Background: an optimization exercise with open tools, aiming at small area and a short achievable clock period. Do not read the settings as production practice.
Only simulation tests tie the RTL to the original design; equivalence was not proved.
Not every run is shown, and edits may drop behaviour that the tests do not exercise.
Power is estimated from default activity; no workload was simulated.

===== design/flow/config.mk =====
export PLATFORM = sky130hd
export DESIGN_NAME = fir_filter
export DESIGN_NICKNAME = fir_filter
export VERILOG_FILES = /design/flow/design.v
export SDC_FILE = /design/flow/constraint.sdc
export NUM_CORES = 4
export LEC_CHECK = 0
export ABC_CLOCK_PERIOD_IN_PS = 2500
export CAP_MARGIN = 20
export CORE_MARGIN = 2
export CORE_UTILIZATION = 40
export CTS_BUF_LIST = sky130_fd_sc_hd__clkbuf_16
export CTS_CLUSTER_DIAMETER = 90
export CTS_CLUSTER_SIZE = 32
export GPL_ROUTABILITY_DRIVEN = 0
export GPL_TIMING_DRIVEN = 0
export SLEW_MARGIN = 20
export SYNTH_HIERARCHICAL = 1
export SYNTH_MINIMUM_KEEP_SIZE = 0

===== design/flow/constraint.sdc =====
create_clock -name core_clock -period 8.0 [get_ports {clk}]
set_input_delay 1.6000 -clock core_clock [delete_from_list [all_inputs] [get_ports {clk}]]
set_output_delay 1.6000 -clock core_clock [all_outputs]
set_load 0.01 [all_outputs]

===== design/flow/design.v =====
module fir_filter (clk, reset, x, y);
  input clk, reset;
  input signed [31:0] x;
  output signed [31:0] y;
  reg [31:0] h0, h1, h2, h3, h4, h5, h6;
  reg [31:0] t0;
  reg [31:0] t1;
  reg [31:0] r0;
  reg [31:0] r1;
  reg [31:0] q0;
  reg [31:0] q1;
  reg [31:0] y_reg;
  wire ts1, tc2;
  fir_fa u_ts1 (.a(h2[0]), .b(~h3[0]), .c(~h5[0]), .s(ts1), .co(tc2));
  wire ts3, tc4;
  fir_fa u_ts3 (.a(h2[0]), .b(h2[1]), .c(h4[0]), .s(ts3), .co(tc4));
  wire ts5, tc6;
  fir_fa u_ts5 (.a(~h3[1]), .b(~h5[1]), .c(tc2), .s(ts5), .co(tc6));
  wire ts7, tc8;
  fir_fa u_ts7 (.a(h2[1]), .b(h2[2]), .c(h4[1]), .s(ts7), .co(tc8));
  wire ts9, tc10;
  fir_fa u_ts9 (.a(h6[0]), .b(~h3[2]), .c(~h5[2]), .s(ts9), .co(tc10));
  wire ts11 = ~(tc4 ^ ts7);
  wire tc12 = tc4 | ts7;
  wire ts13, tc14;
  fir_fa u_ts13 (.a(ts9), .b(ts11), .c(tc6), .s(ts13), .co(tc14));
  wire ts15, tc16;
  fir_fa u_ts15 (.a(h2[2]), .b(h2[3]), .c(h3[0]), .s(ts15), .co(tc16));
  wire ts17 = ~(h4[2] ^ h6[1]);
  wire tc18 = h4[2] | h6[1];
  wire ts19, tc20;
  fir_fa u_ts19 (.a(~h3[3]), .b(~h5[3]), .c(ts17), .s(ts19), .co(tc20));
  wire ts21, tc22;
  fir_fa u_ts21 (.a(tc8), .b(tc10), .c(ts15), .s(ts21), .co(tc22));
  wire ts23, tc24;
  fir_fa u_ts23 (.a(tc12), .b(ts19), .c(ts21), .s(ts23), .co(tc24));
  wire ts25, tc26;
  fir_fa u_ts25 (.a(h2[3]), .b(h2[4]), .c(h3[1]), .s(ts25), .co(tc26));
  wire ts27, tc28;
  fir_fa u_ts27 (.a(h4[3]), .b(h6[2]), .c(~h3[4]), .s(ts27), .co(tc28));
  wire ts29, tc30;
  fir_fa u_ts29 (.a(~h5[4]), .b(tc18), .c(tc16), .s(ts29), .co(tc30));
  wire ts31, tc32;
  fir_fa u_ts31 (.a(ts25), .b(ts27), .c(tc20), .s(ts31), .co(tc32));
  wire ts33, tc34;
  fir_fa u_ts33 (.a(tc22), .b(ts29), .c(ts31), .s(ts33), .co(tc34));
  wire ts35, tc36;
  fir_fa u_ts35 (.a(h2[4]), .b(h2[5]), .c(h3[2]), .s(ts35), .co(tc36));
  wire ts37, tc38;
  fir_fa u_ts37 (.a(h4[4]), .b(h6[3]), .c(~h3[5]), .s(ts37), .co(tc38));
  wire ts39, tc40;
  fir_fa u_ts39 (.a(~h5[5]), .b(tc26), .c(tc28), .s(ts39), .co(tc40));
  wire ts41, tc42;
  fir_fa u_ts41 (.a(ts35), .b(ts37), .c(tc30), .s(ts41), .co(tc42));
  wire ts43, tc44;
  fir_fa u_ts43 (.a(ts39), .b(tc32), .c(ts41), .s(ts43), .co(tc44));
  wire ts45, tc46;
  fir_fa u_ts45 (.a(h2[5]), .b(h2[6]), .c(h3[3]), .s(ts45), .co(tc46));
  wire ts47, tc48;
  fir_fa u_ts47 (.a(h4[5]), .b(h6[4]), .c(~h3[6]), .s(ts47), .co(tc48));
  wire ts49, tc50;
  fir_fa u_ts49 (.a(~h5[6]), .b(tc36), .c(tc38), .s(ts49), .co(tc50));
  wire ts51, tc52;
  fir_fa u_ts51 (.a(ts45), .b(ts47), .c(tc40), .s(ts51), .co(tc52));
  wire ts53, tc54;
  fir_fa u_ts53 (.a(ts49), .b(tc42), .c(ts51), .s(ts53), .co(tc54));
  wire ts55, tc56;
  fir_fa u_ts55 (.a(h2[6]), .b(h2[7]), .c(h3[4]), .s(ts55), .co(tc56));
  wire ts57, tc58;
  fir_fa u_ts57 (.a(h4[6]), .b(h6[5]), .c(~h3[7]), .s(ts57), .co(tc58));
  wire ts59, tc60;
  fir_fa u_ts59 (.a(~h5[7]), .b(tc46), .c(tc48), .s(ts59), .co(tc60));
  wire ts61, tc62;
  fir_fa u_ts61 (.a(ts55), .b(ts57), .c(tc50), .s(ts61), .co(tc62));
  wire ts63, tc64;
  fir_fa u_ts63 (.a(ts59), .b(tc52), .c(ts61), .s(ts63), .co(tc64));
  wire ts65, tc66;
  fir_fa u_ts65 (.a(h2[7]), .b(h2[8]), .c(h3[5]), .s(ts65), .co(tc66));
  wire ts67, tc68;
  fir_fa u_ts67 (.a(h4[7]), .b(h6[6]), .c(~h3[8]), .s(ts67), .co(tc68));
  wire ts69, tc70;
  fir_fa u_ts69 (.a(~h5[8]), .b(tc56), .c(tc58), .s(ts69), .co(tc70));
  wire ts71, tc72;
  fir_fa u_ts71 (.a(ts65), .b(ts67), .c(tc60), .s(ts71), .co(tc72));
  wire ts73, tc74;
  fir_fa u_ts73 (.a(ts69), .b(tc62), .c(ts71), .s(ts73), .co(tc74));
  wire ts75, tc76;
  fir_fa u_ts75 (.a(h2[8]), .b(h2[9]), .c(h3[6]), .s(ts75), .co(tc76));
  wire ts77, tc78;
  fir_fa u_ts77 (.a(h4[8]), .b(h6[7]), .c(~h3[9]), .s(ts77), .co(tc78));
  wire ts79, tc80;
  fir_fa u_ts79 (.a(~h5[9]), .b(tc66), .c(tc68), .s(ts79), .co(tc80));
  wire ts81, tc82;
  fir_fa u_ts81 (.a(ts75), .b(ts77), .c(tc70), .s(ts81), .co(tc82));
  wire ts83, tc84;
  fir_fa u_ts83 (.a(ts79), .b(tc72), .c(ts81), .s(ts83), .co(tc84));
  wire ts85, tc86;
  fir_fa u_ts85 (.a(h2[9]), .b(h2[10]), .c(h3[7]), .s(ts85), .co(tc86));
  wire ts87, tc88;
  fir_fa u_ts87 (.a(h4[9]), .b(h6[8]), .c(~h3[10]), .s(ts87), .co(tc88));
  wire ts89, tc90;
  fir_fa u_ts89 (.a(~h5[10]), .b(tc76), .c(tc78), .s(ts89), .co(tc90));
  wire ts91, tc92;
  fir_fa u_ts91 (.a(ts85), .b(ts87), .c(tc80), .s(ts91), .co(tc92));
  wire ts93, tc94;
  fir_fa u_ts93 (.a(ts89), .b(tc82), .c(ts91), .s(ts93), .co(tc94));
  wire ts95, tc96;
  fir_fa u_ts95 (.a(h2[10]), .b(h2[11]), .c(h3[8]), .s(ts95), .co(tc96));
  wire ts97, tc98;
  fir_fa u_ts97 (.a(h4[10]), .b(h6[9]), .c(~h3[11]), .s(ts97), .co(tc98));
  wire ts99, tc100;
  fir_fa u_ts99 (.a(~h5[11]), .b(tc86), .c(tc88), .s(ts99), .co(tc100));
  wire ts101, tc102;
  fir_fa u_ts101 (.a(ts95), .b(ts97), .c(tc90), .s(ts101), .co(tc102));
  wire ts103, tc104;
  fir_fa u_ts103 (.a(ts99), .b(tc92), .c(ts101), .s(ts103), .co(tc104));
  wire ts105, tc106;
  fir_fa u_ts105 (.a(h2[11]), .b(h2[12]), .c(h3[9]), .s(ts105), .co(tc106));
  wire ts107, tc108;
  fir_fa u_ts107 (.a(h4[11]), .b(h6[10]), .c(~h3[12]), .s(ts107), .co(tc108));
  wire ts109, tc110;
  fir_fa u_ts109 (.a(~h5[12]), .b(tc96), .c(tc98), .s(ts109), .co(tc110));
  wire ts111, tc112;
  fir_fa u_ts111 (.a(ts105), .b(ts107), .c(tc100), .s(ts111), .co(tc112));
  wire ts113, tc114;
  fir_fa u_ts113 (.a(ts109), .b(tc102), .c(ts111), .s(ts113), .co(tc114));
  wire ts115, tc116;
  fir_fa u_ts115 (.a(h2[12]), .b(h2[13]), .c(h3[10]), .s(ts115), .co(tc116));
  wire ts117, tc118;
  fir_fa u_ts117 (.a(h4[12]), .b(h6[11]), .c(~h3[13]), .s(ts117), .co(tc118));
  wire ts119, tc120;
  fir_fa u_ts119 (.a(~h5[13]), .b(tc106), .c(tc108), .s(ts119), .co(tc120));
  wire ts121, tc122;
  fir_fa u_ts121 (.a(ts115), .b(ts117), .c(tc110), .s(ts121), .co(tc122));
  wire ts123, tc124;
  fir_fa u_ts123 (.a(ts119), .b(tc112), .c(ts121), .s(ts123), .co(tc124));
  wire ts125, tc126;
  fir_fa u_ts125 (.a(h2[13]), .b(h2[14]), .c(h3[11]), .s(ts125), .co(tc126));
  wire ts127, tc128;
  fir_fa u_ts127 (.a(h4[13]), .b(h6[12]), .c(~h3[14]), .s(ts127), .co(tc128));
  wire ts129, tc130;
  fir_fa u_ts129 (.a(~h5[14]), .b(tc116), .c(tc118), .s(ts129), .co(tc130));
  wire ts131, tc132;
  fir_fa u_ts131 (.a(ts125), .b(ts127), .c(tc120), .s(ts131), .co(tc132));
  wire ts133, tc134;
  fir_fa u_ts133 (.a(ts129), .b(tc122), .c(ts131), .s(ts133), .co(tc134));
  wire ts135, tc136;
  fir_fa u_ts135 (.a(h2[14]), .b(h2[15]), .c(h3[12]), .s(ts135), .co(tc136));
  wire ts137, tc138;
  fir_fa u_ts137 (.a(h4[14]), .b(h6[13]), .c(~h3[15]), .s(ts137), .co(tc138));
  wire ts139, tc140;
  fir_fa u_ts139 (.a(~h5[15]), .b(tc126), .c(tc128), .s(ts139), .co(tc140));
  wire ts141, tc142;
  fir_fa u_ts141 (.a(ts135), .b(ts137), .c(tc130), .s(ts141), .co(tc142));
  wire ts143, tc144;
  fir_fa u_ts143 (.a(ts139), .b(tc132), .c(ts141), .s(ts143), .co(tc144));
  wire ts145, tc146;
  fir_fa u_ts145 (.a(h2[15]), .b(h2[16]), .c(h3[13]), .s(ts145), .co(tc146));
  wire ts147, tc148;
  fir_fa u_ts147 (.a(h4[15]), .b(h6[14]), .c(~h3[16]), .s(ts147), .co(tc148));
  wire ts149, tc150;
  fir_fa u_ts149 (.a(~h5[16]), .b(tc136), .c(tc138), .s(ts149), .co(tc150));
  wire ts151, tc152;
  fir_fa u_ts151 (.a(ts145), .b(ts147), .c(tc140), .s(ts151), .co(tc152));
  wire ts153, tc154;
  fir_fa u_ts153 (.a(ts149), .b(tc142), .c(ts151), .s(ts153), .co(tc154));
  wire ts155, tc156;
  fir_fa u_ts155 (.a(h2[16]), .b(h2[17]), .c(h3[14]), .s(ts155), .co(tc156));
  wire ts157, tc158;
  fir_fa u_ts157 (.a(h4[16]), .b(h6[15]), .c(~h3[17]), .s(ts157), .co(tc158));
  wire ts159, tc160;
  fir_fa u_ts159 (.a(~h5[17]), .b(tc146), .c(tc148), .s(ts159), .co(tc160));
  wire ts161, tc162;
  fir_fa u_ts161 (.a(ts155), .b(ts157), .c(tc150), .s(ts161), .co(tc162));
  wire ts163, tc164;
  fir_fa u_ts163 (.a(ts159), .b(tc152), .c(ts161), .s(ts163), .co(tc164));
  wire ts165, tc166;
  fir_fa u_ts165 (.a(h2[17]), .b(h2[18]), .c(h3[15]), .s(ts165), .co(tc166));
  wire ts167, tc168;
  fir_fa u_ts167 (.a(h4[17]), .b(h6[16]), .c(~h3[18]), .s(ts167), .co(tc168));
  wire ts169, tc170;
  fir_fa u_ts169 (.a(~h5[18]), .b(tc156), .c(tc158), .s(ts169), .co(tc170));
  wire ts171, tc172;
  fir_fa u_ts171 (.a(ts165), .b(ts167), .c(tc160), .s(ts171), .co(tc172));
  wire ts173, tc174;
  fir_fa u_ts173 (.a(ts169), .b(tc162), .c(ts171), .s(ts173), .co(tc174));
  wire ts175, tc176;
  fir_fa u_ts175 (.a(h2[18]), .b(h2[19]), .c(h3[16]), .s(ts175), .co(tc176));
  wire ts177, tc178;
  fir_fa u_ts177 (.a(h4[18]), .b(h6[17]), .c(~h3[19]), .s(ts177), .co(tc178));
  wire ts179, tc180;
  fir_fa u_ts179 (.a(~h5[19]), .b(tc166), .c(tc168), .s(ts179), .co(tc180));
  wire ts181, tc182;
  fir_fa u_ts181 (.a(ts175), .b(ts177), .c(tc170), .s(ts181), .co(tc182));
  wire ts183, tc184;
  fir_fa u_ts183 (.a(ts179), .b(tc172), .c(ts181), .s(ts183), .co(tc184));
  wire ts185, tc186;
  fir_fa u_ts185 (.a(h2[19]), .b(h2[20]), .c(h3[17]), .s(ts185), .co(tc186));
  wire ts187, tc188;
  fir_fa u_ts187 (.a(h4[19]), .b(h6[18]), .c(~h3[20]), .s(ts187), .co(tc188));
  wire ts189, tc190;
  fir_fa u_ts189 (.a(~h5[20]), .b(tc176), .c(tc178), .s(ts189), .co(tc190));
  wire ts191, tc192;
  fir_fa u_ts191 (.a(ts185), .b(ts187), .c(tc180), .s(ts191), .co(tc192));
  wire ts193, tc194;
  fir_fa u_ts193 (.a(ts189), .b(tc182), .c(ts191), .s(ts193), .co(tc194));
  wire ts195, tc196;
  fir_fa u_ts195 (.a(h2[20]), .b(h2[21]), .c(h3[18]), .s(ts195), .co(tc196));
  wire ts197, tc198;
  fir_fa u_ts197 (.a(h4[20]), .b(h6[19]), .c(~h3[21]), .s(ts197), .co(tc198));
  wire ts199, tc200;
  fir_fa u_ts199 (.a(~h5[21]), .b(tc186), .c(tc188), .s(ts199), .co(tc200));
  wire ts201, tc202;
  fir_fa u_ts201 (.a(ts195), .b(ts197), .c(tc190), .s(ts201), .co(tc202));
  wire ts203, tc204;
  fir_fa u_ts203 (.a(ts199), .b(tc192), .c(ts201), .s(ts203), .co(tc204));
  wire ts205, tc206;
  fir_fa u_ts205 (.a(h2[21]), .b(h2[22]), .c(h3[19]), .s(ts205), .co(tc206));
  wire ts207, tc208;
  fir_fa u_ts207 (.a(h4[21]), .b(h6[20]), .c(~h3[22]), .s(ts207), .co(tc208));
  wire ts209, tc210;
  fir_fa u_ts209 (.a(~h5[22]), .b(tc196), .c(tc198), .s(ts209), .co(tc210));
  wire ts211, tc212;
  fir_fa u_ts211 (.a(ts205), .b(ts207), .c(tc200), .s(ts211), .co(tc212));
  wire ts213, tc214;
  fir_fa u_ts213 (.a(ts209), .b(tc202), .c(ts211), .s(ts213), .co(tc214));
  wire ts215, tc216;
  fir_fa u_ts215 (.a(h2[22]), .b(h2[23]), .c(h3[20]), .s(ts215), .co(tc216));
  wire ts217, tc218;
  fir_fa u_ts217 (.a(h4[22]), .b(h6[21]), .c(~h3[23]), .s(ts217), .co(tc218));
  wire ts219, tc220;
  fir_fa u_ts219 (.a(~h5[23]), .b(tc206), .c(tc208), .s(ts219), .co(tc220));
  wire ts221, tc222;
  fir_fa u_ts221 (.a(ts215), .b(ts217), .c(tc210), .s(ts221), .co(tc222));
  wire ts223, tc224;
  fir_fa u_ts223 (.a(ts219), .b(tc212), .c(ts221), .s(ts223), .co(tc224));
  wire ts225, tc226;
  fir_fa u_ts225 (.a(h2[23]), .b(h2[24]), .c(h3[21]), .s(ts225), .co(tc226));
  wire ts227, tc228;
  fir_fa u_ts227 (.a(h4[23]), .b(h6[22]), .c(~h3[24]), .s(ts227), .co(tc228));
  wire ts229, tc230;
  fir_fa u_ts229 (.a(~h5[24]), .b(tc216), .c(tc218), .s(ts229), .co(tc230));
  wire ts231, tc232;
  fir_fa u_ts231 (.a(ts225), .b(ts227), .c(tc220), .s(ts231), .co(tc232));
  wire ts233, tc234;
  fir_fa u_ts233 (.a(ts229), .b(tc222), .c(ts231), .s(ts233), .co(tc234));
  wire ts235, tc236;
  fir_fa u_ts235 (.a(h2[24]), .b(h2[25]), .c(h3[22]), .s(ts235), .co(tc236));
  wire ts237, tc238;
  fir_fa u_ts237 (.a(h4[24]), .b(h6[23]), .c(~h3[25]), .s(ts237), .co(tc238));
  wire ts239, tc240;
  fir_fa u_ts239 (.a(~h5[25]), .b(tc226), .c(tc228), .s(ts239), .co(tc240));
  wire ts241, tc242;
  fir_fa u_ts241 (.a(ts235), .b(ts237), .c(tc230), .s(ts241), .co(tc242));
  wire ts243, tc244;
  fir_fa u_ts243 (.a(ts239), .b(tc232), .c(ts241), .s(ts243), .co(tc244));
  wire ts245, tc246;
  fir_fa u_ts245 (.a(h2[25]), .b(h2[26]), .c(h3[23]), .s(ts245), .co(tc246));
  wire ts247, tc248;
  fir_fa u_ts247 (.a(h4[25]), .b(h6[24]), .c(~h3[26]), .s(ts247), .co(tc248));
  wire ts249, tc250;
  fir_fa u_ts249 (.a(~h5[26]), .b(tc236), .c(tc238), .s(ts249), .co(tc250));
  wire ts251, tc252;
  fir_fa u_ts251 (.a(ts245), .b(ts247), .c(tc240), .s(ts251), .co(tc252));
  wire ts253, tc254;
  fir_fa u_ts253 (.a(ts249), .b(tc242), .c(ts251), .s(ts253), .co(tc254));
  wire ts255, tc256;
  fir_fa u_ts255 (.a(h2[26]), .b(h2[27]), .c(h3[24]), .s(ts255), .co(tc256));
  wire ts257, tc258;
  fir_fa u_ts257 (.a(h4[26]), .b(h6[25]), .c(~h3[27]), .s(ts257), .co(tc258));
  wire ts259, tc260;
  fir_fa u_ts259 (.a(~h5[27]), .b(tc246), .c(tc248), .s(ts259), .co(tc260));
  wire ts261, tc262;
  fir_fa u_ts261 (.a(ts255), .b(ts257), .c(tc250), .s(ts261), .co(tc262));
  wire ts263, tc264;
  fir_fa u_ts263 (.a(ts259), .b(tc252), .c(ts261), .s(ts263), .co(tc264));
  wire ts265, tc266;
  fir_fa u_ts265 (.a(h2[27]), .b(h2[28]), .c(h3[25]), .s(ts265), .co(tc266));
  wire ts267, tc268;
  fir_fa u_ts267 (.a(h4[27]), .b(h6[26]), .c(~h3[28]), .s(ts267), .co(tc268));
  wire ts269, tc270;
  fir_fa u_ts269 (.a(~h5[28]), .b(tc256), .c(tc258), .s(ts269), .co(tc270));
  wire ts271, tc272;
  fir_fa u_ts271 (.a(ts265), .b(ts267), .c(tc260), .s(ts271), .co(tc272));
  wire ts273, tc274;
  fir_fa u_ts273 (.a(ts269), .b(tc262), .c(ts271), .s(ts273), .co(tc274));
  wire ts275, tc276;
  fir_fa u_ts275 (.a(h2[28]), .b(h2[29]), .c(h3[26]), .s(ts275), .co(tc276));
  wire ts277, tc278;
  fir_fa u_ts277 (.a(h4[28]), .b(h6[27]), .c(~h3[29]), .s(ts277), .co(tc278));
  wire ts279, tc280;
  fir_fa u_ts279 (.a(~h5[29]), .b(tc266), .c(tc268), .s(ts279), .co(tc280));
  wire ts281, tc282;
  fir_fa u_ts281 (.a(ts275), .b(ts277), .c(tc270), .s(ts281), .co(tc282));
  wire ts283, tc284;
  fir_fa u_ts283 (.a(ts279), .b(tc272), .c(ts281), .s(ts283), .co(tc284));
  wire ts285, tc286;
  fir_fa u_ts285 (.a(h2[29]), .b(h2[30]), .c(h3[27]), .s(ts285), .co(tc286));
  wire ts287, tc288;
  fir_fa u_ts287 (.a(h4[29]), .b(h6[28]), .c(~h3[30]), .s(ts287), .co(tc288));
  wire ts289, tc290;
  fir_fa u_ts289 (.a(~h5[30]), .b(tc276), .c(tc278), .s(ts289), .co(tc290));
  wire ts291, tc292;
  fir_fa u_ts291 (.a(ts285), .b(ts287), .c(tc280), .s(ts291), .co(tc292));
  wire ts293, tc294;
  fir_fa u_ts293 (.a(ts289), .b(tc282), .c(ts291), .s(ts293), .co(tc294));
  wire ts295, tc296;
  fir_fa u_ts295 (.a(h2[30]), .b(h2[31]), .c(h3[28]), .s(ts295), .co(tc296));
  wire ts297, tc298;
  fir_fa u_ts297 (.a(h4[30]), .b(h6[29]), .c(~h3[31]), .s(ts297), .co(tc298));
  wire ts299, tc300;
  fir_fa u_ts299 (.a(~h5[31]), .b(tc286), .c(tc288), .s(ts299), .co(tc300));
  wire ts301, tc302;
  fir_fa u_ts301 (.a(ts295), .b(ts297), .c(tc290), .s(ts301), .co(tc302));
  wire ts303, tc304;
  fir_fa u_ts303 (.a(ts299), .b(tc292), .c(ts301), .s(ts303), .co(tc304));
  wire rs305 = ~(t1[0] ^ ~h2[0]);
  wire rc306 = t1[0] | ~h2[0];
  wire rs307, rc308;
  fir_fa u_rs307 (.a(h0[0]), .b(t0[1]), .c(t1[1]), .s(rs307), .co(rc308));
  wire rs309, rc310;
  fir_fa u_rs309 (.a(~h1[0]), .b(~h2[1]), .c(rc306), .s(rs309), .co(rc310));
  wire rs311, rc312;
  fir_fa u_rs311 (.a(h0[0]), .b(h0[1]), .c(t0[2]), .s(rs311), .co(rc312));
  wire rs313, rc314;
  fir_fa u_rs313 (.a(~h1[1]), .b(~h2[0]), .c(~h2[2]), .s(rs313), .co(rc314));
  wire rs315, rc316;
  fir_fa u_rs315 (.a(rc308), .b(rs311), .c(rs313), .s(rs315), .co(rc316));
  wire rs317, rc318;
  fir_fa u_rs317 (.a(h0[1]), .b(h0[2]), .c(t0[3]), .s(rs317), .co(rc318));
  wire rs319, rc320;
  fir_fa u_rs319 (.a(t1[3]), .b(~h1[2]), .c(~h2[1]), .s(rs319), .co(rc320));
  wire rs321, rc322;
  fir_fa u_rs321 (.a(~h2[3]), .b(rc312), .c(rc314), .s(rs321), .co(rc322));
  wire rs323, rc324;
  fir_fa u_rs323 (.a(rs317), .b(rs319), .c(rc316), .s(rs323), .co(rc324));
  wire rs325, rc326;
  fir_fa u_rs325 (.a(h0[2]), .b(h0[3]), .c(t0[4]), .s(rs325), .co(rc326));
  wire rs327, rc328;
  fir_fa u_rs327 (.a(t1[4]), .b(~h1[3]), .c(~h2[2]), .s(rs327), .co(rc328));
  wire rs329, rc330;
  fir_fa u_rs329 (.a(~h2[4]), .b(rc318), .c(rc320), .s(rs329), .co(rc330));
  wire rs331, rc332;
  fir_fa u_rs331 (.a(rs325), .b(rs327), .c(rc322), .s(rs331), .co(rc332));
  wire rs333, rc334;
  fir_fa u_rs333 (.a(rs329), .b(rc324), .c(rs331), .s(rs333), .co(rc334));
  wire rs335, rc336;
  fir_fa u_rs335 (.a(h0[3]), .b(h0[4]), .c(t0[5]), .s(rs335), .co(rc336));
  wire rs337, rc338;
  fir_fa u_rs337 (.a(t1[5]), .b(~h1[4]), .c(~h2[3]), .s(rs337), .co(rc338));
  wire rs339, rc340;
  fir_fa u_rs339 (.a(~h2[5]), .b(rc326), .c(rc328), .s(rs339), .co(rc340));
  wire rs341, rc342;
  fir_fa u_rs341 (.a(rs335), .b(rs337), .c(rc330), .s(rs341), .co(rc342));
  wire rs343, rc344;
  fir_fa u_rs343 (.a(rs339), .b(rc332), .c(rs341), .s(rs343), .co(rc344));
  wire rs345, rc346;
  fir_fa u_rs345 (.a(h0[4]), .b(h0[5]), .c(t0[6]), .s(rs345), .co(rc346));
  wire rs347, rc348;
  fir_fa u_rs347 (.a(t1[6]), .b(~h1[5]), .c(~h2[4]), .s(rs347), .co(rc348));
  wire rs349, rc350;
  fir_fa u_rs349 (.a(~h2[6]), .b(rc336), .c(rc338), .s(rs349), .co(rc350));
  wire rs351, rc352;
  fir_fa u_rs351 (.a(rs345), .b(rs347), .c(rc340), .s(rs351), .co(rc352));
  wire rs353, rc354;
  fir_fa u_rs353 (.a(rs349), .b(rc342), .c(rs351), .s(rs353), .co(rc354));
  wire rs355, rc356;
  fir_fa u_rs355 (.a(h0[5]), .b(h0[6]), .c(t0[7]), .s(rs355), .co(rc356));
  wire rs357, rc358;
  fir_fa u_rs357 (.a(t1[7]), .b(~h1[6]), .c(~h2[5]), .s(rs357), .co(rc358));
  wire rs359, rc360;
  fir_fa u_rs359 (.a(~h2[7]), .b(rc346), .c(rc348), .s(rs359), .co(rc360));
  wire rs361, rc362;
  fir_fa u_rs361 (.a(rs355), .b(rs357), .c(rc350), .s(rs361), .co(rc362));
  wire rs363, rc364;
  fir_fa u_rs363 (.a(rs359), .b(rc352), .c(rs361), .s(rs363), .co(rc364));
  wire rs365, rc366;
  fir_fa u_rs365 (.a(h0[6]), .b(h0[7]), .c(t0[8]), .s(rs365), .co(rc366));
  wire rs367, rc368;
  fir_fa u_rs367 (.a(t1[8]), .b(~h1[7]), .c(~h2[6]), .s(rs367), .co(rc368));
  wire rs369, rc370;
  fir_fa u_rs369 (.a(~h2[8]), .b(rc356), .c(rc358), .s(rs369), .co(rc370));
  wire rs371, rc372;
  fir_fa u_rs371 (.a(rs365), .b(rs367), .c(rc360), .s(rs371), .co(rc372));
  wire rs373, rc374;
  fir_fa u_rs373 (.a(rs369), .b(rc362), .c(rs371), .s(rs373), .co(rc374));
  wire rs375, rc376;
  fir_fa u_rs375 (.a(h0[7]), .b(h0[8]), .c(t0[9]), .s(rs375), .co(rc376));
  wire rs377, rc378;
  fir_fa u_rs377 (.a(t1[9]), .b(~h1[8]), .c(~h2[7]), .s(rs377), .co(rc378));
  wire rs379, rc380;
  fir_fa u_rs379 (.a(~h2[9]), .b(rc366), .c(rc368), .s(rs379), .co(rc380));
  wire rs381, rc382;
  fir_fa u_rs381 (.a(rs375), .b(rs377), .c(rc370), .s(rs381), .co(rc382));
  wire rs383, rc384;
  fir_fa u_rs383 (.a(rs379), .b(rc372), .c(rs381), .s(rs383), .co(rc384));
  wire rs385, rc386;
  fir_fa u_rs385 (.a(h0[8]), .b(h0[9]), .c(t0[10]), .s(rs385), .co(rc386));
  wire rs387, rc388;
  fir_fa u_rs387 (.a(t1[10]), .b(~h1[9]), .c(~h2[8]), .s(rs387), .co(rc388));
  wire rs389, rc390;
  fir_fa u_rs389 (.a(~h2[10]), .b(rc376), .c(rc378), .s(rs389), .co(rc390));
  wire rs391, rc392;
  fir_fa u_rs391 (.a(rs385), .b(rs387), .c(rc380), .s(rs391), .co(rc392));
  wire rs393, rc394;
  fir_fa u_rs393 (.a(rs389), .b(rc382), .c(rs391), .s(rs393), .co(rc394));
  wire rs395, rc396;
  fir_fa u_rs395 (.a(h0[9]), .b(h0[10]), .c(t0[11]), .s(rs395), .co(rc396));
  wire rs397, rc398;
  fir_fa u_rs397 (.a(t1[11]), .b(~h1[10]), .c(~h2[9]), .s(rs397), .co(rc398));
  wire rs399, rc400;
  fir_fa u_rs399 (.a(~h2[11]), .b(rc386), .c(rc388), .s(rs399), .co(rc400));
  wire rs401, rc402;
  fir_fa u_rs401 (.a(rs395), .b(rs397), .c(rc390), .s(rs401), .co(rc402));
  wire rs403, rc404;
  fir_fa u_rs403 (.a(rs399), .b(rc392), .c(rs401), .s(rs403), .co(rc404));
  wire rs405, rc406;
  fir_fa u_rs405 (.a(h0[10]), .b(h0[11]), .c(t0[12]), .s(rs405), .co(rc406));
  wire rs407, rc408;
  fir_fa u_rs407 (.a(t1[12]), .b(~h1[11]), .c(~h2[10]), .s(rs407), .co(rc408));
  wire rs409, rc410;
  fir_fa u_rs409 (.a(~h2[12]), .b(rc396), .c(rc398), .s(rs409), .co(rc410));
  wire rs411, rc412;
  fir_fa u_rs411 (.a(rs405), .b(rs407), .c(rc400), .s(rs411), .co(rc412));
  wire rs413, rc414;
  fir_fa u_rs413 (.a(rs409), .b(rc402), .c(rs411), .s(rs413), .co(rc414));
  wire rs415, rc416;
  fir_fa u_rs415 (.a(h0[11]), .b(h0[12]), .c(t0[13]), .s(rs415), .co(rc416));
  wire rs417, rc418;
  fir_fa u_rs417 (.a(t1[13]), .b(~h1[12]), .c(~h2[11]), .s(rs417), .co(rc418));
  wire rs419, rc420;
  fir_fa u_rs419 (.a(~h2[13]), .b(rc406), .c(rc408), .s(rs419), .co(rc420));
  wire rs421, rc422;
  fir_fa u_rs421 (.a(rs415), .b(rs417), .c(rc410), .s(rs421), .co(rc422));
  wire rs423, rc424;
  fir_fa u_rs423 (.a(rs419), .b(rc412), .c(rs421), .s(rs423), .co(rc424));
  wire rs425, rc426;
  fir_fa u_rs425 (.a(h0[12]), .b(h0[13]), .c(t0[14]), .s(rs425), .co(rc426));
  wire rs427, rc428;
  fir_fa u_rs427 (.a(t1[14]), .b(~h1[13]), .c(~h2[12]), .s(rs427), .co(rc428));
  wire rs429, rc430;
  fir_fa u_rs429 (.a(~h2[14]), .b(rc416), .c(rc418), .s(rs429), .co(rc430));
  wire rs431, rc432;
  fir_fa u_rs431 (.a(rs425), .b(rs427), .c(rc420), .s(rs431), .co(rc432));
  wire rs433, rc434;
  fir_fa u_rs433 (.a(rs429), .b(rc422), .c(rs431), .s(rs433), .co(rc434));
  wire rs435, rc436;
  fir_fa u_rs435 (.a(h0[13]), .b(h0[14]), .c(t0[15]), .s(rs435), .co(rc436));
  wire rs437, rc438;
  fir_fa u_rs437 (.a(t1[15]), .b(~h1[14]), .c(~h2[13]), .s(rs437), .co(rc438));
  wire rs439, rc440;
  fir_fa u_rs439 (.a(~h2[15]), .b(rc426), .c(rc428), .s(rs439), .co(rc440));
  wire rs441, rc442;
  fir_fa u_rs441 (.a(rs435), .b(rs437), .c(rc430), .s(rs441), .co(rc442));
  wire rs443, rc444;
  fir_fa u_rs443 (.a(rs439), .b(rc432), .c(rs441), .s(rs443), .co(rc444));
  wire rs445, rc446;
  fir_fa u_rs445 (.a(h0[14]), .b(h0[15]), .c(t0[16]), .s(rs445), .co(rc446));
  wire rs447, rc448;
  fir_fa u_rs447 (.a(t1[16]), .b(~h1[15]), .c(~h2[14]), .s(rs447), .co(rc448));
  wire rs449, rc450;
  fir_fa u_rs449 (.a(~h2[16]), .b(rc436), .c(rc438), .s(rs449), .co(rc450));
  wire rs451, rc452;
  fir_fa u_rs451 (.a(rs445), .b(rs447), .c(rc440), .s(rs451), .co(rc452));
  wire rs453, rc454;
  fir_fa u_rs453 (.a(rs449), .b(rc442), .c(rs451), .s(rs453), .co(rc454));
  wire rs455, rc456;
  fir_fa u_rs455 (.a(h0[15]), .b(h0[16]), .c(t0[17]), .s(rs455), .co(rc456));
  wire rs457, rc458;
  fir_fa u_rs457 (.a(t1[17]), .b(~h1[16]), .c(~h2[15]), .s(rs457), .co(rc458));
  wire rs459, rc460;
  fir_fa u_rs459 (.a(~h2[17]), .b(rc446), .c(rc448), .s(rs459), .co(rc460));
  wire rs461, rc462;
  fir_fa u_rs461 (.a(rs455), .b(rs457), .c(rc450), .s(rs461), .co(rc462));
  wire rs463, rc464;
  fir_fa u_rs463 (.a(rs459), .b(rc452), .c(rs461), .s(rs463), .co(rc464));
  wire rs465, rc466;
  fir_fa u_rs465 (.a(h0[16]), .b(h0[17]), .c(t0[18]), .s(rs465), .co(rc466));
  wire rs467, rc468;
  fir_fa u_rs467 (.a(t1[18]), .b(~h1[17]), .c(~h2[16]), .s(rs467), .co(rc468));
  wire rs469, rc470;
  fir_fa u_rs469 (.a(~h2[18]), .b(rc456), .c(rc458), .s(rs469), .co(rc470));
  wire rs471, rc472;
  fir_fa u_rs471 (.a(rs465), .b(rs467), .c(rc460), .s(rs471), .co(rc472));
  wire rs473, rc474;
  fir_fa u_rs473 (.a(rs469), .b(rc462), .c(rs471), .s(rs473), .co(rc474));
  wire rs475, rc476;
  fir_fa u_rs475 (.a(h0[17]), .b(h0[18]), .c(t0[19]), .s(rs475), .co(rc476));
  wire rs477, rc478;
  fir_fa u_rs477 (.a(t1[19]), .b(~h1[18]), .c(~h2[17]), .s(rs477), .co(rc478));
  wire rs479, rc480;
  fir_fa u_rs479 (.a(~h2[19]), .b(rc466), .c(rc468), .s(rs479), .co(rc480));
  wire rs481, rc482;
  fir_fa u_rs481 (.a(rs475), .b(rs477), .c(rc470), .s(rs481), .co(rc482));
  wire rs483, rc484;
  fir_fa u_rs483 (.a(rs479), .b(rc472), .c(rs481), .s(rs483), .co(rc484));
  wire rs485, rc486;
  fir_fa u_rs485 (.a(h0[18]), .b(h0[19]), .c(t0[20]), .s(rs485), .co(rc486));
  wire rs487, rc488;
  fir_fa u_rs487 (.a(t1[20]), .b(~h1[19]), .c(~h2[18]), .s(rs487), .co(rc488));
  wire rs489, rc490;
  fir_fa u_rs489 (.a(~h2[20]), .b(rc476), .c(rc478), .s(rs489), .co(rc490));
  wire rs491, rc492;
  fir_fa u_rs491 (.a(rs485), .b(rs487), .c(rc480), .s(rs491), .co(rc492));
  wire rs493, rc494;
  fir_fa u_rs493 (.a(rs489), .b(rc482), .c(rs491), .s(rs493), .co(rc494));
  wire rs495, rc496;
  fir_fa u_rs495 (.a(h0[19]), .b(h0[20]), .c(t0[21]), .s(rs495), .co(rc496));
  wire rs497, rc498;
  fir_fa u_rs497 (.a(t1[21]), .b(~h1[20]), .c(~h2[19]), .s(rs497), .co(rc498));
  wire rs499, rc500;
  fir_fa u_rs499 (.a(~h2[21]), .b(rc486), .c(rc488), .s(rs499), .co(rc500));
  wire rs501, rc502;
  fir_fa u_rs501 (.a(rs495), .b(rs497), .c(rc490), .s(rs501), .co(rc502));
  wire rs503, rc504;
  fir_fa u_rs503 (.a(rs499), .b(rc492), .c(rs501), .s(rs503), .co(rc504));
  wire rs505, rc506;
  fir_fa u_rs505 (.a(h0[20]), .b(h0[21]), .c(t0[22]), .s(rs505), .co(rc506));
  wire rs507, rc508;
  fir_fa u_rs507 (.a(t1[22]), .b(~h1[21]), .c(~h2[20]), .s(rs507), .co(rc508));
  wire rs509, rc510;
  fir_fa u_rs509 (.a(~h2[22]), .b(rc496), .c(rc498), .s(rs509), .co(rc510));
  wire rs511, rc512;
  fir_fa u_rs511 (.a(rs505), .b(rs507), .c(rc500), .s(rs511), .co(rc512));
  wire rs513, rc514;
  fir_fa u_rs513 (.a(rs509), .b(rc502), .c(rs511), .s(rs513), .co(rc514));
  wire rs515, rc516;
  fir_fa u_rs515 (.a(h0[21]), .b(h0[22]), .c(t0[23]), .s(rs515), .co(rc516));
  wire rs517, rc518;
  fir_fa u_rs517 (.a(t1[23]), .b(~h1[22]), .c(~h2[21]), .s(rs517), .co(rc518));
  wire rs519, rc520;
  fir_fa u_rs519 (.a(~h2[23]), .b(rc506), .c(rc508), .s(rs519), .co(rc520));
  wire rs521, rc522;
  fir_fa u_rs521 (.a(rs515), .b(rs517), .c(rc510), .s(rs521), .co(rc522));
  wire rs523, rc524;
  fir_fa u_rs523 (.a(rs519), .b(rc512), .c(rs521), .s(rs523), .co(rc524));
  wire rs525, rc526;
  fir_fa u_rs525 (.a(h0[22]), .b(h0[23]), .c(t0[24]), .s(rs525), .co(rc526));
  wire rs527, rc528;
  fir_fa u_rs527 (.a(t1[24]), .b(~h1[23]), .c(~h2[22]), .s(rs527), .co(rc528));
  wire rs529, rc530;
  fir_fa u_rs529 (.a(~h2[24]), .b(rc516), .c(rc518), .s(rs529), .co(rc530));
  wire rs531, rc532;
  fir_fa u_rs531 (.a(rs525), .b(rs527), .c(rc520), .s(rs531), .co(rc532));
  wire rs533, rc534;
  fir_fa u_rs533 (.a(rs529), .b(rc522), .c(rs531), .s(rs533), .co(rc534));
  wire rs535, rc536;
  fir_fa u_rs535 (.a(h0[23]), .b(h0[24]), .c(t0[25]), .s(rs535), .co(rc536));
  wire rs537, rc538;
  fir_fa u_rs537 (.a(t1[25]), .b(~h1[24]), .c(~h2[23]), .s(rs537), .co(rc538));
  wire rs539, rc540;
  fir_fa u_rs539 (.a(~h2[25]), .b(rc526), .c(rc528), .s(rs539), .co(rc540));
  wire rs541, rc542;
  fir_fa u_rs541 (.a(rs535), .b(rs537), .c(rc530), .s(rs541), .co(rc542));
  wire rs543, rc544;
  fir_fa u_rs543 (.a(rs539), .b(rc532), .c(rs541), .s(rs543), .co(rc544));
  wire rs545, rc546;
  fir_fa u_rs545 (.a(h0[24]), .b(h0[25]), .c(t0[26]), .s(rs545), .co(rc546));
  wire rs547, rc548;
  fir_fa u_rs547 (.a(t1[26]), .b(~h1[25]), .c(~h2[24]), .s(rs547), .co(rc548));
  wire rs549, rc550;
  fir_fa u_rs549 (.a(~h2[26]), .b(rc536), .c(rc538), .s(rs549), .co(rc550));
  wire rs551, rc552;
  fir_fa u_rs551 (.a(rs545), .b(rs547), .c(rc540), .s(rs551), .co(rc552));
  wire rs553, rc554;
  fir_fa u_rs553 (.a(rs549), .b(rc542), .c(rs551), .s(rs553), .co(rc554));
  wire rs555, rc556;
  fir_fa u_rs555 (.a(h0[25]), .b(h0[26]), .c(t0[27]), .s(rs555), .co(rc556));
  wire rs557, rc558;
  fir_fa u_rs557 (.a(t1[27]), .b(~h1[26]), .c(~h2[25]), .s(rs557), .co(rc558));
  wire rs559, rc560;
  fir_fa u_rs559 (.a(~h2[27]), .b(rc546), .c(rc548), .s(rs559), .co(rc560));
  wire rs561, rc562;
  fir_fa u_rs561 (.a(rs555), .b(rs557), .c(rc550), .s(rs561), .co(rc562));
  wire rs563, rc564;
  fir_fa u_rs563 (.a(rs559), .b(rc552), .c(rs561), .s(rs563), .co(rc564));
  wire rs565, rc566;
  fir_fa u_rs565 (.a(h0[26]), .b(h0[27]), .c(t0[28]), .s(rs565), .co(rc566));
  wire rs567, rc568;
  fir_fa u_rs567 (.a(t1[28]), .b(~h1[27]), .c(~h2[26]), .s(rs567), .co(rc568));
  wire rs569, rc570;
  fir_fa u_rs569 (.a(~h2[28]), .b(rc556), .c(rc558), .s(rs569), .co(rc570));
  wire rs571, rc572;
  fir_fa u_rs571 (.a(rs565), .b(rs567), .c(rc560), .s(rs571), .co(rc572));
  wire rs573, rc574;
  fir_fa u_rs573 (.a(rs569), .b(rc562), .c(rs571), .s(rs573), .co(rc574));
  wire rs575, rc576;
  fir_fa u_rs575 (.a(h0[27]), .b(h0[28]), .c(t0[29]), .s(rs575), .co(rc576));
  wire rs577, rc578;
  fir_fa u_rs577 (.a(t1[29]), .b(~h1[28]), .c(~h2[27]), .s(rs577), .co(rc578));
  wire rs579, rc580;
  fir_fa u_rs579 (.a(~h2[29]), .b(rc566), .c(rc568), .s(rs579), .co(rc580));
  wire rs581, rc582;
  fir_fa u_rs581 (.a(rs575), .b(rs577), .c(rc570), .s(rs581), .co(rc582));
  wire rs583, rc584;
  fir_fa u_rs583 (.a(rs579), .b(rc572), .c(rs581), .s(rs583), .co(rc584));
  wire rs585, rc586;
  fir_fa u_rs585 (.a(h0[28]), .b(h0[29]), .c(t0[30]), .s(rs585), .co(rc586));
  wire rs587, rc588;
  fir_fa u_rs587 (.a(t1[30]), .b(~h1[29]), .c(~h2[28]), .s(rs587), .co(rc588));
  wire rs589, rc590;
  fir_fa u_rs589 (.a(~h2[30]), .b(rc576), .c(rc578), .s(rs589), .co(rc590));
  wire rs591, rc592;
  fir_fa u_rs591 (.a(rs585), .b(rs587), .c(rc580), .s(rs591), .co(rc592));
  wire rs593, rc594;
  fir_fa u_rs593 (.a(rs589), .b(rc582), .c(rs591), .s(rs593), .co(rc594));
  wire rs595, rc596;
  fir_fa u_rs595 (.a(h0[29]), .b(h0[30]), .c(t0[31]), .s(rs595), .co(rc596));
  wire rs597, rc598;
  fir_fa u_rs597 (.a(t1[31]), .b(~h1[30]), .c(~h2[29]), .s(rs597), .co(rc598));
  wire rs599, rc600;
  fir_fa u_rs599 (.a(~h2[31]), .b(rc586), .c(rc588), .s(rs599), .co(rc600));
  wire rs601, rc602;
  fir_fa u_rs601 (.a(rs595), .b(rs597), .c(rc590), .s(rs601), .co(rc602));
  wire rs603, rc604;
  fir_fa u_rs603 (.a(rs599), .b(rc592), .c(rs601), .s(rs603), .co(rc604));
  wire qhs605 = r0[1] ^ r1[1];
  wire qhc606 = r0[1] & r1[1];
  wire qs607, qc608;
  fir_fa u_qs607 (.a(h0[0]), .b(r0[2]), .c(r1[2]), .s(qs607), .co(qc608));
  wire qs609, qc610;
  fir_fa u_qs609 (.a(qhc606), .b(qs607), .c(x[2]), .s(qs609), .co(qc610));
  wire qs611, qc612;
  fir_fa u_qs611 (.a(h0[1]), .b(r0[3]), .c(r1[3]), .s(qs611), .co(qc612));
  wire qs613, qc614;
  fir_fa u_qs613 (.a(qc608), .b(qs611), .c(x[3]), .s(qs613), .co(qc614));
  wire qs615, qc616;
  fir_fa u_qs615 (.a(~x[1]), .b(qc610), .c(qs613), .s(qs615), .co(qc616));
  wire qs617, qc618;
  fir_fa u_qs617 (.a(h0[2]), .b(r0[4]), .c(qc612), .s(qs617), .co(qc618));
  wire qs619, qc620;
  fir_fa u_qs619 (.a(x[4]), .b(~x[2]), .c(qs617), .s(qs619), .co(qc620));
  wire qhs621 = qc614 ^ qs619;
  wire qhc622 = qc614 & qs619;
  wire qs623, qc624;
  fir_fa u_qs623 (.a(h0[3]), .b(r0[5]), .c(r1[5]), .s(qs623), .co(qc624));
  wire qs625, qc626;
  fir_fa u_qs625 (.a(qs623), .b(x[5]), .c(qc618), .s(qs625), .co(qc626));
  wire qs627, qc628;
  fir_fa u_qs627 (.a(~x[3]), .b(qc620), .c(qs625), .s(qs627), .co(qc628));
  wire qs629, qc630;
  fir_fa u_qs629 (.a(h0[4]), .b(r0[6]), .c(r1[6]), .s(qs629), .co(qc630));
  wire qs631, qc632;
  fir_fa u_qs631 (.a(qc624), .b(qs629), .c(x[6]), .s(qs631), .co(qc632));
  wire qs633, qc634;
  fir_fa u_qs633 (.a(~x[4]), .b(qc626), .c(qs631), .s(qs633), .co(qc634));
  wire qs635, qc636;
  fir_fa u_qs635 (.a(h0[5]), .b(r0[7]), .c(r1[7]), .s(qs635), .co(qc636));
  wire qs637, qc638;
  fir_fa u_qs637 (.a(qc630), .b(qs635), .c(x[7]), .s(qs637), .co(qc638));
  wire qs639, qc640;
  fir_fa u_qs639 (.a(~x[5]), .b(qc632), .c(qs637), .s(qs639), .co(qc640));
  wire qs641, qc642;
  fir_fa u_qs641 (.a(h0[6]), .b(r0[8]), .c(r1[8]), .s(qs641), .co(qc642));
  wire qs643, qc644;
  fir_fa u_qs643 (.a(qc636), .b(qs641), .c(x[8]), .s(qs643), .co(qc644));
  wire qs645, qc646;
  fir_fa u_qs645 (.a(~x[6]), .b(qc638), .c(qs643), .s(qs645), .co(qc646));
  wire qs647, qc648;
  fir_fa u_qs647 (.a(h0[7]), .b(r0[9]), .c(r1[9]), .s(qs647), .co(qc648));
  wire qs649, qc650;
  fir_fa u_qs649 (.a(qc642), .b(qs647), .c(x[9]), .s(qs649), .co(qc650));
  wire qs651, qc652;
  fir_fa u_qs651 (.a(~x[7]), .b(qc644), .c(qs649), .s(qs651), .co(qc652));
  wire qs653, qc654;
  fir_fa u_qs653 (.a(h0[8]), .b(r0[10]), .c(r1[10]), .s(qs653), .co(qc654));
  wire qs655, qc656;
  fir_fa u_qs655 (.a(qc648), .b(qs653), .c(x[10]), .s(qs655), .co(qc656));
  wire qs657, qc658;
  fir_fa u_qs657 (.a(~x[8]), .b(qc650), .c(qs655), .s(qs657), .co(qc658));
  wire qs659, qc660;
  fir_fa u_qs659 (.a(h0[9]), .b(r0[11]), .c(r1[11]), .s(qs659), .co(qc660));
  wire qs661, qc662;
  fir_fa u_qs661 (.a(qc654), .b(qs659), .c(x[11]), .s(qs661), .co(qc662));
  wire qs663, qc664;
  fir_fa u_qs663 (.a(~x[9]), .b(qc656), .c(qs661), .s(qs663), .co(qc664));
  wire qs665, qc666;
  fir_fa u_qs665 (.a(h0[10]), .b(r0[12]), .c(r1[12]), .s(qs665), .co(qc666));
  wire qs667, qc668;
  fir_fa u_qs667 (.a(qc660), .b(qs665), .c(x[12]), .s(qs667), .co(qc668));
  wire qs669, qc670;
  fir_fa u_qs669 (.a(~x[10]), .b(qc662), .c(qs667), .s(qs669), .co(qc670));
  wire qs671, qc672;
  fir_fa u_qs671 (.a(h0[11]), .b(r0[13]), .c(r1[13]), .s(qs671), .co(qc672));
  wire qs673, qc674;
  fir_fa u_qs673 (.a(qc666), .b(qs671), .c(x[13]), .s(qs673), .co(qc674));
  wire qs675, qc676;
  fir_fa u_qs675 (.a(~x[11]), .b(qc668), .c(qs673), .s(qs675), .co(qc676));
  wire qs677, qc678;
  fir_fa u_qs677 (.a(h0[12]), .b(r0[14]), .c(r1[14]), .s(qs677), .co(qc678));
  wire qs679, qc680;
  fir_fa u_qs679 (.a(qc672), .b(qs677), .c(x[14]), .s(qs679), .co(qc680));
  wire qs681, qc682;
  fir_fa u_qs681 (.a(~x[12]), .b(qc674), .c(qs679), .s(qs681), .co(qc682));
  wire qs683, qc684;
  fir_fa u_qs683 (.a(h0[13]), .b(r0[15]), .c(r1[15]), .s(qs683), .co(qc684));
  wire qs685, qc686;
  fir_fa u_qs685 (.a(qc678), .b(qs683), .c(x[15]), .s(qs685), .co(qc686));
  wire qs687, qc688;
  fir_fa u_qs687 (.a(~x[13]), .b(qc680), .c(qs685), .s(qs687), .co(qc688));
  wire qs689, qc690;
  fir_fa u_qs689 (.a(h0[14]), .b(r0[16]), .c(r1[16]), .s(qs689), .co(qc690));
  wire qs691, qc692;
  fir_fa u_qs691 (.a(qc684), .b(qs689), .c(x[16]), .s(qs691), .co(qc692));
  wire qs693, qc694;
  fir_fa u_qs693 (.a(~x[14]), .b(qc686), .c(qs691), .s(qs693), .co(qc694));
  wire qs695, qc696;
  fir_fa u_qs695 (.a(h0[15]), .b(r0[17]), .c(r1[17]), .s(qs695), .co(qc696));
  wire qs697, qc698;
  fir_fa u_qs697 (.a(qc690), .b(qs695), .c(x[17]), .s(qs697), .co(qc698));
  wire qs699, qc700;
  fir_fa u_qs699 (.a(~x[15]), .b(qc692), .c(qs697), .s(qs699), .co(qc700));
  wire qs701, qc702;
  fir_fa u_qs701 (.a(h0[16]), .b(r0[18]), .c(r1[18]), .s(qs701), .co(qc702));
  wire qs703, qc704;
  fir_fa u_qs703 (.a(qc696), .b(qs701), .c(x[18]), .s(qs703), .co(qc704));
  wire qs705, qc706;
  fir_fa u_qs705 (.a(~x[16]), .b(qc698), .c(qs703), .s(qs705), .co(qc706));
  wire qs707, qc708;
  fir_fa u_qs707 (.a(h0[17]), .b(r0[19]), .c(r1[19]), .s(qs707), .co(qc708));
  wire qs709, qc710;
  fir_fa u_qs709 (.a(qc702), .b(qs707), .c(x[19]), .s(qs709), .co(qc710));
  wire qs711, qc712;
  fir_fa u_qs711 (.a(~x[17]), .b(qc704), .c(qs709), .s(qs711), .co(qc712));
  wire qs713, qc714;
  fir_fa u_qs713 (.a(h0[18]), .b(r0[20]), .c(r1[20]), .s(qs713), .co(qc714));
  wire qs715, qc716;
  fir_fa u_qs715 (.a(qc708), .b(qs713), .c(x[20]), .s(qs715), .co(qc716));
  wire qs717, qc718;
  fir_fa u_qs717 (.a(~x[18]), .b(qc710), .c(qs715), .s(qs717), .co(qc718));
  wire qs719, qc720;
  fir_fa u_qs719 (.a(h0[19]), .b(r0[21]), .c(r1[21]), .s(qs719), .co(qc720));
  wire qs721, qc722;
  fir_fa u_qs721 (.a(qc714), .b(qs719), .c(x[21]), .s(qs721), .co(qc722));
  wire qs723, qc724;
  fir_fa u_qs723 (.a(~x[19]), .b(qc716), .c(qs721), .s(qs723), .co(qc724));
  wire qs725, qc726;
  fir_fa u_qs725 (.a(h0[20]), .b(r0[22]), .c(r1[22]), .s(qs725), .co(qc726));
  wire qs727, qc728;
  fir_fa u_qs727 (.a(qc720), .b(qs725), .c(x[22]), .s(qs727), .co(qc728));
  wire qs729, qc730;
  fir_fa u_qs729 (.a(~x[20]), .b(qc722), .c(qs727), .s(qs729), .co(qc730));
  wire qs731, qc732;
  fir_fa u_qs731 (.a(h0[21]), .b(r0[23]), .c(r1[23]), .s(qs731), .co(qc732));
  wire qs733, qc734;
  fir_fa u_qs733 (.a(qc726), .b(qs731), .c(x[23]), .s(qs733), .co(qc734));
  wire qs735, qc736;
  fir_fa u_qs735 (.a(~x[21]), .b(qc728), .c(qs733), .s(qs735), .co(qc736));
  wire qs737, qc738;
  fir_fa u_qs737 (.a(h0[22]), .b(r0[24]), .c(r1[24]), .s(qs737), .co(qc738));
  wire qs739, qc740;
  fir_fa u_qs739 (.a(qc732), .b(qs737), .c(x[24]), .s(qs739), .co(qc740));
  wire qs741, qc742;
  fir_fa u_qs741 (.a(~x[22]), .b(qc734), .c(qs739), .s(qs741), .co(qc742));
  wire qs743, qc744;
  fir_fa u_qs743 (.a(h0[23]), .b(r0[25]), .c(r1[25]), .s(qs743), .co(qc744));
  wire qs745, qc746;
  fir_fa u_qs745 (.a(qc738), .b(qs743), .c(x[25]), .s(qs745), .co(qc746));
  wire qs747, qc748;
  fir_fa u_qs747 (.a(~x[23]), .b(qc740), .c(qs745), .s(qs747), .co(qc748));
  wire qs749, qc750;
  fir_fa u_qs749 (.a(h0[24]), .b(r0[26]), .c(r1[26]), .s(qs749), .co(qc750));
  wire qs751, qc752;
  fir_fa u_qs751 (.a(qc744), .b(qs749), .c(x[26]), .s(qs751), .co(qc752));
  wire qs753, qc754;
  fir_fa u_qs753 (.a(~x[24]), .b(qc746), .c(qs751), .s(qs753), .co(qc754));
  wire qs755, qc756;
  fir_fa u_qs755 (.a(h0[25]), .b(r0[27]), .c(r1[27]), .s(qs755), .co(qc756));
  wire qs757, qc758;
  fir_fa u_qs757 (.a(qc750), .b(qs755), .c(x[27]), .s(qs757), .co(qc758));
  wire qs759, qc760;
  fir_fa u_qs759 (.a(~x[25]), .b(qc752), .c(qs757), .s(qs759), .co(qc760));
  wire qs761, qc762;
  fir_fa u_qs761 (.a(h0[26]), .b(r0[28]), .c(r1[28]), .s(qs761), .co(qc762));
  wire qs763, qc764;
  fir_fa u_qs763 (.a(qc756), .b(qs761), .c(x[28]), .s(qs763), .co(qc764));
  wire qs765, qc766;
  fir_fa u_qs765 (.a(~x[26]), .b(qc758), .c(qs763), .s(qs765), .co(qc766));
  wire qs767, qc768;
  fir_fa u_qs767 (.a(h0[27]), .b(r0[29]), .c(r1[29]), .s(qs767), .co(qc768));
  wire qs769, qc770;
  fir_fa u_qs769 (.a(qc762), .b(qs767), .c(x[29]), .s(qs769), .co(qc770));
  wire qs771, qc772;
  fir_fa u_qs771 (.a(~x[27]), .b(qc764), .c(qs769), .s(qs771), .co(qc772));
  wire qs773, qc774;
  fir_fa u_qs773 (.a(h0[28]), .b(r0[30]), .c(r1[30]), .s(qs773), .co(qc774));
  wire qs775, qc776;
  fir_fa u_qs775 (.a(qc768), .b(qs773), .c(x[30]), .s(qs775), .co(qc776));
  wire qs777, qc778;
  fir_fa u_qs777 (.a(~x[28]), .b(qc770), .c(qs775), .s(qs777), .co(qc778));
  wire qs779, qc780;
  fir_fa u_qs779 (.a(h0[29]), .b(r0[31]), .c(r1[31]), .s(qs779), .co(qc780));
  wire qs781, qc782;
  fir_fa u_qs781 (.a(qc774), .b(qs779), .c(x[31]), .s(qs781), .co(qc782));
  wire qs783, qc784;
  fir_fa u_qs783 (.a(~x[29]), .b(qc776), .c(qs781), .s(qs783), .co(qc784));
  wire [31:0] t0_d = {tc294, tc284, tc274, tc264, tc254, tc244, tc234, tc224, tc214, tc204, tc194, tc184, tc174, tc164, tc154, tc144, tc134, tc124, tc114, tc104, tc94, tc84, tc74, tc64, tc54, tc44, tc34, tc24, tc14, ts13, ts3, 1'b0};
  wire [31:0] t1_d = {ts303, ts293, ts283, ts273, ts263, ts253, ts243, ts233, ts223, ts213, ts203, ts193, ts183, ts173, ts163, ts153, ts143, ts133, ts123, ts113, ts103, ts93, ts83, ts73, ts63, ts53, ts43, ts33, ts23, 1'b0, ts5, ts1};
  wire [31:0] r0_d = {rc594, rc584, rc574, rc564, rc554, rc544, rc534, rc524, rc514, rc504, rc494, rc484, rc474, rc464, rc454, rc444, rc434, rc424, rc414, rc404, rc394, rc384, rc374, rc364, rc354, rc344, rc334, rs333, rs321, rc310, rs307, rs305};
  wire [31:0] r1_d = {rs603, rs593, rs583, rs573, rs563, rs553, rs543, rs533, rs523, rs513, rs503, rs493, rs483, rs473, rs463, rs453, rs443, rs433, rs423, rs413, rs403, rs393, rs383, rs373, rs363, rs353, rs343, 1'b0, rs323, rs315, rs309, 1'b0};
  wire [31:0] q0_d = {qc778, qc772, qc766, qc760, qc754, qc748, qc742, qc736, qc730, qc724, qc718, qc712, qc706, qc700, qc694, qc688, qc682, qc676, qc670, qc664, qc658, qc652, qc646, qc640, qc634, qc628, qhc622, qc616, qs615, ~x[0], x[1], x[0]};
  wire [31:0] q1_d = {qs783, qs777, qs771, qs765, qs759, qs753, qs747, qs741, qs735, qs729, qs723, qs717, qs711, qs705, qs699, qs693, qs687, qs681, qs675, qs669, qs663, qs657, qs651, qs645, qs639, qs633, qs627, qhs621, 1'b0, qs609, qhs605, r0[0]};
  wire [31:0] ya = {q0[31], q0[30], q0[29], q0[28], q0[27], q0[26], q0[25], q0[24], q0[23], q0[22], q0[21], q0[20], q0[19], q0[18], q0[17], q0[16], q0[15], q0[14], q0[13], q0[12], q0[11], q0[10], q0[9], q0[8], q0[7], q0[6], q0[5], q0[4], q0[3], q0[2], q0[1], q0[0]};
  wire [31:0] yb = {q1[31], q1[30], q1[29], q1[28], q1[27], q1[26], q1[25], q1[24], q1[23], q1[22], q1[21], q1[20], q1[19], q1[18], q1[17], q1[16], q1[15], q1[14], q1[13], q1[12], q1[11], q1[10], q1[9], q1[8], q1[7], q1[6], q1[5], q1[4], 1'b0, q1[2], q1[1], q1[0]};
  wire [31:0] y_d_p, y_d_g;
  fir_pg u_y_d_pg (.a(ya), .b(yb), .p(y_d_p), .g(y_d_g));
  wire y_dG1 = y_d_g[1] | (y_d_p[1] & y_d_g[0]);
  wire y_dG2 = y_d_g[3] | (y_d_p[3] & y_d_g[2]);
  wire y_dP2 = y_d_p[3] & y_d_p[2];
  wire y_dG3 = y_d_g[5] | (y_d_p[5] & y_d_g[4]);
  wire y_dP3 = y_d_p[5] & y_d_p[4];
  wire y_dG4 = y_d_g[7] | (y_d_p[7] & y_d_g[6]);
  wire y_dP4 = y_d_p[7] & y_d_p[6];
  wire y_dG5 = y_d_g[9] | (y_d_p[9] & y_d_g[8]);
  wire y_dP5 = y_d_p[9] & y_d_p[8];
  wire y_dG6 = y_d_g[11] | (y_d_p[11] & y_d_g[10]);
  wire y_dP6 = y_d_p[11] & y_d_p[10];
  wire y_dG7 = y_d_g[13] | (y_d_p[13] & y_d_g[12]);
  wire y_dP7 = y_d_p[13] & y_d_p[12];
  wire y_dG8 = y_d_g[15] | (y_d_p[15] & y_d_g[14]);
  wire y_dP8 = y_d_p[15] & y_d_p[14];
  wire y_dG9 = y_d_g[17] | (y_d_p[17] & y_d_g[16]);
  wire y_dP9 = y_d_p[17] & y_d_p[16];
  wire y_dG10 = y_d_g[19] | (y_d_p[19] & y_d_g[18]);
  wire y_dP10 = y_d_p[19] & y_d_p[18];
  wire y_dG11 = y_d_g[21] | (y_d_p[21] & y_d_g[20]);
  wire y_dP11 = y_d_p[21] & y_d_p[20];
  wire y_dG12 = y_d_g[23] | (y_d_p[23] & y_d_g[22]);
  wire y_dP12 = y_d_p[23] & y_d_p[22];
  wire y_dG13 = y_d_g[25] | (y_d_p[25] & y_d_g[24]);
  wire y_dP13 = y_d_p[25] & y_d_p[24];
  wire y_dG14 = y_d_g[27] | (y_d_p[27] & y_d_g[26]);
  wire y_dP14 = y_d_p[27] & y_d_p[26];
  wire y_dG15 = y_d_g[29] | (y_d_p[29] & y_d_g[28]);
  wire y_dP15 = y_d_p[29] & y_d_p[28];
  wire y_dG16 = y_dG2 | (y_dP2 & y_dG1);
  wire y_dG17 = y_dG4 | (y_dP4 & y_dG3);
  wire y_dP17 = y_dP4 & y_dP3;
  wire y_dG18 = y_dG6 | (y_dP6 & y_dG5);
  wire y_dP18 = y_dP6 & y_dP5;
  wire y_dG19 = y_dG8 | (y_dP8 & y_dG7);
  wire y_dP19 = y_dP8 & y_dP7;
  wire y_dG20 = y_dG10 | (y_dP10 & y_dG9);
  wire y_dP20 = y_dP10 & y_dP9;
  wire y_dG21 = y_dG12 | (y_dP12 & y_dG11);
  wire y_dP21 = y_dP12 & y_dP11;
  wire y_dG22 = y_dG14 | (y_dP14 & y_dG13);
  wire y_dP22 = y_dP14 & y_dP13;
  wire y_dG23 = y_dG17 | (y_dP17 & y_dG16);
  wire y_dG24 = y_dG19 | (y_dP19 & y_dG18);
  wire y_dP24 = y_dP19 & y_dP18;
  wire y_dG25 = y_dG21 | (y_dP21 & y_dG20);
  wire y_dP25 = y_dP21 & y_dP20;
  wire y_dG26 = y_dG24 | (y_dP24 & y_dG23);
  wire y_dG27 = y_dG25 | (y_dP25 & y_dG26);
  wire y_dG28 = y_dG18 | (y_dP18 & y_dG23);
  wire y_dG29 = y_dG20 | (y_dP20 & y_dG26);
  wire y_dG30 = y_dG22 | (y_dP22 & y_dG27);
  wire y_dG31 = y_dG3 | (y_dP3 & y_dG16);
  wire y_dG32 = y_dG5 | (y_dP5 & y_dG23);
  wire y_dG33 = y_dG7 | (y_dP7 & y_dG28);
  wire y_dG34 = y_dG9 | (y_dP9 & y_dG26);
  wire y_dG35 = y_dG11 | (y_dP11 & y_dG29);
  wire y_dG36 = y_dG13 | (y_dP13 & y_dG27);
  wire y_dG37 = y_dG15 | (y_dP15 & y_dG30);
  wire y_dG38 = y_d_g[2] | (y_d_p[2] & y_dG1);
  wire y_dG39 = y_d_g[4] | (y_d_p[4] & y_dG16);
  wire y_dG40 = y_d_g[6] | (y_d_p[6] & y_dG31);
  wire y_dG41 = y_d_g[8] | (y_d_p[8] & y_dG23);
  wire y_dG42 = y_d_g[10] | (y_d_p[10] & y_dG32);
  wire y_dG43 = y_d_g[12] | (y_d_p[12] & y_dG28);
  wire y_dG44 = y_d_g[14] | (y_d_p[14] & y_dG33);
  wire y_dG45 = y_d_g[16] | (y_d_p[16] & y_dG26);
  wire y_dG46 = y_d_g[18] | (y_d_p[18] & y_dG34);
  wire y_dG47 = y_d_g[20] | (y_d_p[20] & y_dG29);
  wire y_dG48 = y_d_g[22] | (y_d_p[22] & y_dG35);
  wire y_dG49 = y_d_g[24] | (y_d_p[24] & y_dG27);
  wire y_dG50 = y_d_g[26] | (y_d_p[26] & y_dG36);
  wire y_dG51 = y_d_g[28] | (y_d_p[28] & y_dG30);
  wire y_dG52 = y_d_g[30] | (y_d_p[30] & y_dG37);
  wire [31:0] y_d = {y_d_p[31] ^ y_dG52, y_d_p[30] ^ y_dG37, y_d_p[29] ^ y_dG51, y_d_p[28] ^ y_dG30, y_d_p[27] ^ y_dG50, y_d_p[26] ^ y_dG36, y_d_p[25] ^ y_dG49, y_d_p[24] ^ y_dG27, y_d_p[23] ^ y_dG48, y_d_p[22] ^ y_dG35, y_d_p[21] ^ y_dG47, y_d_p[20] ^ y_dG29, y_d_p[19] ^ y_dG46, y_d_p[18] ^ y_dG34, y_d_p[17] ^ y_dG45, y_d_p[16] ^ y_dG26, y_d_p[15] ^ y_dG44, y_d_p[14] ^ y_dG33, y_d_p[13] ^ y_dG43, y_d_p[12] ^ y_dG28, y_d_p[11] ^ y_dG42, y_d_p[10] ^ y_dG32, y_d_p[9] ^ y_dG41, y_d_p[8] ^ y_dG23, y_d_p[7] ^ y_dG40, y_d_p[6] ^ y_dG31, y_d_p[5] ^ y_dG39, y_d_p[4] ^ y_dG16, y_d_p[3] ^ y_dG38, y_d_p[2] ^ y_dG1, y_d_p[1] ^ y_d_g[0], y_d_p[0]};
  always @(posedge clk or posedge reset) begin
    if (reset) begin
      h0 <= 32'd0; h1 <= 32'd0; h2 <= 32'd0; h3 <= 32'd0; h4 <= 32'd0; h5 <= 32'd0; h6 <= 32'd0;
      t0 <= 32'h0000000a;
      t1 <= 32'h00000000;
      r0 <= 32'h00000004;
      r1 <= 32'h00000000;
      q0 <= 32'h00000000;
      q1 <= 32'h00000000;
      y_reg <= 32'd0;
    end else begin
      h0 <= x; h1 <= h0; h2 <= h1; h3 <= h2; h4 <= h3; h5 <= h4; h6 <= h5;
      t0 <= t0_d;
      t1 <= t1_d;
      r0 <= r0_d;
      r1 <= r1_d;
      q0 <= q0_d;
      q1 <= q1_d;
      y_reg <= y_d;
    end
  end
  assign y = y_reg;
endmodule
module fir_fa (a, b, c, s, co);
  input a, b, c;
  output s, co;
  assign s = a ^ b ^ c;
  assign co = (a & b) | (a & c) | (b & c);
endmodule
module fir_pg (a, b, p, g);
  input [31:0] a, b;
  output [31:0] p, g;
  assign p = a ^ b;
  assign g = a & b;
endmodule

===== design/flow/flow/run.sh =====
#!/bin/bash
set -euo pipefail
export SETUP_SLACK_MARGIN=5.3
export BUFFER_PORTS_ARGS="-buffer_cell sky130_fd_sc_hd__buf_2"
bash standard.sh > make_finish.log 2>&1

===== design/flow/standard.sh =====
#!/bin/bash
# synth_recipe.tcl (not shown) runs the flow's synth.tcl, then flattens the netlist and writes it again
# the make line also repeats each setting of config.mk as NAME=value (left out here)
make -C /OpenROAD-flow-scripts/flow DESIGN_CONFIG=/design/flow/config.mk WORK_HOME=/design/flow/orfs CLKGATE_MAP_FILE= SYNTH_SCRIPT=/design/flow/synth_recipe.tcl "${@:-finish}"

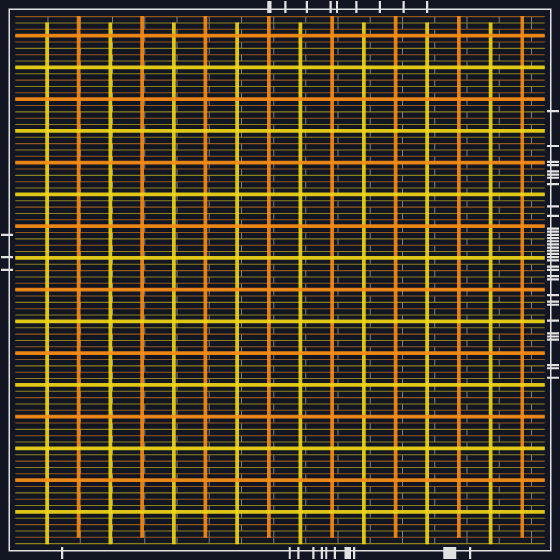
(run_1/power_grid.png)
Pins as bars on the die edge. Tap cells in gray.
Yellow is VSS. Orange is VDD.
84 met1 rails follow the rows. 16 straps on met4.
floorplan die height: 231 um
core region area: 51200 um^2
Die X-Extent: 231 um

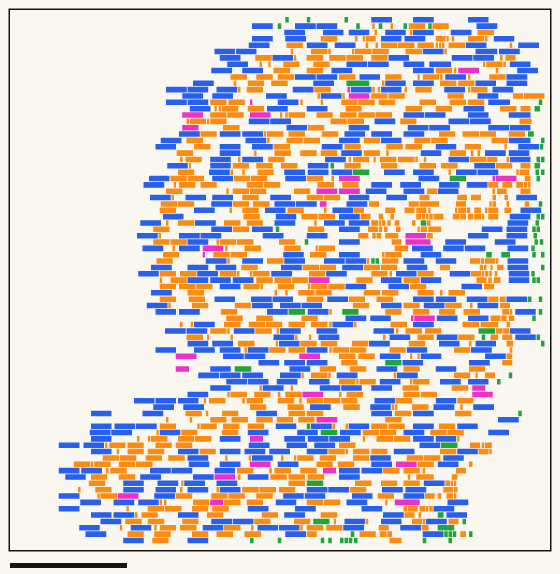
(run_1/placement_by_type.png)
Scale bar: 50 um.
Magenta is clock drivers and dummy loads, cells 35, share of their area 3.2%. Green is remaining buffers and delay cells, cells 84, share of their area 2.9%. Blue is sequential cells, cells 439, share of their area 50%. Orange is combinational and other logic, cells 708, share of their area 44%.
Seq area share: 47.9%
final design utilization: 44.8%
Cell Rows: 83
fin area: 22900 um^2

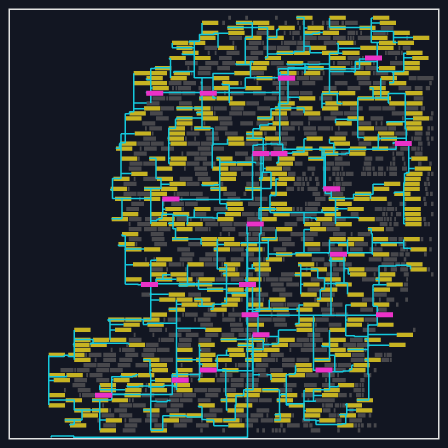
(run_1/clk_routes.png)
Magenta is clock drivers, count 20. Cyan is clock wires, length 4770 um. Yellow is flip-flops, count 439.
There are 21 routed clock nets.
Clock net power: 1310 uW
proportion of power drawn by the clock network: 16.1%

==> impl.org, run 1 <==
** Status
- Result of the run :: timing/DRC/antenna clean

** Pwr
- Power share of the combinational group :: 44.1%
- Internal power comes to between 5000 and 6000 uW.
- Switching share of power :: 35.6%
- Leakage dissipation :: between 0.01 and 0.015 uW
- Pwr/cell area :: between 300 and 400 nW/um^2
- Power comes to 8130 uW.
- Power dissipated by switching net loads :: approximately 2900 uW
- Maximum vdd drop :: between 0.15 and 0.2 mV
- Part of the total power dissipated in sequential elements :: between 30 and 40%

** STA
- Pin slew with the least headroom to its limit :: around 0.66 ns
- Max Freq :: around 0.37 GHz
- Clock Skew :: approximately 0.021 ns
- In the finished design, the share of the clock period the worst path needs comes to 34.2%.
- The final hold violation count came to 0.
- The worst pin sits at a relative slew slack of a little under three fifths.
- Setup total negative slack on the finished layout was measured at 0 ns.
- Unrepaired setup endpoints after global routing :: true
- The routed design could run at a clock period as short as around 2.7 ns.
- Across all setup checks in the final design, the least slack found is between 5 and 6 ns.
- Worst-case hold slack :: 0.362 ns
- Number of pins exceeding their max-slew limit in the final report :: 0
- Setup violations remaining at the end of the flow were counted as 0.

** Placed design
- Number of I/O port buffers :: between 60 and 70
- The HPWL after detailed placement is between 20000 and 30000 um.
- Post-Place Cells :: about 1900
- Pre-CTS worst setup slack :: about 4.7 ns
- Dpl cell area :: approximately 22000 um^2

** Floorplan
- Once the floorplan was initialized, standard cells occupied 40.4% of the core.
- For this floorplan the total number of well-tap instances is 680.
- The die covers 53500 um^2.
- I/O pins :: 66

** Worst hold path
- Hold/Removal Path Class :: flop to flop

** Cells and area
- Count of clock buffers in the final design :: 21
- Clock buffers and inverters, area share :: around 3.1%
- Ratio of cells with drive above 1 in the final layout :: about 11%
- After layout, the buffer instance count without clock buffers stands at between 80 and 90.
- Count of non-CTS inverters in the layout :: between 150 and 200
- Filler Cells Inserted :: 4420
- Across the whole layout, multi-input logic makes up slightly below 40% of the cell area.
- Number of nets in the layout :: between 1500 and 2000
- The sequential cells in the finished layout cover a total of between 10000 and 15000 um^2.
- Sequential cells placed in the final layout were counted as between 400 and 500.
- Count of multi-input gates :: 536
- Final cell count without fillers :: just under 2000
- The biggest slice of the area belongs to sequential cells.
- The multi-input combinational cells in the finished layout cover a total of about 9000 um^2.
- Antenna cells :: 1
- Proportion of final cell area spent on non-clock buffers :: around 2.8%
- Area added between synthesis and finish :: 11.0%

** Global route
- The total overflow left after global routing is 0.
- Total track usage :: between 10% and 20%
- Pin count of the biggest net entering global routing :: 37
- Via count of the first global-routing pass :: around 10000
- Global-route wire length before repair :: 56000 um
- The initial antenna violation count was 4.

** Synthesis
- The commonest cells after synthesis are sky130_fd_sc_hd__dfrtp_1 (436), sky130_fd_sc_hd__fa_1 (387), sky130_fd_sc_hd__inv_1 (171).
- Seq cells post-synth :: ~440
- Area share of the leading cell type in the synthesized netlist :: between 50 and 60%
- In this run the mean area of a mapped cell was between 15 and 20 um^2.
- Summing the areas of all and, or, nand and nor instances in the mapped netlist gives 1.03% of the synthesized area.
- Arithmetic-cell share of the synthesized area counting full adders, half adders and majority gates :: between 40% and 50%
- The synthesized netlist occupies a cell area of ~21000 um^2.
- Summing the areas of all compound-gate instances in the mapped netlist gives between 1 and 1.5% of the synthesized area.
- Share of cell area taken by muxes after synthesis :: 0%
- Yosys instantiated no cell more often than sky130_fd_sc_hd__dfrtp_1.
- The number of different library cells used by synthesis comes to 33.
- Synth area leaders :: sky130_fd_sc_hd__dfrtp_1 (53%), sky130_fd_sc_hd__fa_1 (37%), sky130_fd_sc_hd__ha_1 (3.2%)
- Net Count, Synth :: ~1600
- Top FF cell, synth :: sky130_fd_sc_hd__dfrtp_1
- Largest family of logic cells by synthesized area :: adder cells
- Synth async-reset ratio :: 100%
- Number of enable-type register cells in the synthesized netlist :: 0
- Fraction of synthesized cell area in xor and xnor cells :: less than 1%
- Of all cell types, the one taking the most synthesized area is sky130_fd_sc_hd__dfrtp_1.
- Post-synthesis sequential area ratio :: between 50% and 60%
- Number of synthesis warnings :: 7
- Number of standard cells after synthesis :: 1146

** Detailed routing
- After detailed routing, the average wire length per cell comes to roughly 17 um.
- Vias per inst :: 4.37
- Antenna Violating Nets Remaining :: 0
- Total detailed-routing wirelength :: between 30000 and 40000 um
- DRC violation count after routing :: 0
- For this run, the detailed router's first-pass iteration total came to 4.
- Violation count after the first detailed-route iteration :: between 400 and 500
- Count of vias placed by the detailed router :: between 8000 and 9000

** Clock network
- The clock passes through at most 3 buffers.
- CTS tree :: built
- Latest clock arrival within the worst-skew pair :: between 0.5 and 0.6 ns
- The root buffer cell chosen for the clock tree is sky130_fd_sc_hd__clkbuf_16.
- CTS resizes :: 2
- For this design, the sink count on the clock tree is 439.
- After clock tree synthesis, the setup repair step added 2 buffers.
- Number of buffers created by CTS :: 20
- In this run the number of H-tree levels came out at 1.
- The number of hold buffers added after CTS was 0.
- Clock-pin slew reported for the worst setup and hold paths after clock tree synthesis :: ~0.11 ns

** Setup path
- Buf/Inv on CP :: 1
- By startpoint and endpoint, the worst setup path is classified as flop to output pin.
- Slowest stage cell on the critical path :: sky130_fd_sc_hd__dfrtp_1
- Longest individual stage delay on the worst path :: between 0.4 and 0.5 ns
- For the worst setup path, the data arrival time is roughly 1.1 ns.
- The worst setup path is launched from a flop.
- Of all nets on the critical path, the largest fanout is 1.
- Cells along the critical path :: buf_2
- Worst path required time :: roughly 6.4 ns
- STA classifies the critical path endpoint as an output pin.
- The cell family contributing the most delay on the critical path is flip-flops.

** Job
- Across the run, the number of max-cap violations was 0.
## run 1: Yosys stat by module (local to each module, per instance)
module	cells	area (um^2)
fir_fa	1	20.0
fir_filter	727	12500
fir_pg	32	400
## run 1: path summary, 6_finish.rpt
check	startpoint	to	slack, ns	depth (start not counted)
worst max-delay path	y_reg[14]	y[14]	5.27	1
worst min-delay path	r0[0]	q1[0]	0.36	0
worst max register to register	q0[1]	y_reg[29]	5.39	11
worst min register to register	r0[0]	q1[0]	0.36	0
max in group asynchronous	reset	h5[7]	5.76	7
min in group asynchronous	reset	q1[27]	1.12	3
## run 1: layer usage
metal  track usage, %  share of wire [%]  vias up
li1                 -                  -     3632
met1             21.1                 48     4760
met2             20.1                 47       86
met3             2.13                4.0       24
met4             2.34                1.1        4
met5                0              0.083        -
## run 1: cell usage in the layout (no fill, tap or decap), types with 2 or more instances in the layout
cell type,Yosys,routed
sky130_fd_sc_hd__and4_1,2,2
sky130_fd_sc_hd__buf_2,0,64
sky130_fd_sc_hd__inv_12,0,3
sky130_fd_sc_hd__bufinv_16,0,2
sky130_fd_sc_hd__a21o_1,5,5
sky130_fd_sc_hd__a211oi_2,2,2
sky130_fd_sc_hd__dfstp_2,3,3
sky130_fd_sc_hd__a211oi_1,2,2
sky130_fd_sc_hd__xnor2_1,15,13
sky130_fd_sc_hd__clkbuf_16,0,21
sky130_fd_sc_hd__fa_1,387,387
sky130_fd_sc_hd__dfrtp_2,0,2
sky130_fd_sc_hd__nand2_1,10,10
sky130_fd_sc_hd__nor2_2,0,3
sky130_fd_sc_hd__buf_12,0,12
sky130_fd_sc_hd__xnor2_2,0,2
sky130_fd_sc_hd__ha_2,0,2
sky130_fd_sc_hd__inv_1,171,174
sky130_fd_sc_hd__a21oi_1,12,12
sky130_fd_sc_hd__nor2_1,18,15
sky130_fd_sc_hd__dfrtp_1,436,434
sky130_fd_sc_hd__nand3_1,4,4
sky130_fd_sc_hd__buf_4,0,6
sky130_fd_sc_hd__o21bai_1,2,2
sky130_fd_sc_hd__o211ai_1,2,2
sky130_fd_sc_hd__o21ai_0,6,6
sky130_fd_sc_hd__clkinv_8,0,2
sky130_fd_sc_hd__ha_1,53,50
## run 1: power groups by stage
stage	Sequential [uW]	Clock [uW]	Combinational, uW
after floorplan	3260	0	2600
after global placement	3290	0	3490
after detailed placement	3300	0	3610
after CTS	3250	1380	3640
after global routing	3310	1460	4300
final	3230	1310	3590
## Run 2: what changed since run 1
--- a/design/flow/config.mk
+++ b/design/flow/config.mk
@@ -8,12 +8,10 @@
 export ABC_CLOCK_PERIOD_IN_PS = 2500
 export CAP_MARGIN = 20
 export CORE_MARGIN = 2
-export CORE_UTILIZATION = 40
+export CORE_UTILIZATION = 52
 export CTS_BUF_LIST = sky130_fd_sc_hd__clkbuf_16
 export CTS_CLUSTER_DIAMETER = 90
 export CTS_CLUSTER_SIZE = 32
-export GPL_ROUTABILITY_DRIVEN = 0
-export GPL_TIMING_DRIVEN = 0
 export SLEW_MARGIN = 20
 export SYNTH_HIERARCHICAL = 1
 export SYNTH_MINIMUM_KEEP_SIZE = 0
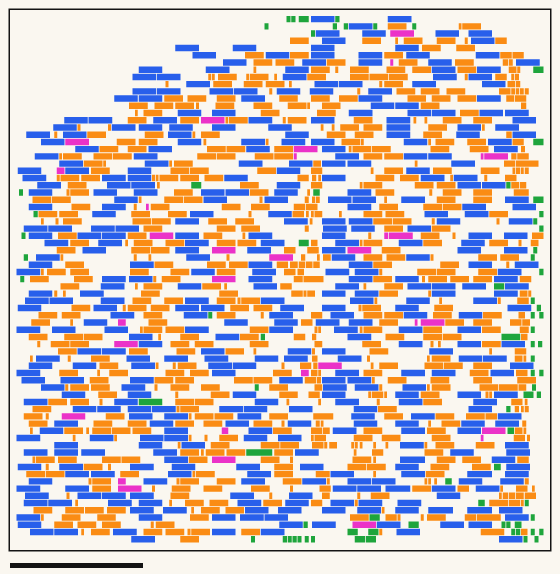
(run_2/placement_by_type.png)
Scale bar: 50 um.
Green is remaining buffers and delay cells, cells 78, share of their area 2.5%. Orange is combinational and other logic, cells 707, share of their area 45%. Magenta is clock drivers and dummy loads, cells 31, share of their area 2.5%. Blue is sequential cells, cells 439, share of their area 50%.
fin area: 22500 um^2
Cell Rows: 73
final design utilization: 57.0%
core region area: 39500 um^2
Seq area share: 48.9%

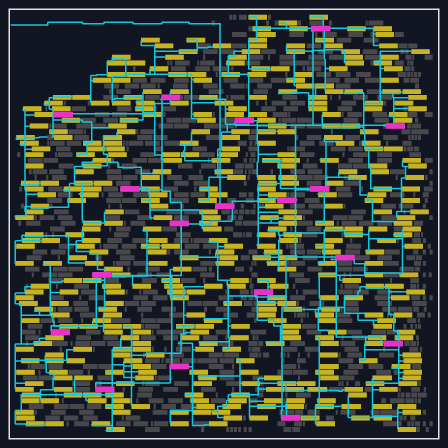
(run_2/clk_routes.png)
Yellow is flip-flops, count 439. Magenta is clock drivers, count 18. Cyan is clock wires, length 4640 um.
There are 19 routed clock nets. Position of the flops: widely spread.
latest clock arrival within the worst-skew pair: 0.54 ns
Clock Skew: 0.0171 ns

==> run 2 against run 1 <==
  * Routed wire length increased by 3.6%
  * Sequential power about the same
  * Worst hold slack lost 0.0090 ns
  * Clock-buffer cell count is 2 lower
  * Register-to-register slack lost 0.04 ns
  * Die area is 23% lower
  * Power decreased by 1.7%
  * First-iteration DRC count shrank 20%
  * Critical path depth unchanged
  * Global-route usage grew 4.4 points
  * Sequential share of layout area up 0.99 points
  * Critical path type unchanged
  * Critical endpoint is now y[24]
  * Highest routed layer is now met4
==> impl.org, run 2 <==
** Synthesis
- Number of standard cells after synthesis :: 1146 (unchanged)
- Seq cells post-synth :: 439 (unchanged)
- Leading cell type by number of instances after synthesis :: sky130_fd_sc_hd__dfrtp_1
- Avg Inst Size Synth :: 18.0 um^2 (unchanged)
- Unique cell type count in the Yosys netlist :: 33 (unchanged)
- Synth area leaders :: sky130_fd_sc_hd__dfrtp_1 (53%), sky130_fd_sc_hd__fa_1 (37%), sky130_fd_sc_hd__ha_1 (3.2%)
- The async set or reset register ratio after synthesis came to 100% (unchanged).
- The fraction of synthesized cell area taken by the top area cell type is 52.8% (unchanged).
- Number of synthesis warnings :: 7 (unchanged)
- Top FF cell, synth :: sky130_fd_sc_hd__dfrtp_1
- Post-synthesis sequential area ratio :: 53.2% (unchanged)
- Total standard cell area after synthesis :: 20700 um^2 (unchanged)
- By count the netlist is led by sky130_fd_sc_hd__dfrtp_1 (436), sky130_fd_sc_hd__fa_1 (387), sky130_fd_sc_hd__inv_1 (171).
- Number of enable-type register cells in the synthesized netlist :: 0 (unchanged)
- The net count after synthesis is 1620 (unchanged).
- The synthesized design spends more area on one cell type than any other, namely sky130_fd_sc_hd__dfrtp_1.

** Detailed routing
- The remaining design rule violation count came to 0 (unchanged).
- Vias per inst :: 4.79 (+9.7%)
- The routed length on met1 was 15500 um (-1.5%).
- The met2 routed wirelength came to 17100 um (+13%).
- The initial DRC count is 352 (-20%).
- Antenna Violating Nets Remaining :: 0 (unchanged)
- The met3 routed wirelength is 641 um (-51%).
- Highest Signal Layer :: met4
- The number of iterations in the first detailed-routing pass is 6 (+2).
- The routed wire length was 33700 um (+3.6%).

** STA
- The time the final worst path needs with I/O delays and setup is 2.75 ns (+0.0109 ns).
- The final hold violation count is 0 (unchanged).
- Worst max-slew margin expressed relative to the limit :: 59.2% (+3.6 points)
- The worst hold margin came to 0.353 ns (-0.00896 ns).
- Post-Route Setup TNS :: 0 ns (unchanged)
- The transition at the pin with the smallest max-transition slack came to 0.612 ns (-0.0511 ns).
- Tcrit/Tclk final :: 34.3% (+0.14 points)
- The number of pins exceeding their max-slew limit in the final report is 0 (unchanged).
- The maximum operating frequency is 0.364 GHz (-0.40%).
- Setup repair after global routing could not meet its margin everywhere.
- Number of endpoints failing setup at the final stage :: 0 (unchanged)

** Setup path
- The delay contributed by the slowest stage of the critical path is 0.44 ns (about the same).
- Among cell families on the critical path, the largest total delay comes from flip-flops.
- The slowest stage of the critical path is the sky130_fd_sc_hd__dfrtp_1 cell.
- The maximum net fanout on the critical path came to 1 (unchanged).
- The combined buffer and inverter count along the critical path is 1 (unchanged).
- The data arrival time at the worst-slack endpoint is 1.15 ns (+0.02 ns).
- STA classifies the critical path endpoint as an output pin.
- Number of cells on the worst reg-to-reg path :: 14 (+3)
- By startpoint and endpoint, the worst setup path is classified as flop to output pin.
- Setup crit start kind :: flop
- Cells along the critical path :: buf_2
- Worst path required time :: 6.40 ns (about the same)
- CP Depth :: 1 (unchanged)

** Floorplan
- Die outline area :: 41400 um^2 (-23%)
- The number of primary I/O pins is 66 (unchanged).
- Initial core utilization :: 52.4% (+12 points)

** Cells and area
- Most common cell after layout, fill and taps aside :: sky130_fd_sc_hd__dfrtp_1
- Ratio of cells with drive above 1 in the final layout :: 9.80% (-1.2 points)
- Total area of multi-input combinational cells :: 9090 um^2 (about the same)
- Leaving out fill and tap cells, the most frequent cells in the layout are sky130_fd_sc_hd__dfrtp_1 (434), sky130_fd_sc_hd__fa_1 (387), sky130_fd_sc_hd__inv_1 (173).
- The area growth from synthesis to layout is 8.78%.
- The number of fillers in the final layout is 3071 (-31%).
- Number of nets in the layout :: 1718 (-0.52%)
- Total area of sequential cells :: 11000 um^2 (unchanged)

** Pwr
- Leakage dissipation :: 0.0101 uW (-1.4%)
- The areal power density over the cells was 355 nW/um^2 (+0.31%).

** Global route
- Global-route wire length before repair :: 56200 um (+0.43%)
- Most used routing layer in global routing :: met2
- The initial antenna violation count came to 0 (-4).
- The overflow left after global routing came to 0 (unchanged).
- Via count of the first global-routing pass :: 10400 (+0.94%)
- The met1 track utilization from global routing was 26.5% (+5.4 points).
- Pin count of the biggest net entering global routing :: 140 (+280%)
- The global-route met2 utilization is 30.0% (+9.8 points).
- The met3 track demand over resource was 1.76% (-0.37 points).

** Clock network
- Buffer type at the clock tree root :: sky130_fd_sc_hd__clkbuf_16
- Number of buffers created by CTS :: 18 (-10%)
- The maximum root-to-sink buffer count is 3 (unchanged).
- Count of H-tree levels built during CTS :: 1 (unchanged)
- The total clock sinks is 439 (unchanged).
- CTS tree :: built
- The clock-pin slew on the worst setup and hold paths came to 0.12 ns (about the same).
- The total of hold buffers inserted after clock tree synthesis came to 0 (unchanged).

** Status
- The run finished with no timing, DRC or antenna violations.

** Job
- The max-capacitance violation count is 0 (unchanged).

** Placed design
- Estimated wirelength of the detail-placed design :: 26500 um (+2.1%)
- Placer congestion estimate :: between 0.7 and 0.8
- Number of I/O port buffers :: 65 (unchanged)

** Worst hold path
- Hold/Removal Path Class :: flop to flop
- Cells on Worst Hold Path :: 0 (unchanged)
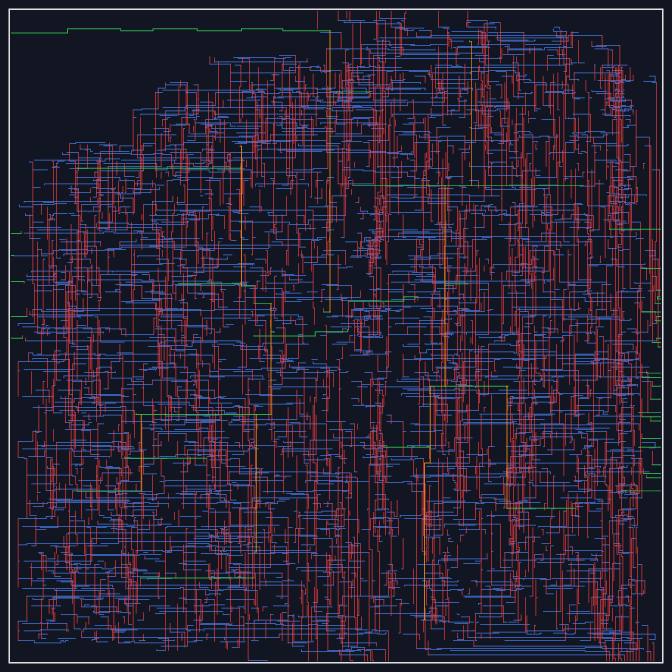
(run_2/wires.png)
Green is metal 3, wire length 641 um. Red is metal 2, wire length 17100 um. Blue is metal 1, wire length 15500 um. Orange is metal 4, wire length 453 um.
total track usage: 17.9%
average detailed-routed wire length per instance: 18.9 um
count of vias placed by the detailed router: 8537

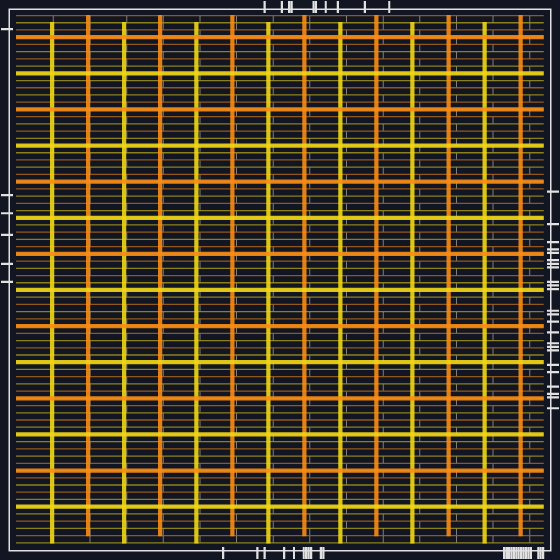
(run_2/power_grid.png)
Pins as bars on the die edge. Tap cells in gray.
Orange is VDD. Yellow is VSS.
14 straps on met4. 525 tap cells. 66 signal pins sit on the boundary. 74 met1 rails follow the rows. 14 straps on met5.
Die X-Extent: 203 um
maximum vdd drop: 0.144 mV
floorplan die height: 203 um

-- run 2: per-module statistics from Yosys (local to each module, per instance) --
| module | times used | flops+latches | cells |
|---|---|---|---|
| fir_pg | 1 | 0 | 32 |
| fir_filter | 1 | 439 | 727 |
| fir_fa | 387 | 0 | 1 |
-- run 2: power breakdown --
group	switching (uW)	total [uW]	leakage, uW	internal (uW)
clock network	669	1110	0.000276	446
registers	328	3260	0.00511	2930
logic	1890	3620	0.00472	1730
-- run 2: final timing paths --
check / end / slack, ns / start
setup reg to reg: y_reg[19] / 5.35 / q0[1]
setup / recovery: y[24] / 5.25 / y_reg[24]
hold / removal: h2[31] / 0.35 / h1[31]
min in group asynchronous: y_reg[3] / 1.05 / reset
max in group asynchronous: q0[27] / 5.55 / reset
hold reg to reg: h2[31] / 0.35 / h1[31]
-- run 2: area by class of cell --
| class | instances | area share, % |
|---|---|---|
| diodes | 2 | 0.0223 |
| clock buffers | 19 | 2.11 |
| clock inverters | 12 | 0.312 |
| inverters | 171 | 2.87 |
| multi-input cells | 536 | 40.4 |
| flip-flops and latches | 439 | 48.9 |
| well taps | 525 | 2.92 |
| repair buffers | 78 | 2.45 |
-- run 2: through the flow --
step / power, uW / cell area [um^2] / std cells / setup slack [ns] / utilization (%)
6_report: 7990 / 22500 / 1782 / 5.25 / 57.0
5_1_grt: 8840 / 22500 / 1780 / 5.22 / 57.0
4_1_cts: 8160 / 22300 / 1775 / 5.23 / 56.6
3_5_place_dp: 6980 / 21700 / 1742 / 4.44 / 55.0
3_3_place_gp: 6810 / 21700 / 1742 / 4.48 / 55.0
2_1_floorplan: 5860 / 20700 / 1146 / 0.471 / -
-- run 2: cells by family after synthesis --
family	count (synthesis)	synth area share [%]
adder cells (fa/ha/maj)	440	40.7
flip-flops	439	53.2
buffers and inverters	171	3.11
AND/OR/NAND/NOR	42	1.03
AO/OA/AOI/OAI	38	1.34
XOR/XNOR	15	0.636
other	1	0.0181
-- run 2: timing repair --
| action | in CTS | in global routing |
|---|---|---|
| hold endpoints to repair | 0 | 0 |
| pin swaps | 3 | 5 |
| setup buffers | 2 | 4 |
| setup endpoints to repair | 362 | 304 |
| gates resized for setup | 20 | 16 |
| cloned | 0 | 1 |
## Run 3: what changed since run 2
--- a/design/flow/config.mk
+++ b/design/flow/config.mk
@@ -8,7 +8,7 @@
 export ABC_CLOCK_PERIOD_IN_PS = 2500
 export CAP_MARGIN = 20
 export CORE_MARGIN = 2
-export CORE_UTILIZATION = 52
+export CORE_UTILIZATION = 40
 export CTS_BUF_LIST = sky130_fd_sc_hd__clkbuf_16
 export CTS_CLUSTER_DIAMETER = 90
 export CTS_CLUSTER_SIZE = 32
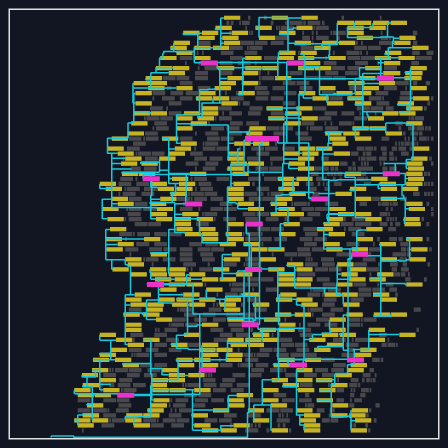
(run_3/clk_routes.png)
Magenta is clock drivers, count 18. Yellow is flip-flops, count 439. Cyan is clock wires, length 4860 um.
There are 19 routed clock nets.
Clock Skew: 0.0203 ns
Clock net power: 1140 uW
proportion of power drawn by the clock network: 14.4%

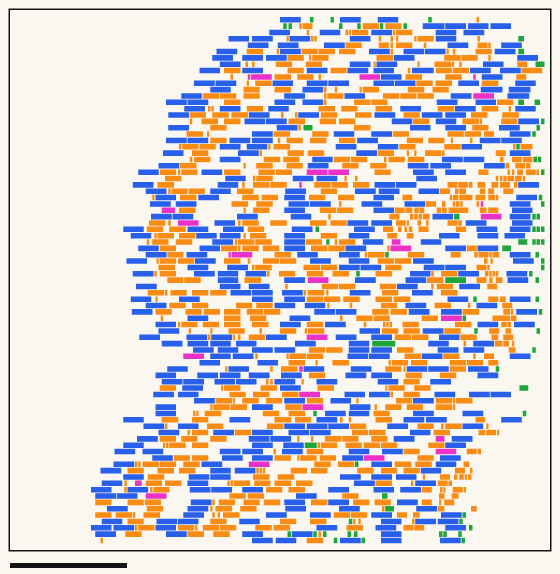
(run_3/placement_by_type.png)
Scale bar: 50 um.
Green is remaining buffers and delay cells, cells 76, share of their area 2.2%. Magenta is clock drivers and dummy loads, cells 29, share of their area 2.5%. Orange is combinational and other logic, cells 707, share of their area 45%. Blue is sequential cells, cells 439, share of their area 51%.
fin area: 22600 um^2
Cell Rows: 83
Seq area share: 48.7%

==> run 3 against run 2 <==
  * Sequential share of layout area is 0.19 points lower
  * Clock skew rose by 0.0032 ns
  * Clock-buffer cell count unchanged
  * Via count fell by 0.59%
  * Setup slack better by 0.063 ns
  * Sequential power about the same
  * Global-route usage down 4.4 points
  * Cell area increased by 0.39%
  * Utilization shrank 13 points
  * First-iteration DRC count is 21% higher
==> impl.org, run 3 <==
** Cells and area
- Filler Cells Inserted :: 4441 (+45%)
- Relative to the synthesized area, the layout overhead comes to 9.21%.
- Ratio of cells with drive above 1 in the final layout :: 9.35% (-0.45 points)
- Most frequent cells in the layout :: sky130_fd_sc_hd__dfrtp_1 (434), sky130_fd_sc_hd__fa_1 (387), sky130_fd_sc_hd__inv_1 (175)
- The final standard cell count with taps included and fillers excluded is 1931 (+8.4%).
- The number of diodes is 0 (-2).
- Most common cell after layout, fill and taps aside :: sky130_fd_sc_hd__dfrtp_1
- Number of nets in the layout :: 1716 (-0.12%)

** Synthesis
- Post-synthesis sequential area ratio :: 53.2% (unchanged)
- The number of standard cells after synthesis was 1146 (unchanged).
- The number of warnings issued by yosys came to 7 (unchanged).
- Seq cells post-synth :: 439 (unchanged)
- Unique cell type count in the Yosys netlist :: 33 (unchanged)
- Area share of the leading cell type in the synthesized netlist :: 52.8% (unchanged)
- By count the netlist is led by sky130_fd_sc_hd__dfrtp_1 (436), sky130_fd_sc_hd__fa_1 (387), sky130_fd_sc_hd__inv_1 (171).
- The number of flops mapped to enable cells by yosys is 0 (unchanged).
- Leading cell type by number of instances after synthesis :: sky130_fd_sc_hd__dfrtp_1
- Total standard cell area after synthesis :: 20700 um^2 (unchanged)
- Yosys attributes the largest share of cell area to sky130_fd_sc_hd__dfrtp_1 (53%), sky130_fd_sc_hd__fa_1 (37%), sky130_fd_sc_hd__ha_1 (3.2%).
- The largest total area in the synthesized netlist belongs to sky130_fd_sc_hd__dfrtp_1.
- Net Count, Synth :: 1620 (unchanged)
- The async set or reset register ratio after synthesis came to 100% (unchanged).
- Avg Inst Size Synth :: 18.0 um^2 (unchanged)
- Top FF cell, synth :: sky130_fd_sc_hd__dfrtp_1

** Pwr
- Pwr/cell area :: 350 nW/um^2 (-1.4%)
- The maximum VDD drop came to 0.158 mV (+9.5%).
- The leakage power of the design is 0.0101 uW (-0.15%).

** STA
- Tcrit/Tclk final :: 33.5% (-0.78 points)
- The final hold violation count came to 0 (unchanged).
- Final Worst Setup Slack :: 5.32 ns (+0.0627 ns)
- Setup repair after global routing could not meet its margin everywhere.
- Number of pins exceeding their max-slew limit in the final report :: 0 (unchanged)
- Number of endpoints failing setup at the final stage :: 0 (unchanged)
- Pin slew with the least headroom to its limit :: 0.626 ns (+0.0140 ns)
- Max Freq :: 0.373 GHz (+2.3%)
- Fin crit period :: 2.68 ns (-0.0627 ns)
- Worst-case hold slack :: 0.359 ns (+0.00616 ns)
- The aggregate negative setup slack came to 0 ns (unchanged).
- The relative max-transition margin was 58.2% (-0.93 points).

** Detailed routing
- The remaining design rule violation count came to 0 (unchanged).
- The number of iterations in the first detailed-routing pass was 4 (-2).
- The initial DRC count was 426 (+21%).
- The residual antenna-violating net count after detailed routing was 0 (unchanged).
- Vias per inst :: 4.40 (-8.3%)

** Global route
- The number of global-route vias before repair is 10200 (-1.4%).
- Met3 usage in global routing :: 2.46% (+0.70 points)
- Global-route wire length before repair :: 56300 um (about the same)
- Number of antenna violations at the first check in global routing :: 4 (+4)
- Global routing met2 resource utilization :: 19.4% (-11 points)
- In this run the most used layer during global routing was met1.
- Pin count of the biggest net entering global routing :: 175 (+25%)
- Total congestion overflow after global routing :: 0 (unchanged)
- Fraction of met1 tracks used by global routing :: 21.3% (-5.2 points)

** Placed design
- Pre-CTS worst setup slack :: 4.33 ns (-0.112 ns)
- Placer congestion estimate :: 0.736 (-6.2%)
- The number of port buffers came to 65 (unchanged).
- Estimated wirelength of the detail-placed design :: 25800 um (-2.6%)
- The post-placement cell count was 1896 (+8.8%).

** Floorplan
- Die outline area :: 53500 um^2 (+29%)
- Core region area :: 51200 um^2 (+30%)
- The number of primary I/O pins came to 66 (unchanged).
- The horizontal die dimension came to 231 um (+14%).
- Initial core utilization :: 40.4% (-12 points)
- Floorplan die height :: 231 um (+14%)

** Worst hold path
- The min-delay analysis places its worst path in the category flop to flop.

** Status
- The flow ran to the end and the layout has no timing, DRC or antenna violations.

** Clock network
- Clock-pin slew reported for the worst setup and hold paths after clock tree synthesis :: 0.11 ns (about the same)
- TritonCTS built the clock tree.
- Number of buffers created by CTS :: 18 (unchanged)
- Buffer type at the clock tree root :: sky130_fd_sc_hd__clkbuf_16
- Latest clock arrival within the worst-skew pair :: 0.55 ns (about the same)
- The maximum root-to-sink buffer count was 3 (unchanged).
- Count of H-tree levels built during CTS :: 1 (unchanged)
- CTS sink cnt :: 439 (unchanged)

** Setup path
- The required time of the critical path came to 6.40 ns (about the same).
- Longest individual stage delay on the worst path :: 0.41 ns (-0.03 ns)
- On the critical path, the stage with the largest delay is an instance of sky130_fd_sc_hd__dfrtp_1.
- Buf/Inv on CP :: 1 (unchanged)
- Grouping stages by cell kind, the critical path spends the most delay in flip-flops.
- Cells along the critical path :: buf_2
- STA classifies the critical path endpoint as an output pin.
- Path type of the worst setup path :: flop to output pin
- Setup crit start kind :: flop
- The data arrival time at the worst-slack endpoint came to 1.08 ns (-0.07 ns).
- The maximum net fanout on the critical path was 1 (unchanged).

** Job
- The max-capacitance violation count is 0 (unchanged).
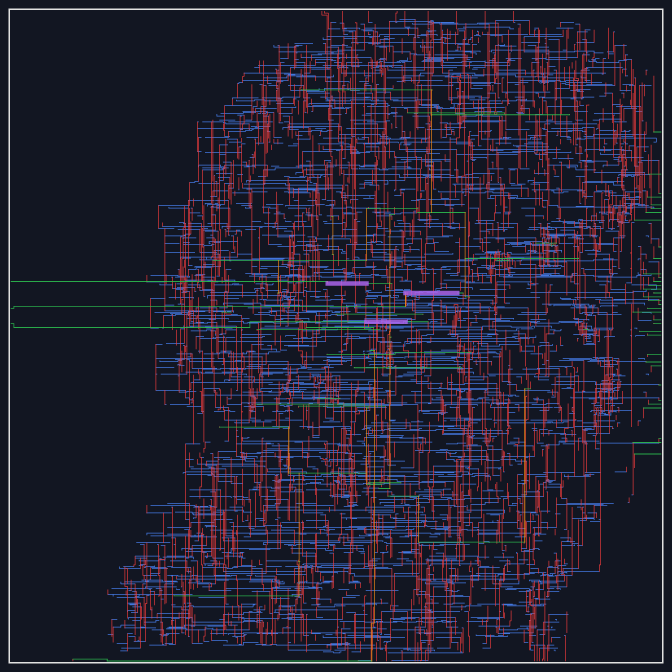
(run_3/wires.png)
Purple is metal 5, wire length 46.0 um. Red is metal 2, wire length 14800 um. Orange is metal 4, wire length 489 um. Blue is metal 1, wire length 16300 um. Green is metal 3, wire length 1370 um.
average detailed-routed wire length per instance: 17.1 um
count of vias placed by the detailed router: 8487
total detailed-routing wirelength: 33000 um
total track usage: 13.4%

[run 3: changes by cell type in the layout (fill, tap and decap cells not counted), sizes merged]
cell	before	now
buf	77	75
clkinv	7	3
clkinvlp	2	1
diode	2	0
inv	174	177
[run 3: worst paths after layout]
check	from	endpoint	slack, ns	depth (start not counted)
worst max-delay path	y_reg[15]	y[15]	5.32	1
worst min-delay path	h4[31]	h5[31]	0.36	0
worst max register to register	h2[12]	r1[16]	5.45	5
worst min register to register	h4[31]	h5[31]	0.36	0
max in group asynchronous	reset	t0[15]	5.61	4
min in group asynchronous	reset	q1[31]	0.98	2
[run 3: what timing repair did]
| action | CTS | global route |
|---|---|---|
| gates resized for setup | 1 | 13 |
| hold buffers | 0 | 0 |
| pin swaps | 0 | 7 |
| setup endpoints to repair | 345 | 401 |
| buffers inserted | 0 | 5 |
| cloned | 0 | 1 |
[run 3: final cells by class]
class                   instances  area [um^2]  share of cell area [%]
inverters                     171          646                    2.86
flip-flops and latches        439        11000                    48.7
repair buffers                 76          485                    2.15
clock inverters                10         71.3                   0.316
multi-input cells             536         9050                    40.1
well taps                     680          851                    3.77
clock buffers                  19          475                    2.11
[run 3: kinds of logic after synthesis]
kind of cell,count (synthesis),share of synthesized area [%]
xor gates and xnor gates,15,0.636
other,1,0.0181
adders and majority gates,440,40.7
AOI/OAI and AO/OA,38,1.34
and+or+nand+nor,42,1.03
DFF,439,53.2
buffers and inverters,171,3.11
[run 3: routing by layer]
layer  up-vias  part of all wire [%]
met3        35                   4.2
li1       3603                     -
met1      4747                    49
met2        96                    45
met5         -                  0.14
met4         6                   1.5
[run 3: stage by stage]
stage	area, um^2	util, %	power [uW]
after floorplan	20700	-	5860
after global placement	21900	42.8	6790
after detailed placement	21900	42.8	6930
after CTS	22400	43.8	8080
after global routing	22600	44.1	8840
final	22600	44.1	7910
[run 3: report_power, final]
| group | switching [uW] | internal [uW] |
|---|---|---|
| logic | 1830 | 1700 |
| clock network | 687 | 449 |
| registers | 311 | 2930 |
[run 3: per-module statistics from Yosys, one instance, submodules excluded]
module,times used,area (um^2),flops+latches
fir_filter,1,12500,439
fir_fa,387,20.0,0
fir_pg,1,400,0
## Run 4: what changed since run 3
--- a/design/flow/config.mk
+++ b/design/flow/config.mk
@@ -11,7 +11,7 @@
 export CORE_UTILIZATION = 40
 export CTS_BUF_LIST = sky130_fd_sc_hd__clkbuf_16
 export CTS_CLUSTER_DIAMETER = 90
-export CTS_CLUSTER_SIZE = 32
+export CTS_CLUSTER_SIZE = 28
 export SLEW_MARGIN = 20
 export SYNTH_HIERARCHICAL = 1
 export SYNTH_MINIMUM_KEEP_SIZE = 0
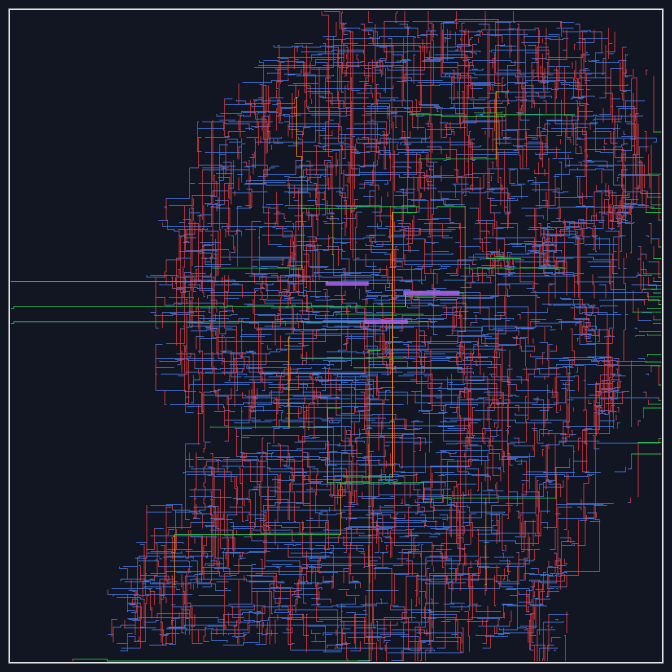
(run_4/wires.png)
Green is metal 3, wire length 1310 um. Red is metal 2, wire length 14900 um. Blue is metal 1, wire length 16400 um. Purple is metal 5, wire length 46.0 um. Orange is metal 4, wire length 496 um.
count of vias placed by the detailed router: 8492
average detailed-routed wire length per instance: 17.1 um
total track usage: 13.6%
total detailed-routing wirelength: 33100 um

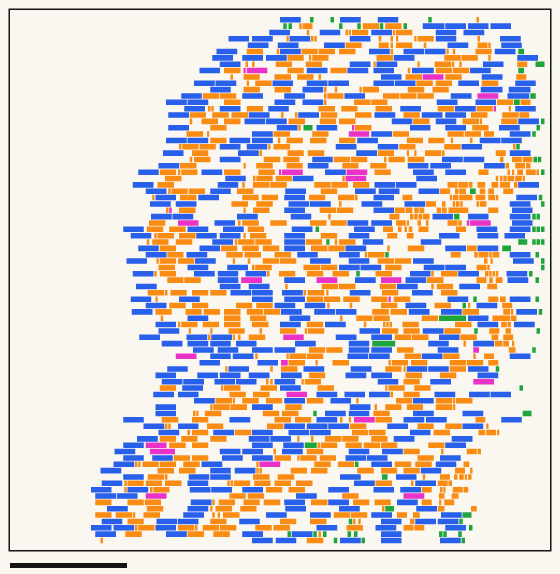
(run_4/placement_by_type.png)
Scale bar: 50 um.
Orange is combinational and other logic, cells 707, share of their area 44%. Green is remaining buffers and delay cells, cells 77, share of their area 2.3%. Blue is sequential cells, cells 439, share of their area 50%. Magenta is clock drivers and dummy loads, cells 31, share of their area 2.7%.
core region area: 51200 um^2
Seq area share: 48.6%
final design utilization: 44.2%

==> run 4 against run 3 <==
  * Clock power up 4%
  * Cell count up 0.16%
  * Combinational power about the same
  * Critical path type unchanged
  * Cell area up 0.28%
  * Global-route usage up 0.17 points
  * Worst hold slack worse by 0.0017 ns
  * Area after synthesis unchanged
  * Fmax down 0.46%
  * Register-to-register slack worse by 0.05 ns
  * First-iteration DRC count up 17%
  * Synthesized cell count unchanged
  * Largest cell class unchanged
  * Setup slack worse by 0.012 ns
==> impl.org, run 4 <==
** Status
- The flow ran to the end and the layout has no timing, DRC or antenna violations.

** Global route
- Total congestion overflow after global routing :: 0 (unchanged)
- Global-route wire length before repair :: 56800 um (+0.98%)
- The initial antenna violation count was 4 (unchanged).
- Pin count of the biggest net entering global routing :: 89 (-49%)
- The number of global-route vias before repair is 10300 (+0.48%).

** Synthesis
- sky130_fd_sc_hd__dfrtp_1 takes more of the synthesized area than any other cell.
- Total standard cell area after synthesis :: 20700 um^2 (unchanged)
- Post-synthesis sequential area ratio :: 53.2% (unchanged)
- The number of flops mapped to enable cells by yosys came to 0 (unchanged).
- In the synthesized netlist the dominant register cell turns out to be sky130_fd_sc_hd__dfrtp_1.
- The async set or reset register ratio after synthesis was 100% (unchanged).
- The post-synthesis sequential element count is 439 (unchanged).
- The synthesized area divided by synthesized cell count came to 18.0 um^2 (unchanged).
- Area share of the leading cell type in the synthesized netlist :: 52.8% (unchanged)
- Number of standard cells after synthesis :: 1146 (unchanged)
- The number of warnings issued by yosys came to 7 (unchanged).
- Synth area leaders :: sky130_fd_sc_hd__dfrtp_1 (53%), sky130_fd_sc_hd__fa_1 (37%), sky130_fd_sc_hd__ha_1 (3.2%)
- The distinct cell type count of the synthesized netlist came to 33 (unchanged).
- Most numerous cell types in the synthesized netlist :: sky130_fd_sc_hd__dfrtp_1 (436), sky130_fd_sc_hd__fa_1 (387), sky130_fd_sc_hd__inv_1 (171)
- The most common cell in the synthesized netlist is sky130_fd_sc_hd__dfrtp_1.
- Net Count, Synth :: 1620 (unchanged)

** Clock network
- The maximum root-to-sink buffer count came to 3 (unchanged).
- Number of buffers created by CTS :: 20 (+2)
- The CTS H-tree depth was 1 (unchanged).
- The clock-pin slew on the worst setup and hold paths came to 0.11 ns (about the same).
- The total of hold buffers inserted after clock tree synthesis came to 0 (unchanged).
- The total clock sinks came to 439 (unchanged).
- TritonCTS built the clock tree.
- In this run the clock root is driven by a sky130_fd_sc_hd__clkbuf_16.

** Setup path
- Longest individual stage delay on the worst path :: 0.41 ns (about the same)
- Path type of the worst setup path :: flop to output pin
- Worst Setup End Kind :: output pin
- Arrival time at the worst endpoint :: 1.10 ns (+0.02 ns)
- Family of cells with the greatest summed delay on the critical path :: flip-flops
- Setup crit start kind :: flop
- Highest net fanout along the worst path :: 1 (unchanged)
- Slowest stage cell on the critical path :: sky130_fd_sc_hd__dfrtp_1
- Buf/Inv on CP :: 1 (unchanged)
- The required time of the critical path was 6.40 ns (about the same).
- Cells along the critical path :: buf_2

** STA
- Final Worst Setup Slack :: 5.30 ns (-0.0123 ns)
- The time the final worst path needs with I/O delays and setup was 2.70 ns (+0.0123 ns).
- Number of pins exceeding their max-slew limit in the final report :: 0 (unchanged)
- Post-Route Setup TNS :: 0 ns (unchanged)
- The transition at the pin with the smallest max-transition slack is 0.627 ns (+0.000809 ns).
- Tcrit/Tclk final :: 33.7% (+0.15 points)
- The maximum operating frequency is 0.371 GHz (-0.46%).
- The relative max-transition margin came to 58.2% (about the same).
- The setup violation total in the final timing report came to 0 (unchanged).
- Final hold vios :: 0 (unchanged)
- Setup repair after global routing could not meet its margin everywhere.

** Detailed routing
- Antenna Violating Nets Remaining :: 0 (unchanged)
- The remaining design rule violation count was 0 (unchanged).
- The number of iterations in the first detailed-routing pass came to 5 (+1).
- Vias per inst :: 4.39 (about the same)
- Violation count after the first detailed-route iteration :: 497 (+17%)

** Floorplan
- The total die area is 53500 um^2 (unchanged).
- Die X-Extent :: 231 um (unchanged)
- Initial core utilization :: 40.4% (unchanged)
- The chip height came to 231 um (unchanged).
- Cell Rows :: 83 (unchanged)
- I/O pins :: 66 (unchanged)

** Cells and area
- The library cells used most frequently in the layout, excluding fill and tap cells, are sky130_fd_sc_hd__dfrtp_1 (434), sky130_fd_sc_hd__fa_1 (387), sky130_fd_sc_hd__inv_1 (177).
- Final cell count without fillers :: 1934 (+0.16%)
- Area added between synthesis and finish :: 9.52%
- Filler Cells Inserted :: 4419 (-0.50%)
- The library cell used most frequently in the layout, excluding fill and tap cells, is sky130_fd_sc_hd__dfrtp_1.
- Ratio of cells with drive above 1 in the final layout :: 9.41% (+0.057 points)
- The net count of the finished layout was 1719 (+0.17%).
- Antenna cells :: 0 (unchanged)

** Pwr
- Pwr/cell area :: 352 nW/um^2 (+0.42%)
- The leakage power of the design was 0.0101 uW (+0.40%).
- Overall power after layout :: 7960 uW (+0.70%)
- The maximum VDD drop was 0.166 mV (+4.9%).

** Worst hold path
- The min-delay analysis places its worst path in the category flop to flop.

** Placed design
- Number of I/O port buffers :: 65 (unchanged)
- Estimated wirelength of the detail-placed design :: 25800 um (unchanged)
- Placer congestion estimate :: 0.736 (unchanged)
- Post-Place Cells :: 1896 (unchanged)
- Pre-CTS worst setup slack :: 4.33 ns (unchanged)

** Job
- The max-capacitance violation count came to 0 (unchanged).
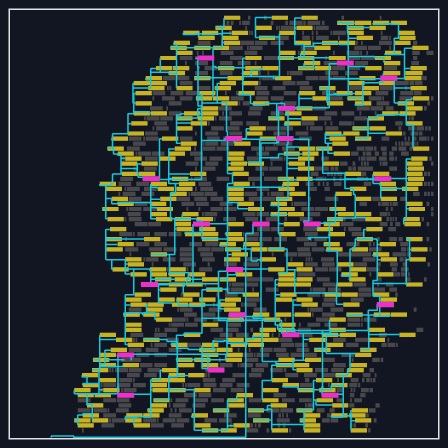
(run_4/clk_routes.png)
Yellow is flip-flops, count 439. Cyan is clock wires, length 4850 um. Magenta is clock drivers, count 20.
There are 21 routed clock nets.
Clock net power: 1180 uW
latest clock arrival within the worst-skew pair: 0.55 ns
Clock Skew: 0.0305 ns

[run 4: timing repair]
item                                    CTS  global route
resized for setup                         5            11
pin swaps                                 1             6
setup buffers                             1             5
cloned                                    1             0
endpoints found under the setup margin  342           317
[run 4: cells by family after synthesis]
kind of cell | synth area share [%]
adder cells (fa/ha/maj) | 40.7
flip-flops | 53.2
buffers and inverters | 3.11
AND/OR/NAND/NOR | 1.03
AO/OA/AOI/OAI | 1.34
XOR/XNOR | 0.636
other | 0.0181
[run 4: modules after synthesis, one instance, submodules excluded]
module,times used,flops+latches,cells inside,cell area (um^2)
fir_fa,387,0,1,20.0
fir_pg,1,0,32,400
fir_filter,1,439,727,12500
[run 4: final timing paths]
check	startpoint	endpoint	slack, ns	depth (start not counted)
max	y_reg[15]	y[15]	5.30	1
min	h4[31]	h5[31]	0.36	0
max reg2reg	q0[1]	y_reg[31]	5.40	12
min reg2reg	h4[31]	h5[31]	0.36	0
max in group asynchronous	reset	t0[3]	5.62	4
min in group asynchronous	reset	q0[31]	0.97	2
[run 4: routing by layer]
layer,GRT usage [%],wire [um],vias to the layer above
li1,-,-,3616
met4,2.72,495,6
met2,19.8,14900,89
met5,0,46,-
met3,2.50,1310,37
met1,21.4,16400,4744
[run 4: cell type report]
| class | instances | area, um^2 | area share, % |
|---|---|---|---|
| Multi-Input combinational cell | 536 | 9040 | 39.9 |
| Timing Repair Buffer | 77 | 507 | 2.24 |
| Clock inverter | 10 | 72.6 | 0.321 |
| Tap cell | 680 | 851 | 3.76 |
| Clock buffer | 21 | 526 | 2.32 |
| Inverter | 171 | 646 | 2.85 |
| Sequential cell | 439 | 11000 | 48.6 |
[run 4: per-stage QoR]
step                cell area (um^2)  hold WS [ns]  util [%]
floorplan                      20700         0.331         -
global placement               21900         0.331      42.8
detailed placement             21900         0.336      42.8
CTS                            22600         0.361      44.1
global route                   22600         0.377      44.2
finish                         22600         0.358      44.2
[run 4: power breakdown]
part | switching [uW] | internal [uW] | total (uW) | leakage [uW]
combinational | 1840 | 1710 | 3550 | 0.00471
clock | 688 | 489 | 1180 | 0.000312
sequential | 312 | 2930 | 3240 | 0.00511
total | 2840 | 5130 | 7960 | 0.0101
## Run 5: what changed since run 4
--- a/design/flow/config.mk
+++ b/design/flow/config.mk
@@ -10,8 +10,8 @@
 export CORE_MARGIN = 2
 export CORE_UTILIZATION = 40
 export CTS_BUF_LIST = sky130_fd_sc_hd__clkbuf_16
-export CTS_CLUSTER_DIAMETER = 90
-export CTS_CLUSTER_SIZE = 28
+export CTS_CLUSTER_DIAMETER = 80
+export CTS_CLUSTER_SIZE = 36
 export SLEW_MARGIN = 20
 export SYNTH_HIERARCHICAL = 1
 export SYNTH_MINIMUM_KEEP_SIZE = 0
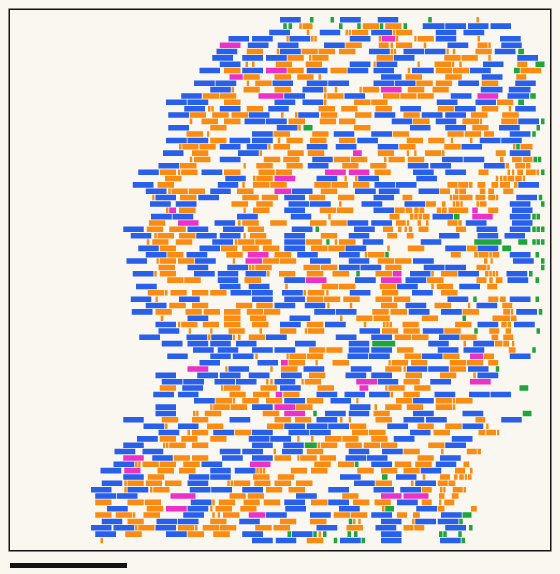
(run_5/placement_by_type.png)
Scale bar: 50 um.
Green is remaining buffers and delay cells, cells 76, share of their area 2.3%. Blue is sequential cells, cells 439, share of their area 50%. Orange is combinational and other logic, cells 707, share of their area 44%. Magenta is clock drivers and dummy loads, cells 38, share of their area 3.7%.
final design utilization: 44.7%
fin area: 22900 um^2
Seq area share: 48.1%

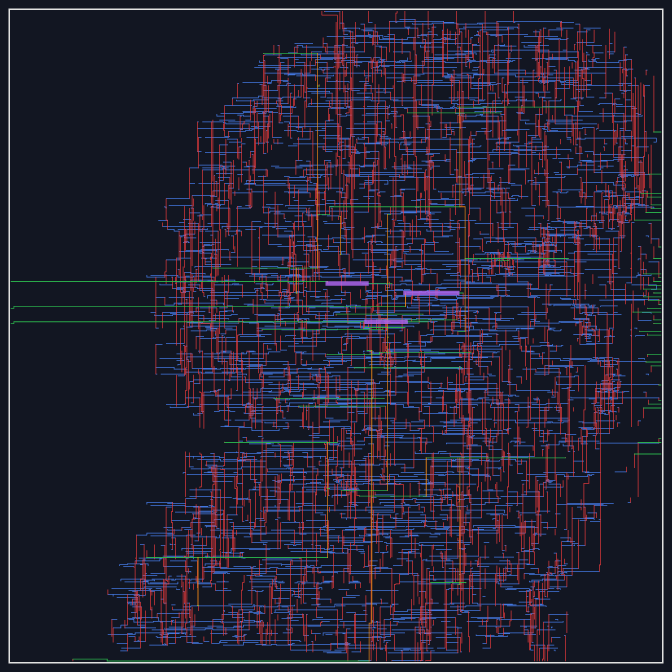
(run_5/wires.png)
Red is metal 2, wire length 14800 um. Blue is metal 1, wire length 16200 um. Green is metal 3, wire length 1370 um. Purple is metal 5, wire length 46.0 um. Orange is metal 4, wire length 511 um.
total track usage: 13.5%
count of vias placed by the detailed router: 8459
average detailed-routed wire length per instance: 17.0 um
total detailed-routing wirelength: 32900 um

==> run 5 against run 4 <==
  * Global-route usage hardly changed
  * Sequential cell count stayed put
  * Fmax is 1.4% lower
  * Via count is 0.39% lower
  * Synthesized cell count stayed put
  * Largest power group unchanged
  * Non-clock buffer count is 1 lower
  * Critical path type unchanged
  * Still clean on timing, DRC and antenna
==> impl.org, run 5 <==
** Status
- The run finished with no timing, DRC or antenna violations.

** Cells and area
- The ratio of cells with drive above 1 in the final layout was 10.5% (+1.1 points).
- The area growth from synthesis to layout is 10.6%.
- Antenna cells :: 0 (unchanged)
- Most common cell after layout, fill and taps aside :: sky130_fd_sc_hd__dfrtp_1
- Most frequent cells in the layout :: sky130_fd_sc_hd__dfrtp_1 (434), sky130_fd_sc_hd__fa_1 (387), sky130_fd_sc_hd__inv_1 (170)
- The sequential cell area came to 11000 um^2 (unchanged).
- Total area of multi-input combinational cells :: 9050 um^2 (+0.15%)
- The number of fillers in the final layout came to 4410 (-0.20%).
- The net count of the finished layout is 1719 (unchanged).

** Synthesis
- Post-synthesis sequential area ratio :: 53.2% (unchanged)
- Sorting the synthesized cells by area gives the leading types as sky130_fd_sc_hd__dfrtp_1 (53%), sky130_fd_sc_hd__fa_1 (37%), sky130_fd_sc_hd__ha_1 (3.2%).
- By count the netlist is led by sky130_fd_sc_hd__dfrtp_1 (436), sky130_fd_sc_hd__fa_1 (387), sky130_fd_sc_hd__inv_1 (171).
- The net count after synthesis is 1620 (unchanged).
- Number of synthesis warnings :: 7 (unchanged)
- Leading area contributor after synthesis :: sky130_fd_sc_hd__dfrtp_1
- Total standard cell area after synthesis :: 20700 um^2 (unchanged)
- Number of standard cells after synthesis :: 1146 (unchanged)
- Leading cell type by number of instances after synthesis :: sky130_fd_sc_hd__dfrtp_1
- The number of flops mapped to enable cells by yosys was 0 (unchanged).
- Area share of the leading cell type in the synthesized netlist :: 52.8% (unchanged)
- Unique cell type count in the Yosys netlist :: 33 (unchanged)
- The synthesized area divided by synthesized cell count came to 18.0 um^2 (unchanged).
- The async set or reset register ratio after synthesis was 100% (unchanged).
- The post-synthesis sequential element count was 439 (unchanged).
- The most used flip-flop cell after synthesis is sky130_fd_sc_hd__dfrtp_1.

** Detailed routing
- Routed length on met3 :: 1370 um (+4.2%)
- The met2 routed wirelength is 14800 um (-0.87%).
- Count of TritonRoute iterations in the first routing pass :: 4 (-1)
- In this run the top signal layer used is met5.
- The per-cell via count in the routed design was 4.36 (-0.70%).
- DRC violation count after routing :: 0 (unchanged)
- Routed length on met1 :: 16200 um (-0.98%)
- The residual antenna-violating net count after detailed routing was 0 (unchanged).
- The initial DRC count is 501 (+0.80%).

** Floorplan
- The chip height is 231 um (unchanged).
- Cell Rows :: 83 (unchanged)
- The core area is 51200 um^2 (unchanged).
- The total die area came to 53500 um^2 (unchanged).
- Die X-Extent :: 231 um (unchanged)
- The initial cell density of the core is 40.4% (unchanged).
- The number of primary I/O pins came to 66 (unchanged).

** Clock network
- The cell sitting at the root of the clock tree is a sky130_fd_sc_hd__clkbuf_16.
- The maximum root-to-sink buffer count came to 3 (unchanged).
- The TritonCTS buffer count was 21 (+5.0%).
- CTS tree :: built
- The clock-pin slew on the worst setup and hold paths is 0.12 ns (about the same).
- CTS Hold Bufs :: 0 (unchanged)
- The total clock sinks is 439 (unchanged).
- Count of H-tree levels built during CTS :: 1 (unchanged)

** Worst hold path
- The worst hold path belongs to the class flop to flop.

** Setup path
- The required time of the critical path was 6.40 ns (about the same).
- The maximum net fanout on the critical path came to 1 (unchanged).
- Setup crit start kind :: flop
- Path type of the worst setup path :: flop to output pin
- Worst reg2reg setup slack :: 5.46 ns (+0.06 ns)
- The delay contributed by the slowest stage of the critical path came to 0.42 ns (about the same).
- The kind of cell with the highest combined delay along the critical path is flip-flops.
- Cells along the critical path :: buf_2
- Worst Setup End Kind :: output pin
- Buf/Inv on CP :: 1 (unchanged)
- The data arrival time at the worst-slack endpoint is 1.13 ns (+0.03 ns).
- On the critical path, the stage with the largest delay is an instance of sky130_fd_sc_hd__dfrtp_1.

** STA
- Tcrit/Tclk final :: 34.2% (+0.49 points)
- The number of pins exceeding their max-slew limit in the final report came to 0 (unchanged).
- Max Freq :: 0.366 GHz (-1.4%)
- The aggregate negative setup slack is 0 ns (unchanged).
- Setup repair after global routing could not meet its margin everywhere.
- Fin crit period :: 2.73 ns (+0.0394 ns)
- Pin slew with the least headroom to its limit :: 0.628 ns (+0.000949 ns)
- The relative max-transition margin is 58.1% (-0.063 points).
- The final hold violation count was 0 (unchanged).
- Number of endpoints failing setup at the final stage :: 0 (unchanged)

** Global route
- The wire length of the first global-routing pass was 56500 um (-0.52%).
- The maximum number of pins on one net before global-route repair is 89 (unchanged).
- Number of antenna violations at the first check in global routing :: 4 (unchanged)
- Total congestion overflow after global routing :: 0 (unchanged)
- Via count of the first global-routing pass :: 10300 (-0.058%)

** Placed design
- Number of I/O port buffers :: 65 (unchanged)
- Placer congestion estimate :: 0.736 (unchanged)
- The HPWL reported at the end of detailed placement came to 25800 um (unchanged).

** Job
- Count of max-cap constraint violations :: 0 (unchanged)

** Pwr
- The maximum VDD drop was 0.194 mV (+17%).
- The areal power density over the cells was 359 nW/um^2 (+2.0%).
- Leakage dissipation :: 0.0102 uW (+0.72%)
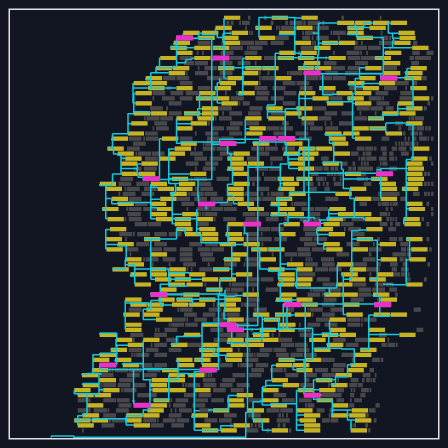
(run_5/clk_routes.png)
Cyan is clock wires, length 4740 um. Magenta is clock drivers, count 21. Yellow is flip-flops, count 439.
There are 22 routed clock nets.
proportion of power drawn by the clock network: 17.2%
Clock Skew: 0.0232 ns
latest clock arrival within the worst-skew pair: 0.57 ns
Clock net power: 1410 uW

## run 5: kinds of logic (layout without fill, tap and decap cells)
group	after synthesis	count (layout)	synth area share, %
other	1	1	0.0181
xor gates and xnor gates	15	15	0.636
and+or+nand+nor	42	42	1.03
DFF	439	439	53.2
buffers and inverters	171	285	3.11
AOI/OAI and AO/OA	38	38	1.34
adders and majority gates	440	440	40.7
## run 5: layout make-up
| cell class | count | share of cell area (%) |
|---|---|---|
| multi-input cells | 536 | 39.6 |
| well taps | 680 | 3.72 |
| clock buffers | 21 | 2.30 |
| repair buffers | 76 | 2.21 |
| clock inverters | 17 | 1.25 |
| flip-flops and latches | 439 | 48.1 |
| inverters | 171 | 2.82 |
## run 5: timing repair
item                       in CTS  in global routing
gates cloned                    1                  0
pin swaps                       1                  9
buffers inserted                1                  4
setup endpoints to repair     365                331
resized for setup               6                 12
## run 5: worst paths after layout
path / from / endpoint / cells past startpoint
setup / recovery: y_reg[15] / y[15] / 1
hold / removal: h4[31] / h5[31] / 0
setup reg to reg: q0[1] / r1[5] / 5
hold reg to reg: h4[31] / h5[31] / 0
max in group asynchronous: reset / h3[4] / 4
min in group asynchronous: reset / q1[31] / 2
## run 5: power breakdown
| part | total, uW | internal [uW] | switching (uW) |
|---|---|---|---|
| Clock | 1410 | 590 | 819 |
| Sequential | 3240 | 2930 | 313 |
| Combinational | 3550 | 1710 | 1840 |
| Total | 8200 | 5230 | 2970 |
## run 5: per-stage QoR
step	instances	setup slack [ns]	hold slack (ns)	instance area, um^2	total power [uW]
final	1940	5.27	0.363	22900	8200
after global routing	1940	5.22	0.381	22900	9130
after CTS	1936	5.24	0.366	22800	8380
after detailed placement	1896	4.33	0.336	21900	6930
after global placement	1896	4.42	0.331	21900	6790
after floorplan	1146	0.471	0.331	20700	5860
## run 5: per-module statistics from Yosys, one instance, submodules excluded
module	times used	flip-flops and latches	cells inside	area, um^2
fir_pg	1	0	32	400
fir_filter	1	439	727	12500
fir_fa	387	0	1	20.0
## run 5: routing by layer
layer | track usage (%) | up-vias
met3 | 2.50 | 32
met4 | 2.74 | 6
met5 | 0 | -
met1 | 21.2 | 4712
met2 | 19.9 | 88
li1 | - | 3621

re-timing with driven ports:
The results above use ideal ports. As a check the final layouts listed here were re-extracted and re-timed, cells and wires unchanged.
Step 1, drivers: a clkbuf_16 drives clk and a buf_2 each remaining input, both assumed.
Step 2, shift: input delay + t, output delay - t, t = (earliest + latest rising clock arrival at the registers) / 2. This alone moves slack from input paths to output paths.
Slacks: ideal / step 1 / step 2; pairs: ideal / step 1.
| run | t (ns) | setup slack, ns | latest minus earliest clock arrival (ns) | worst register clock-pin slew, ns | pins driven straight from the clock port |
|---|---|---|---|---|---|
| run 1 | 0.593 | 5.265 / 5.212 / 5.149 | 0.034 / 0.034 | 0.12 / 0.12 | 1 |
| run 2 | 0.583 | 5.254 / 5.203 / 5.003 | 0.021 / 0.021 | 0.12 / 0.12 | 1 |
| run 3 | 0.589 | 5.317 / 5.265 / 5.055 | 0.022 / 0.021 | 0.12 / 0.12 | 1 |
| run 4 | 0.587 | 5.305 / 5.251 / 5.067 | 0.035 / 0.035 | 0.11 / 0.11 | 1 |
| run 5 | 0.609 | 5.265 / 5.213 / 5.042 | 0.029 / 0.029 | 0.12 / 0.12 | 1 |
After both steps every run listed still meets setup and hold. For run 3, which loses most, drivers alone change the setup slack by -0.052 ns; drivers and shift together by -0.262 ns. Setup slack includes reset recovery checks.
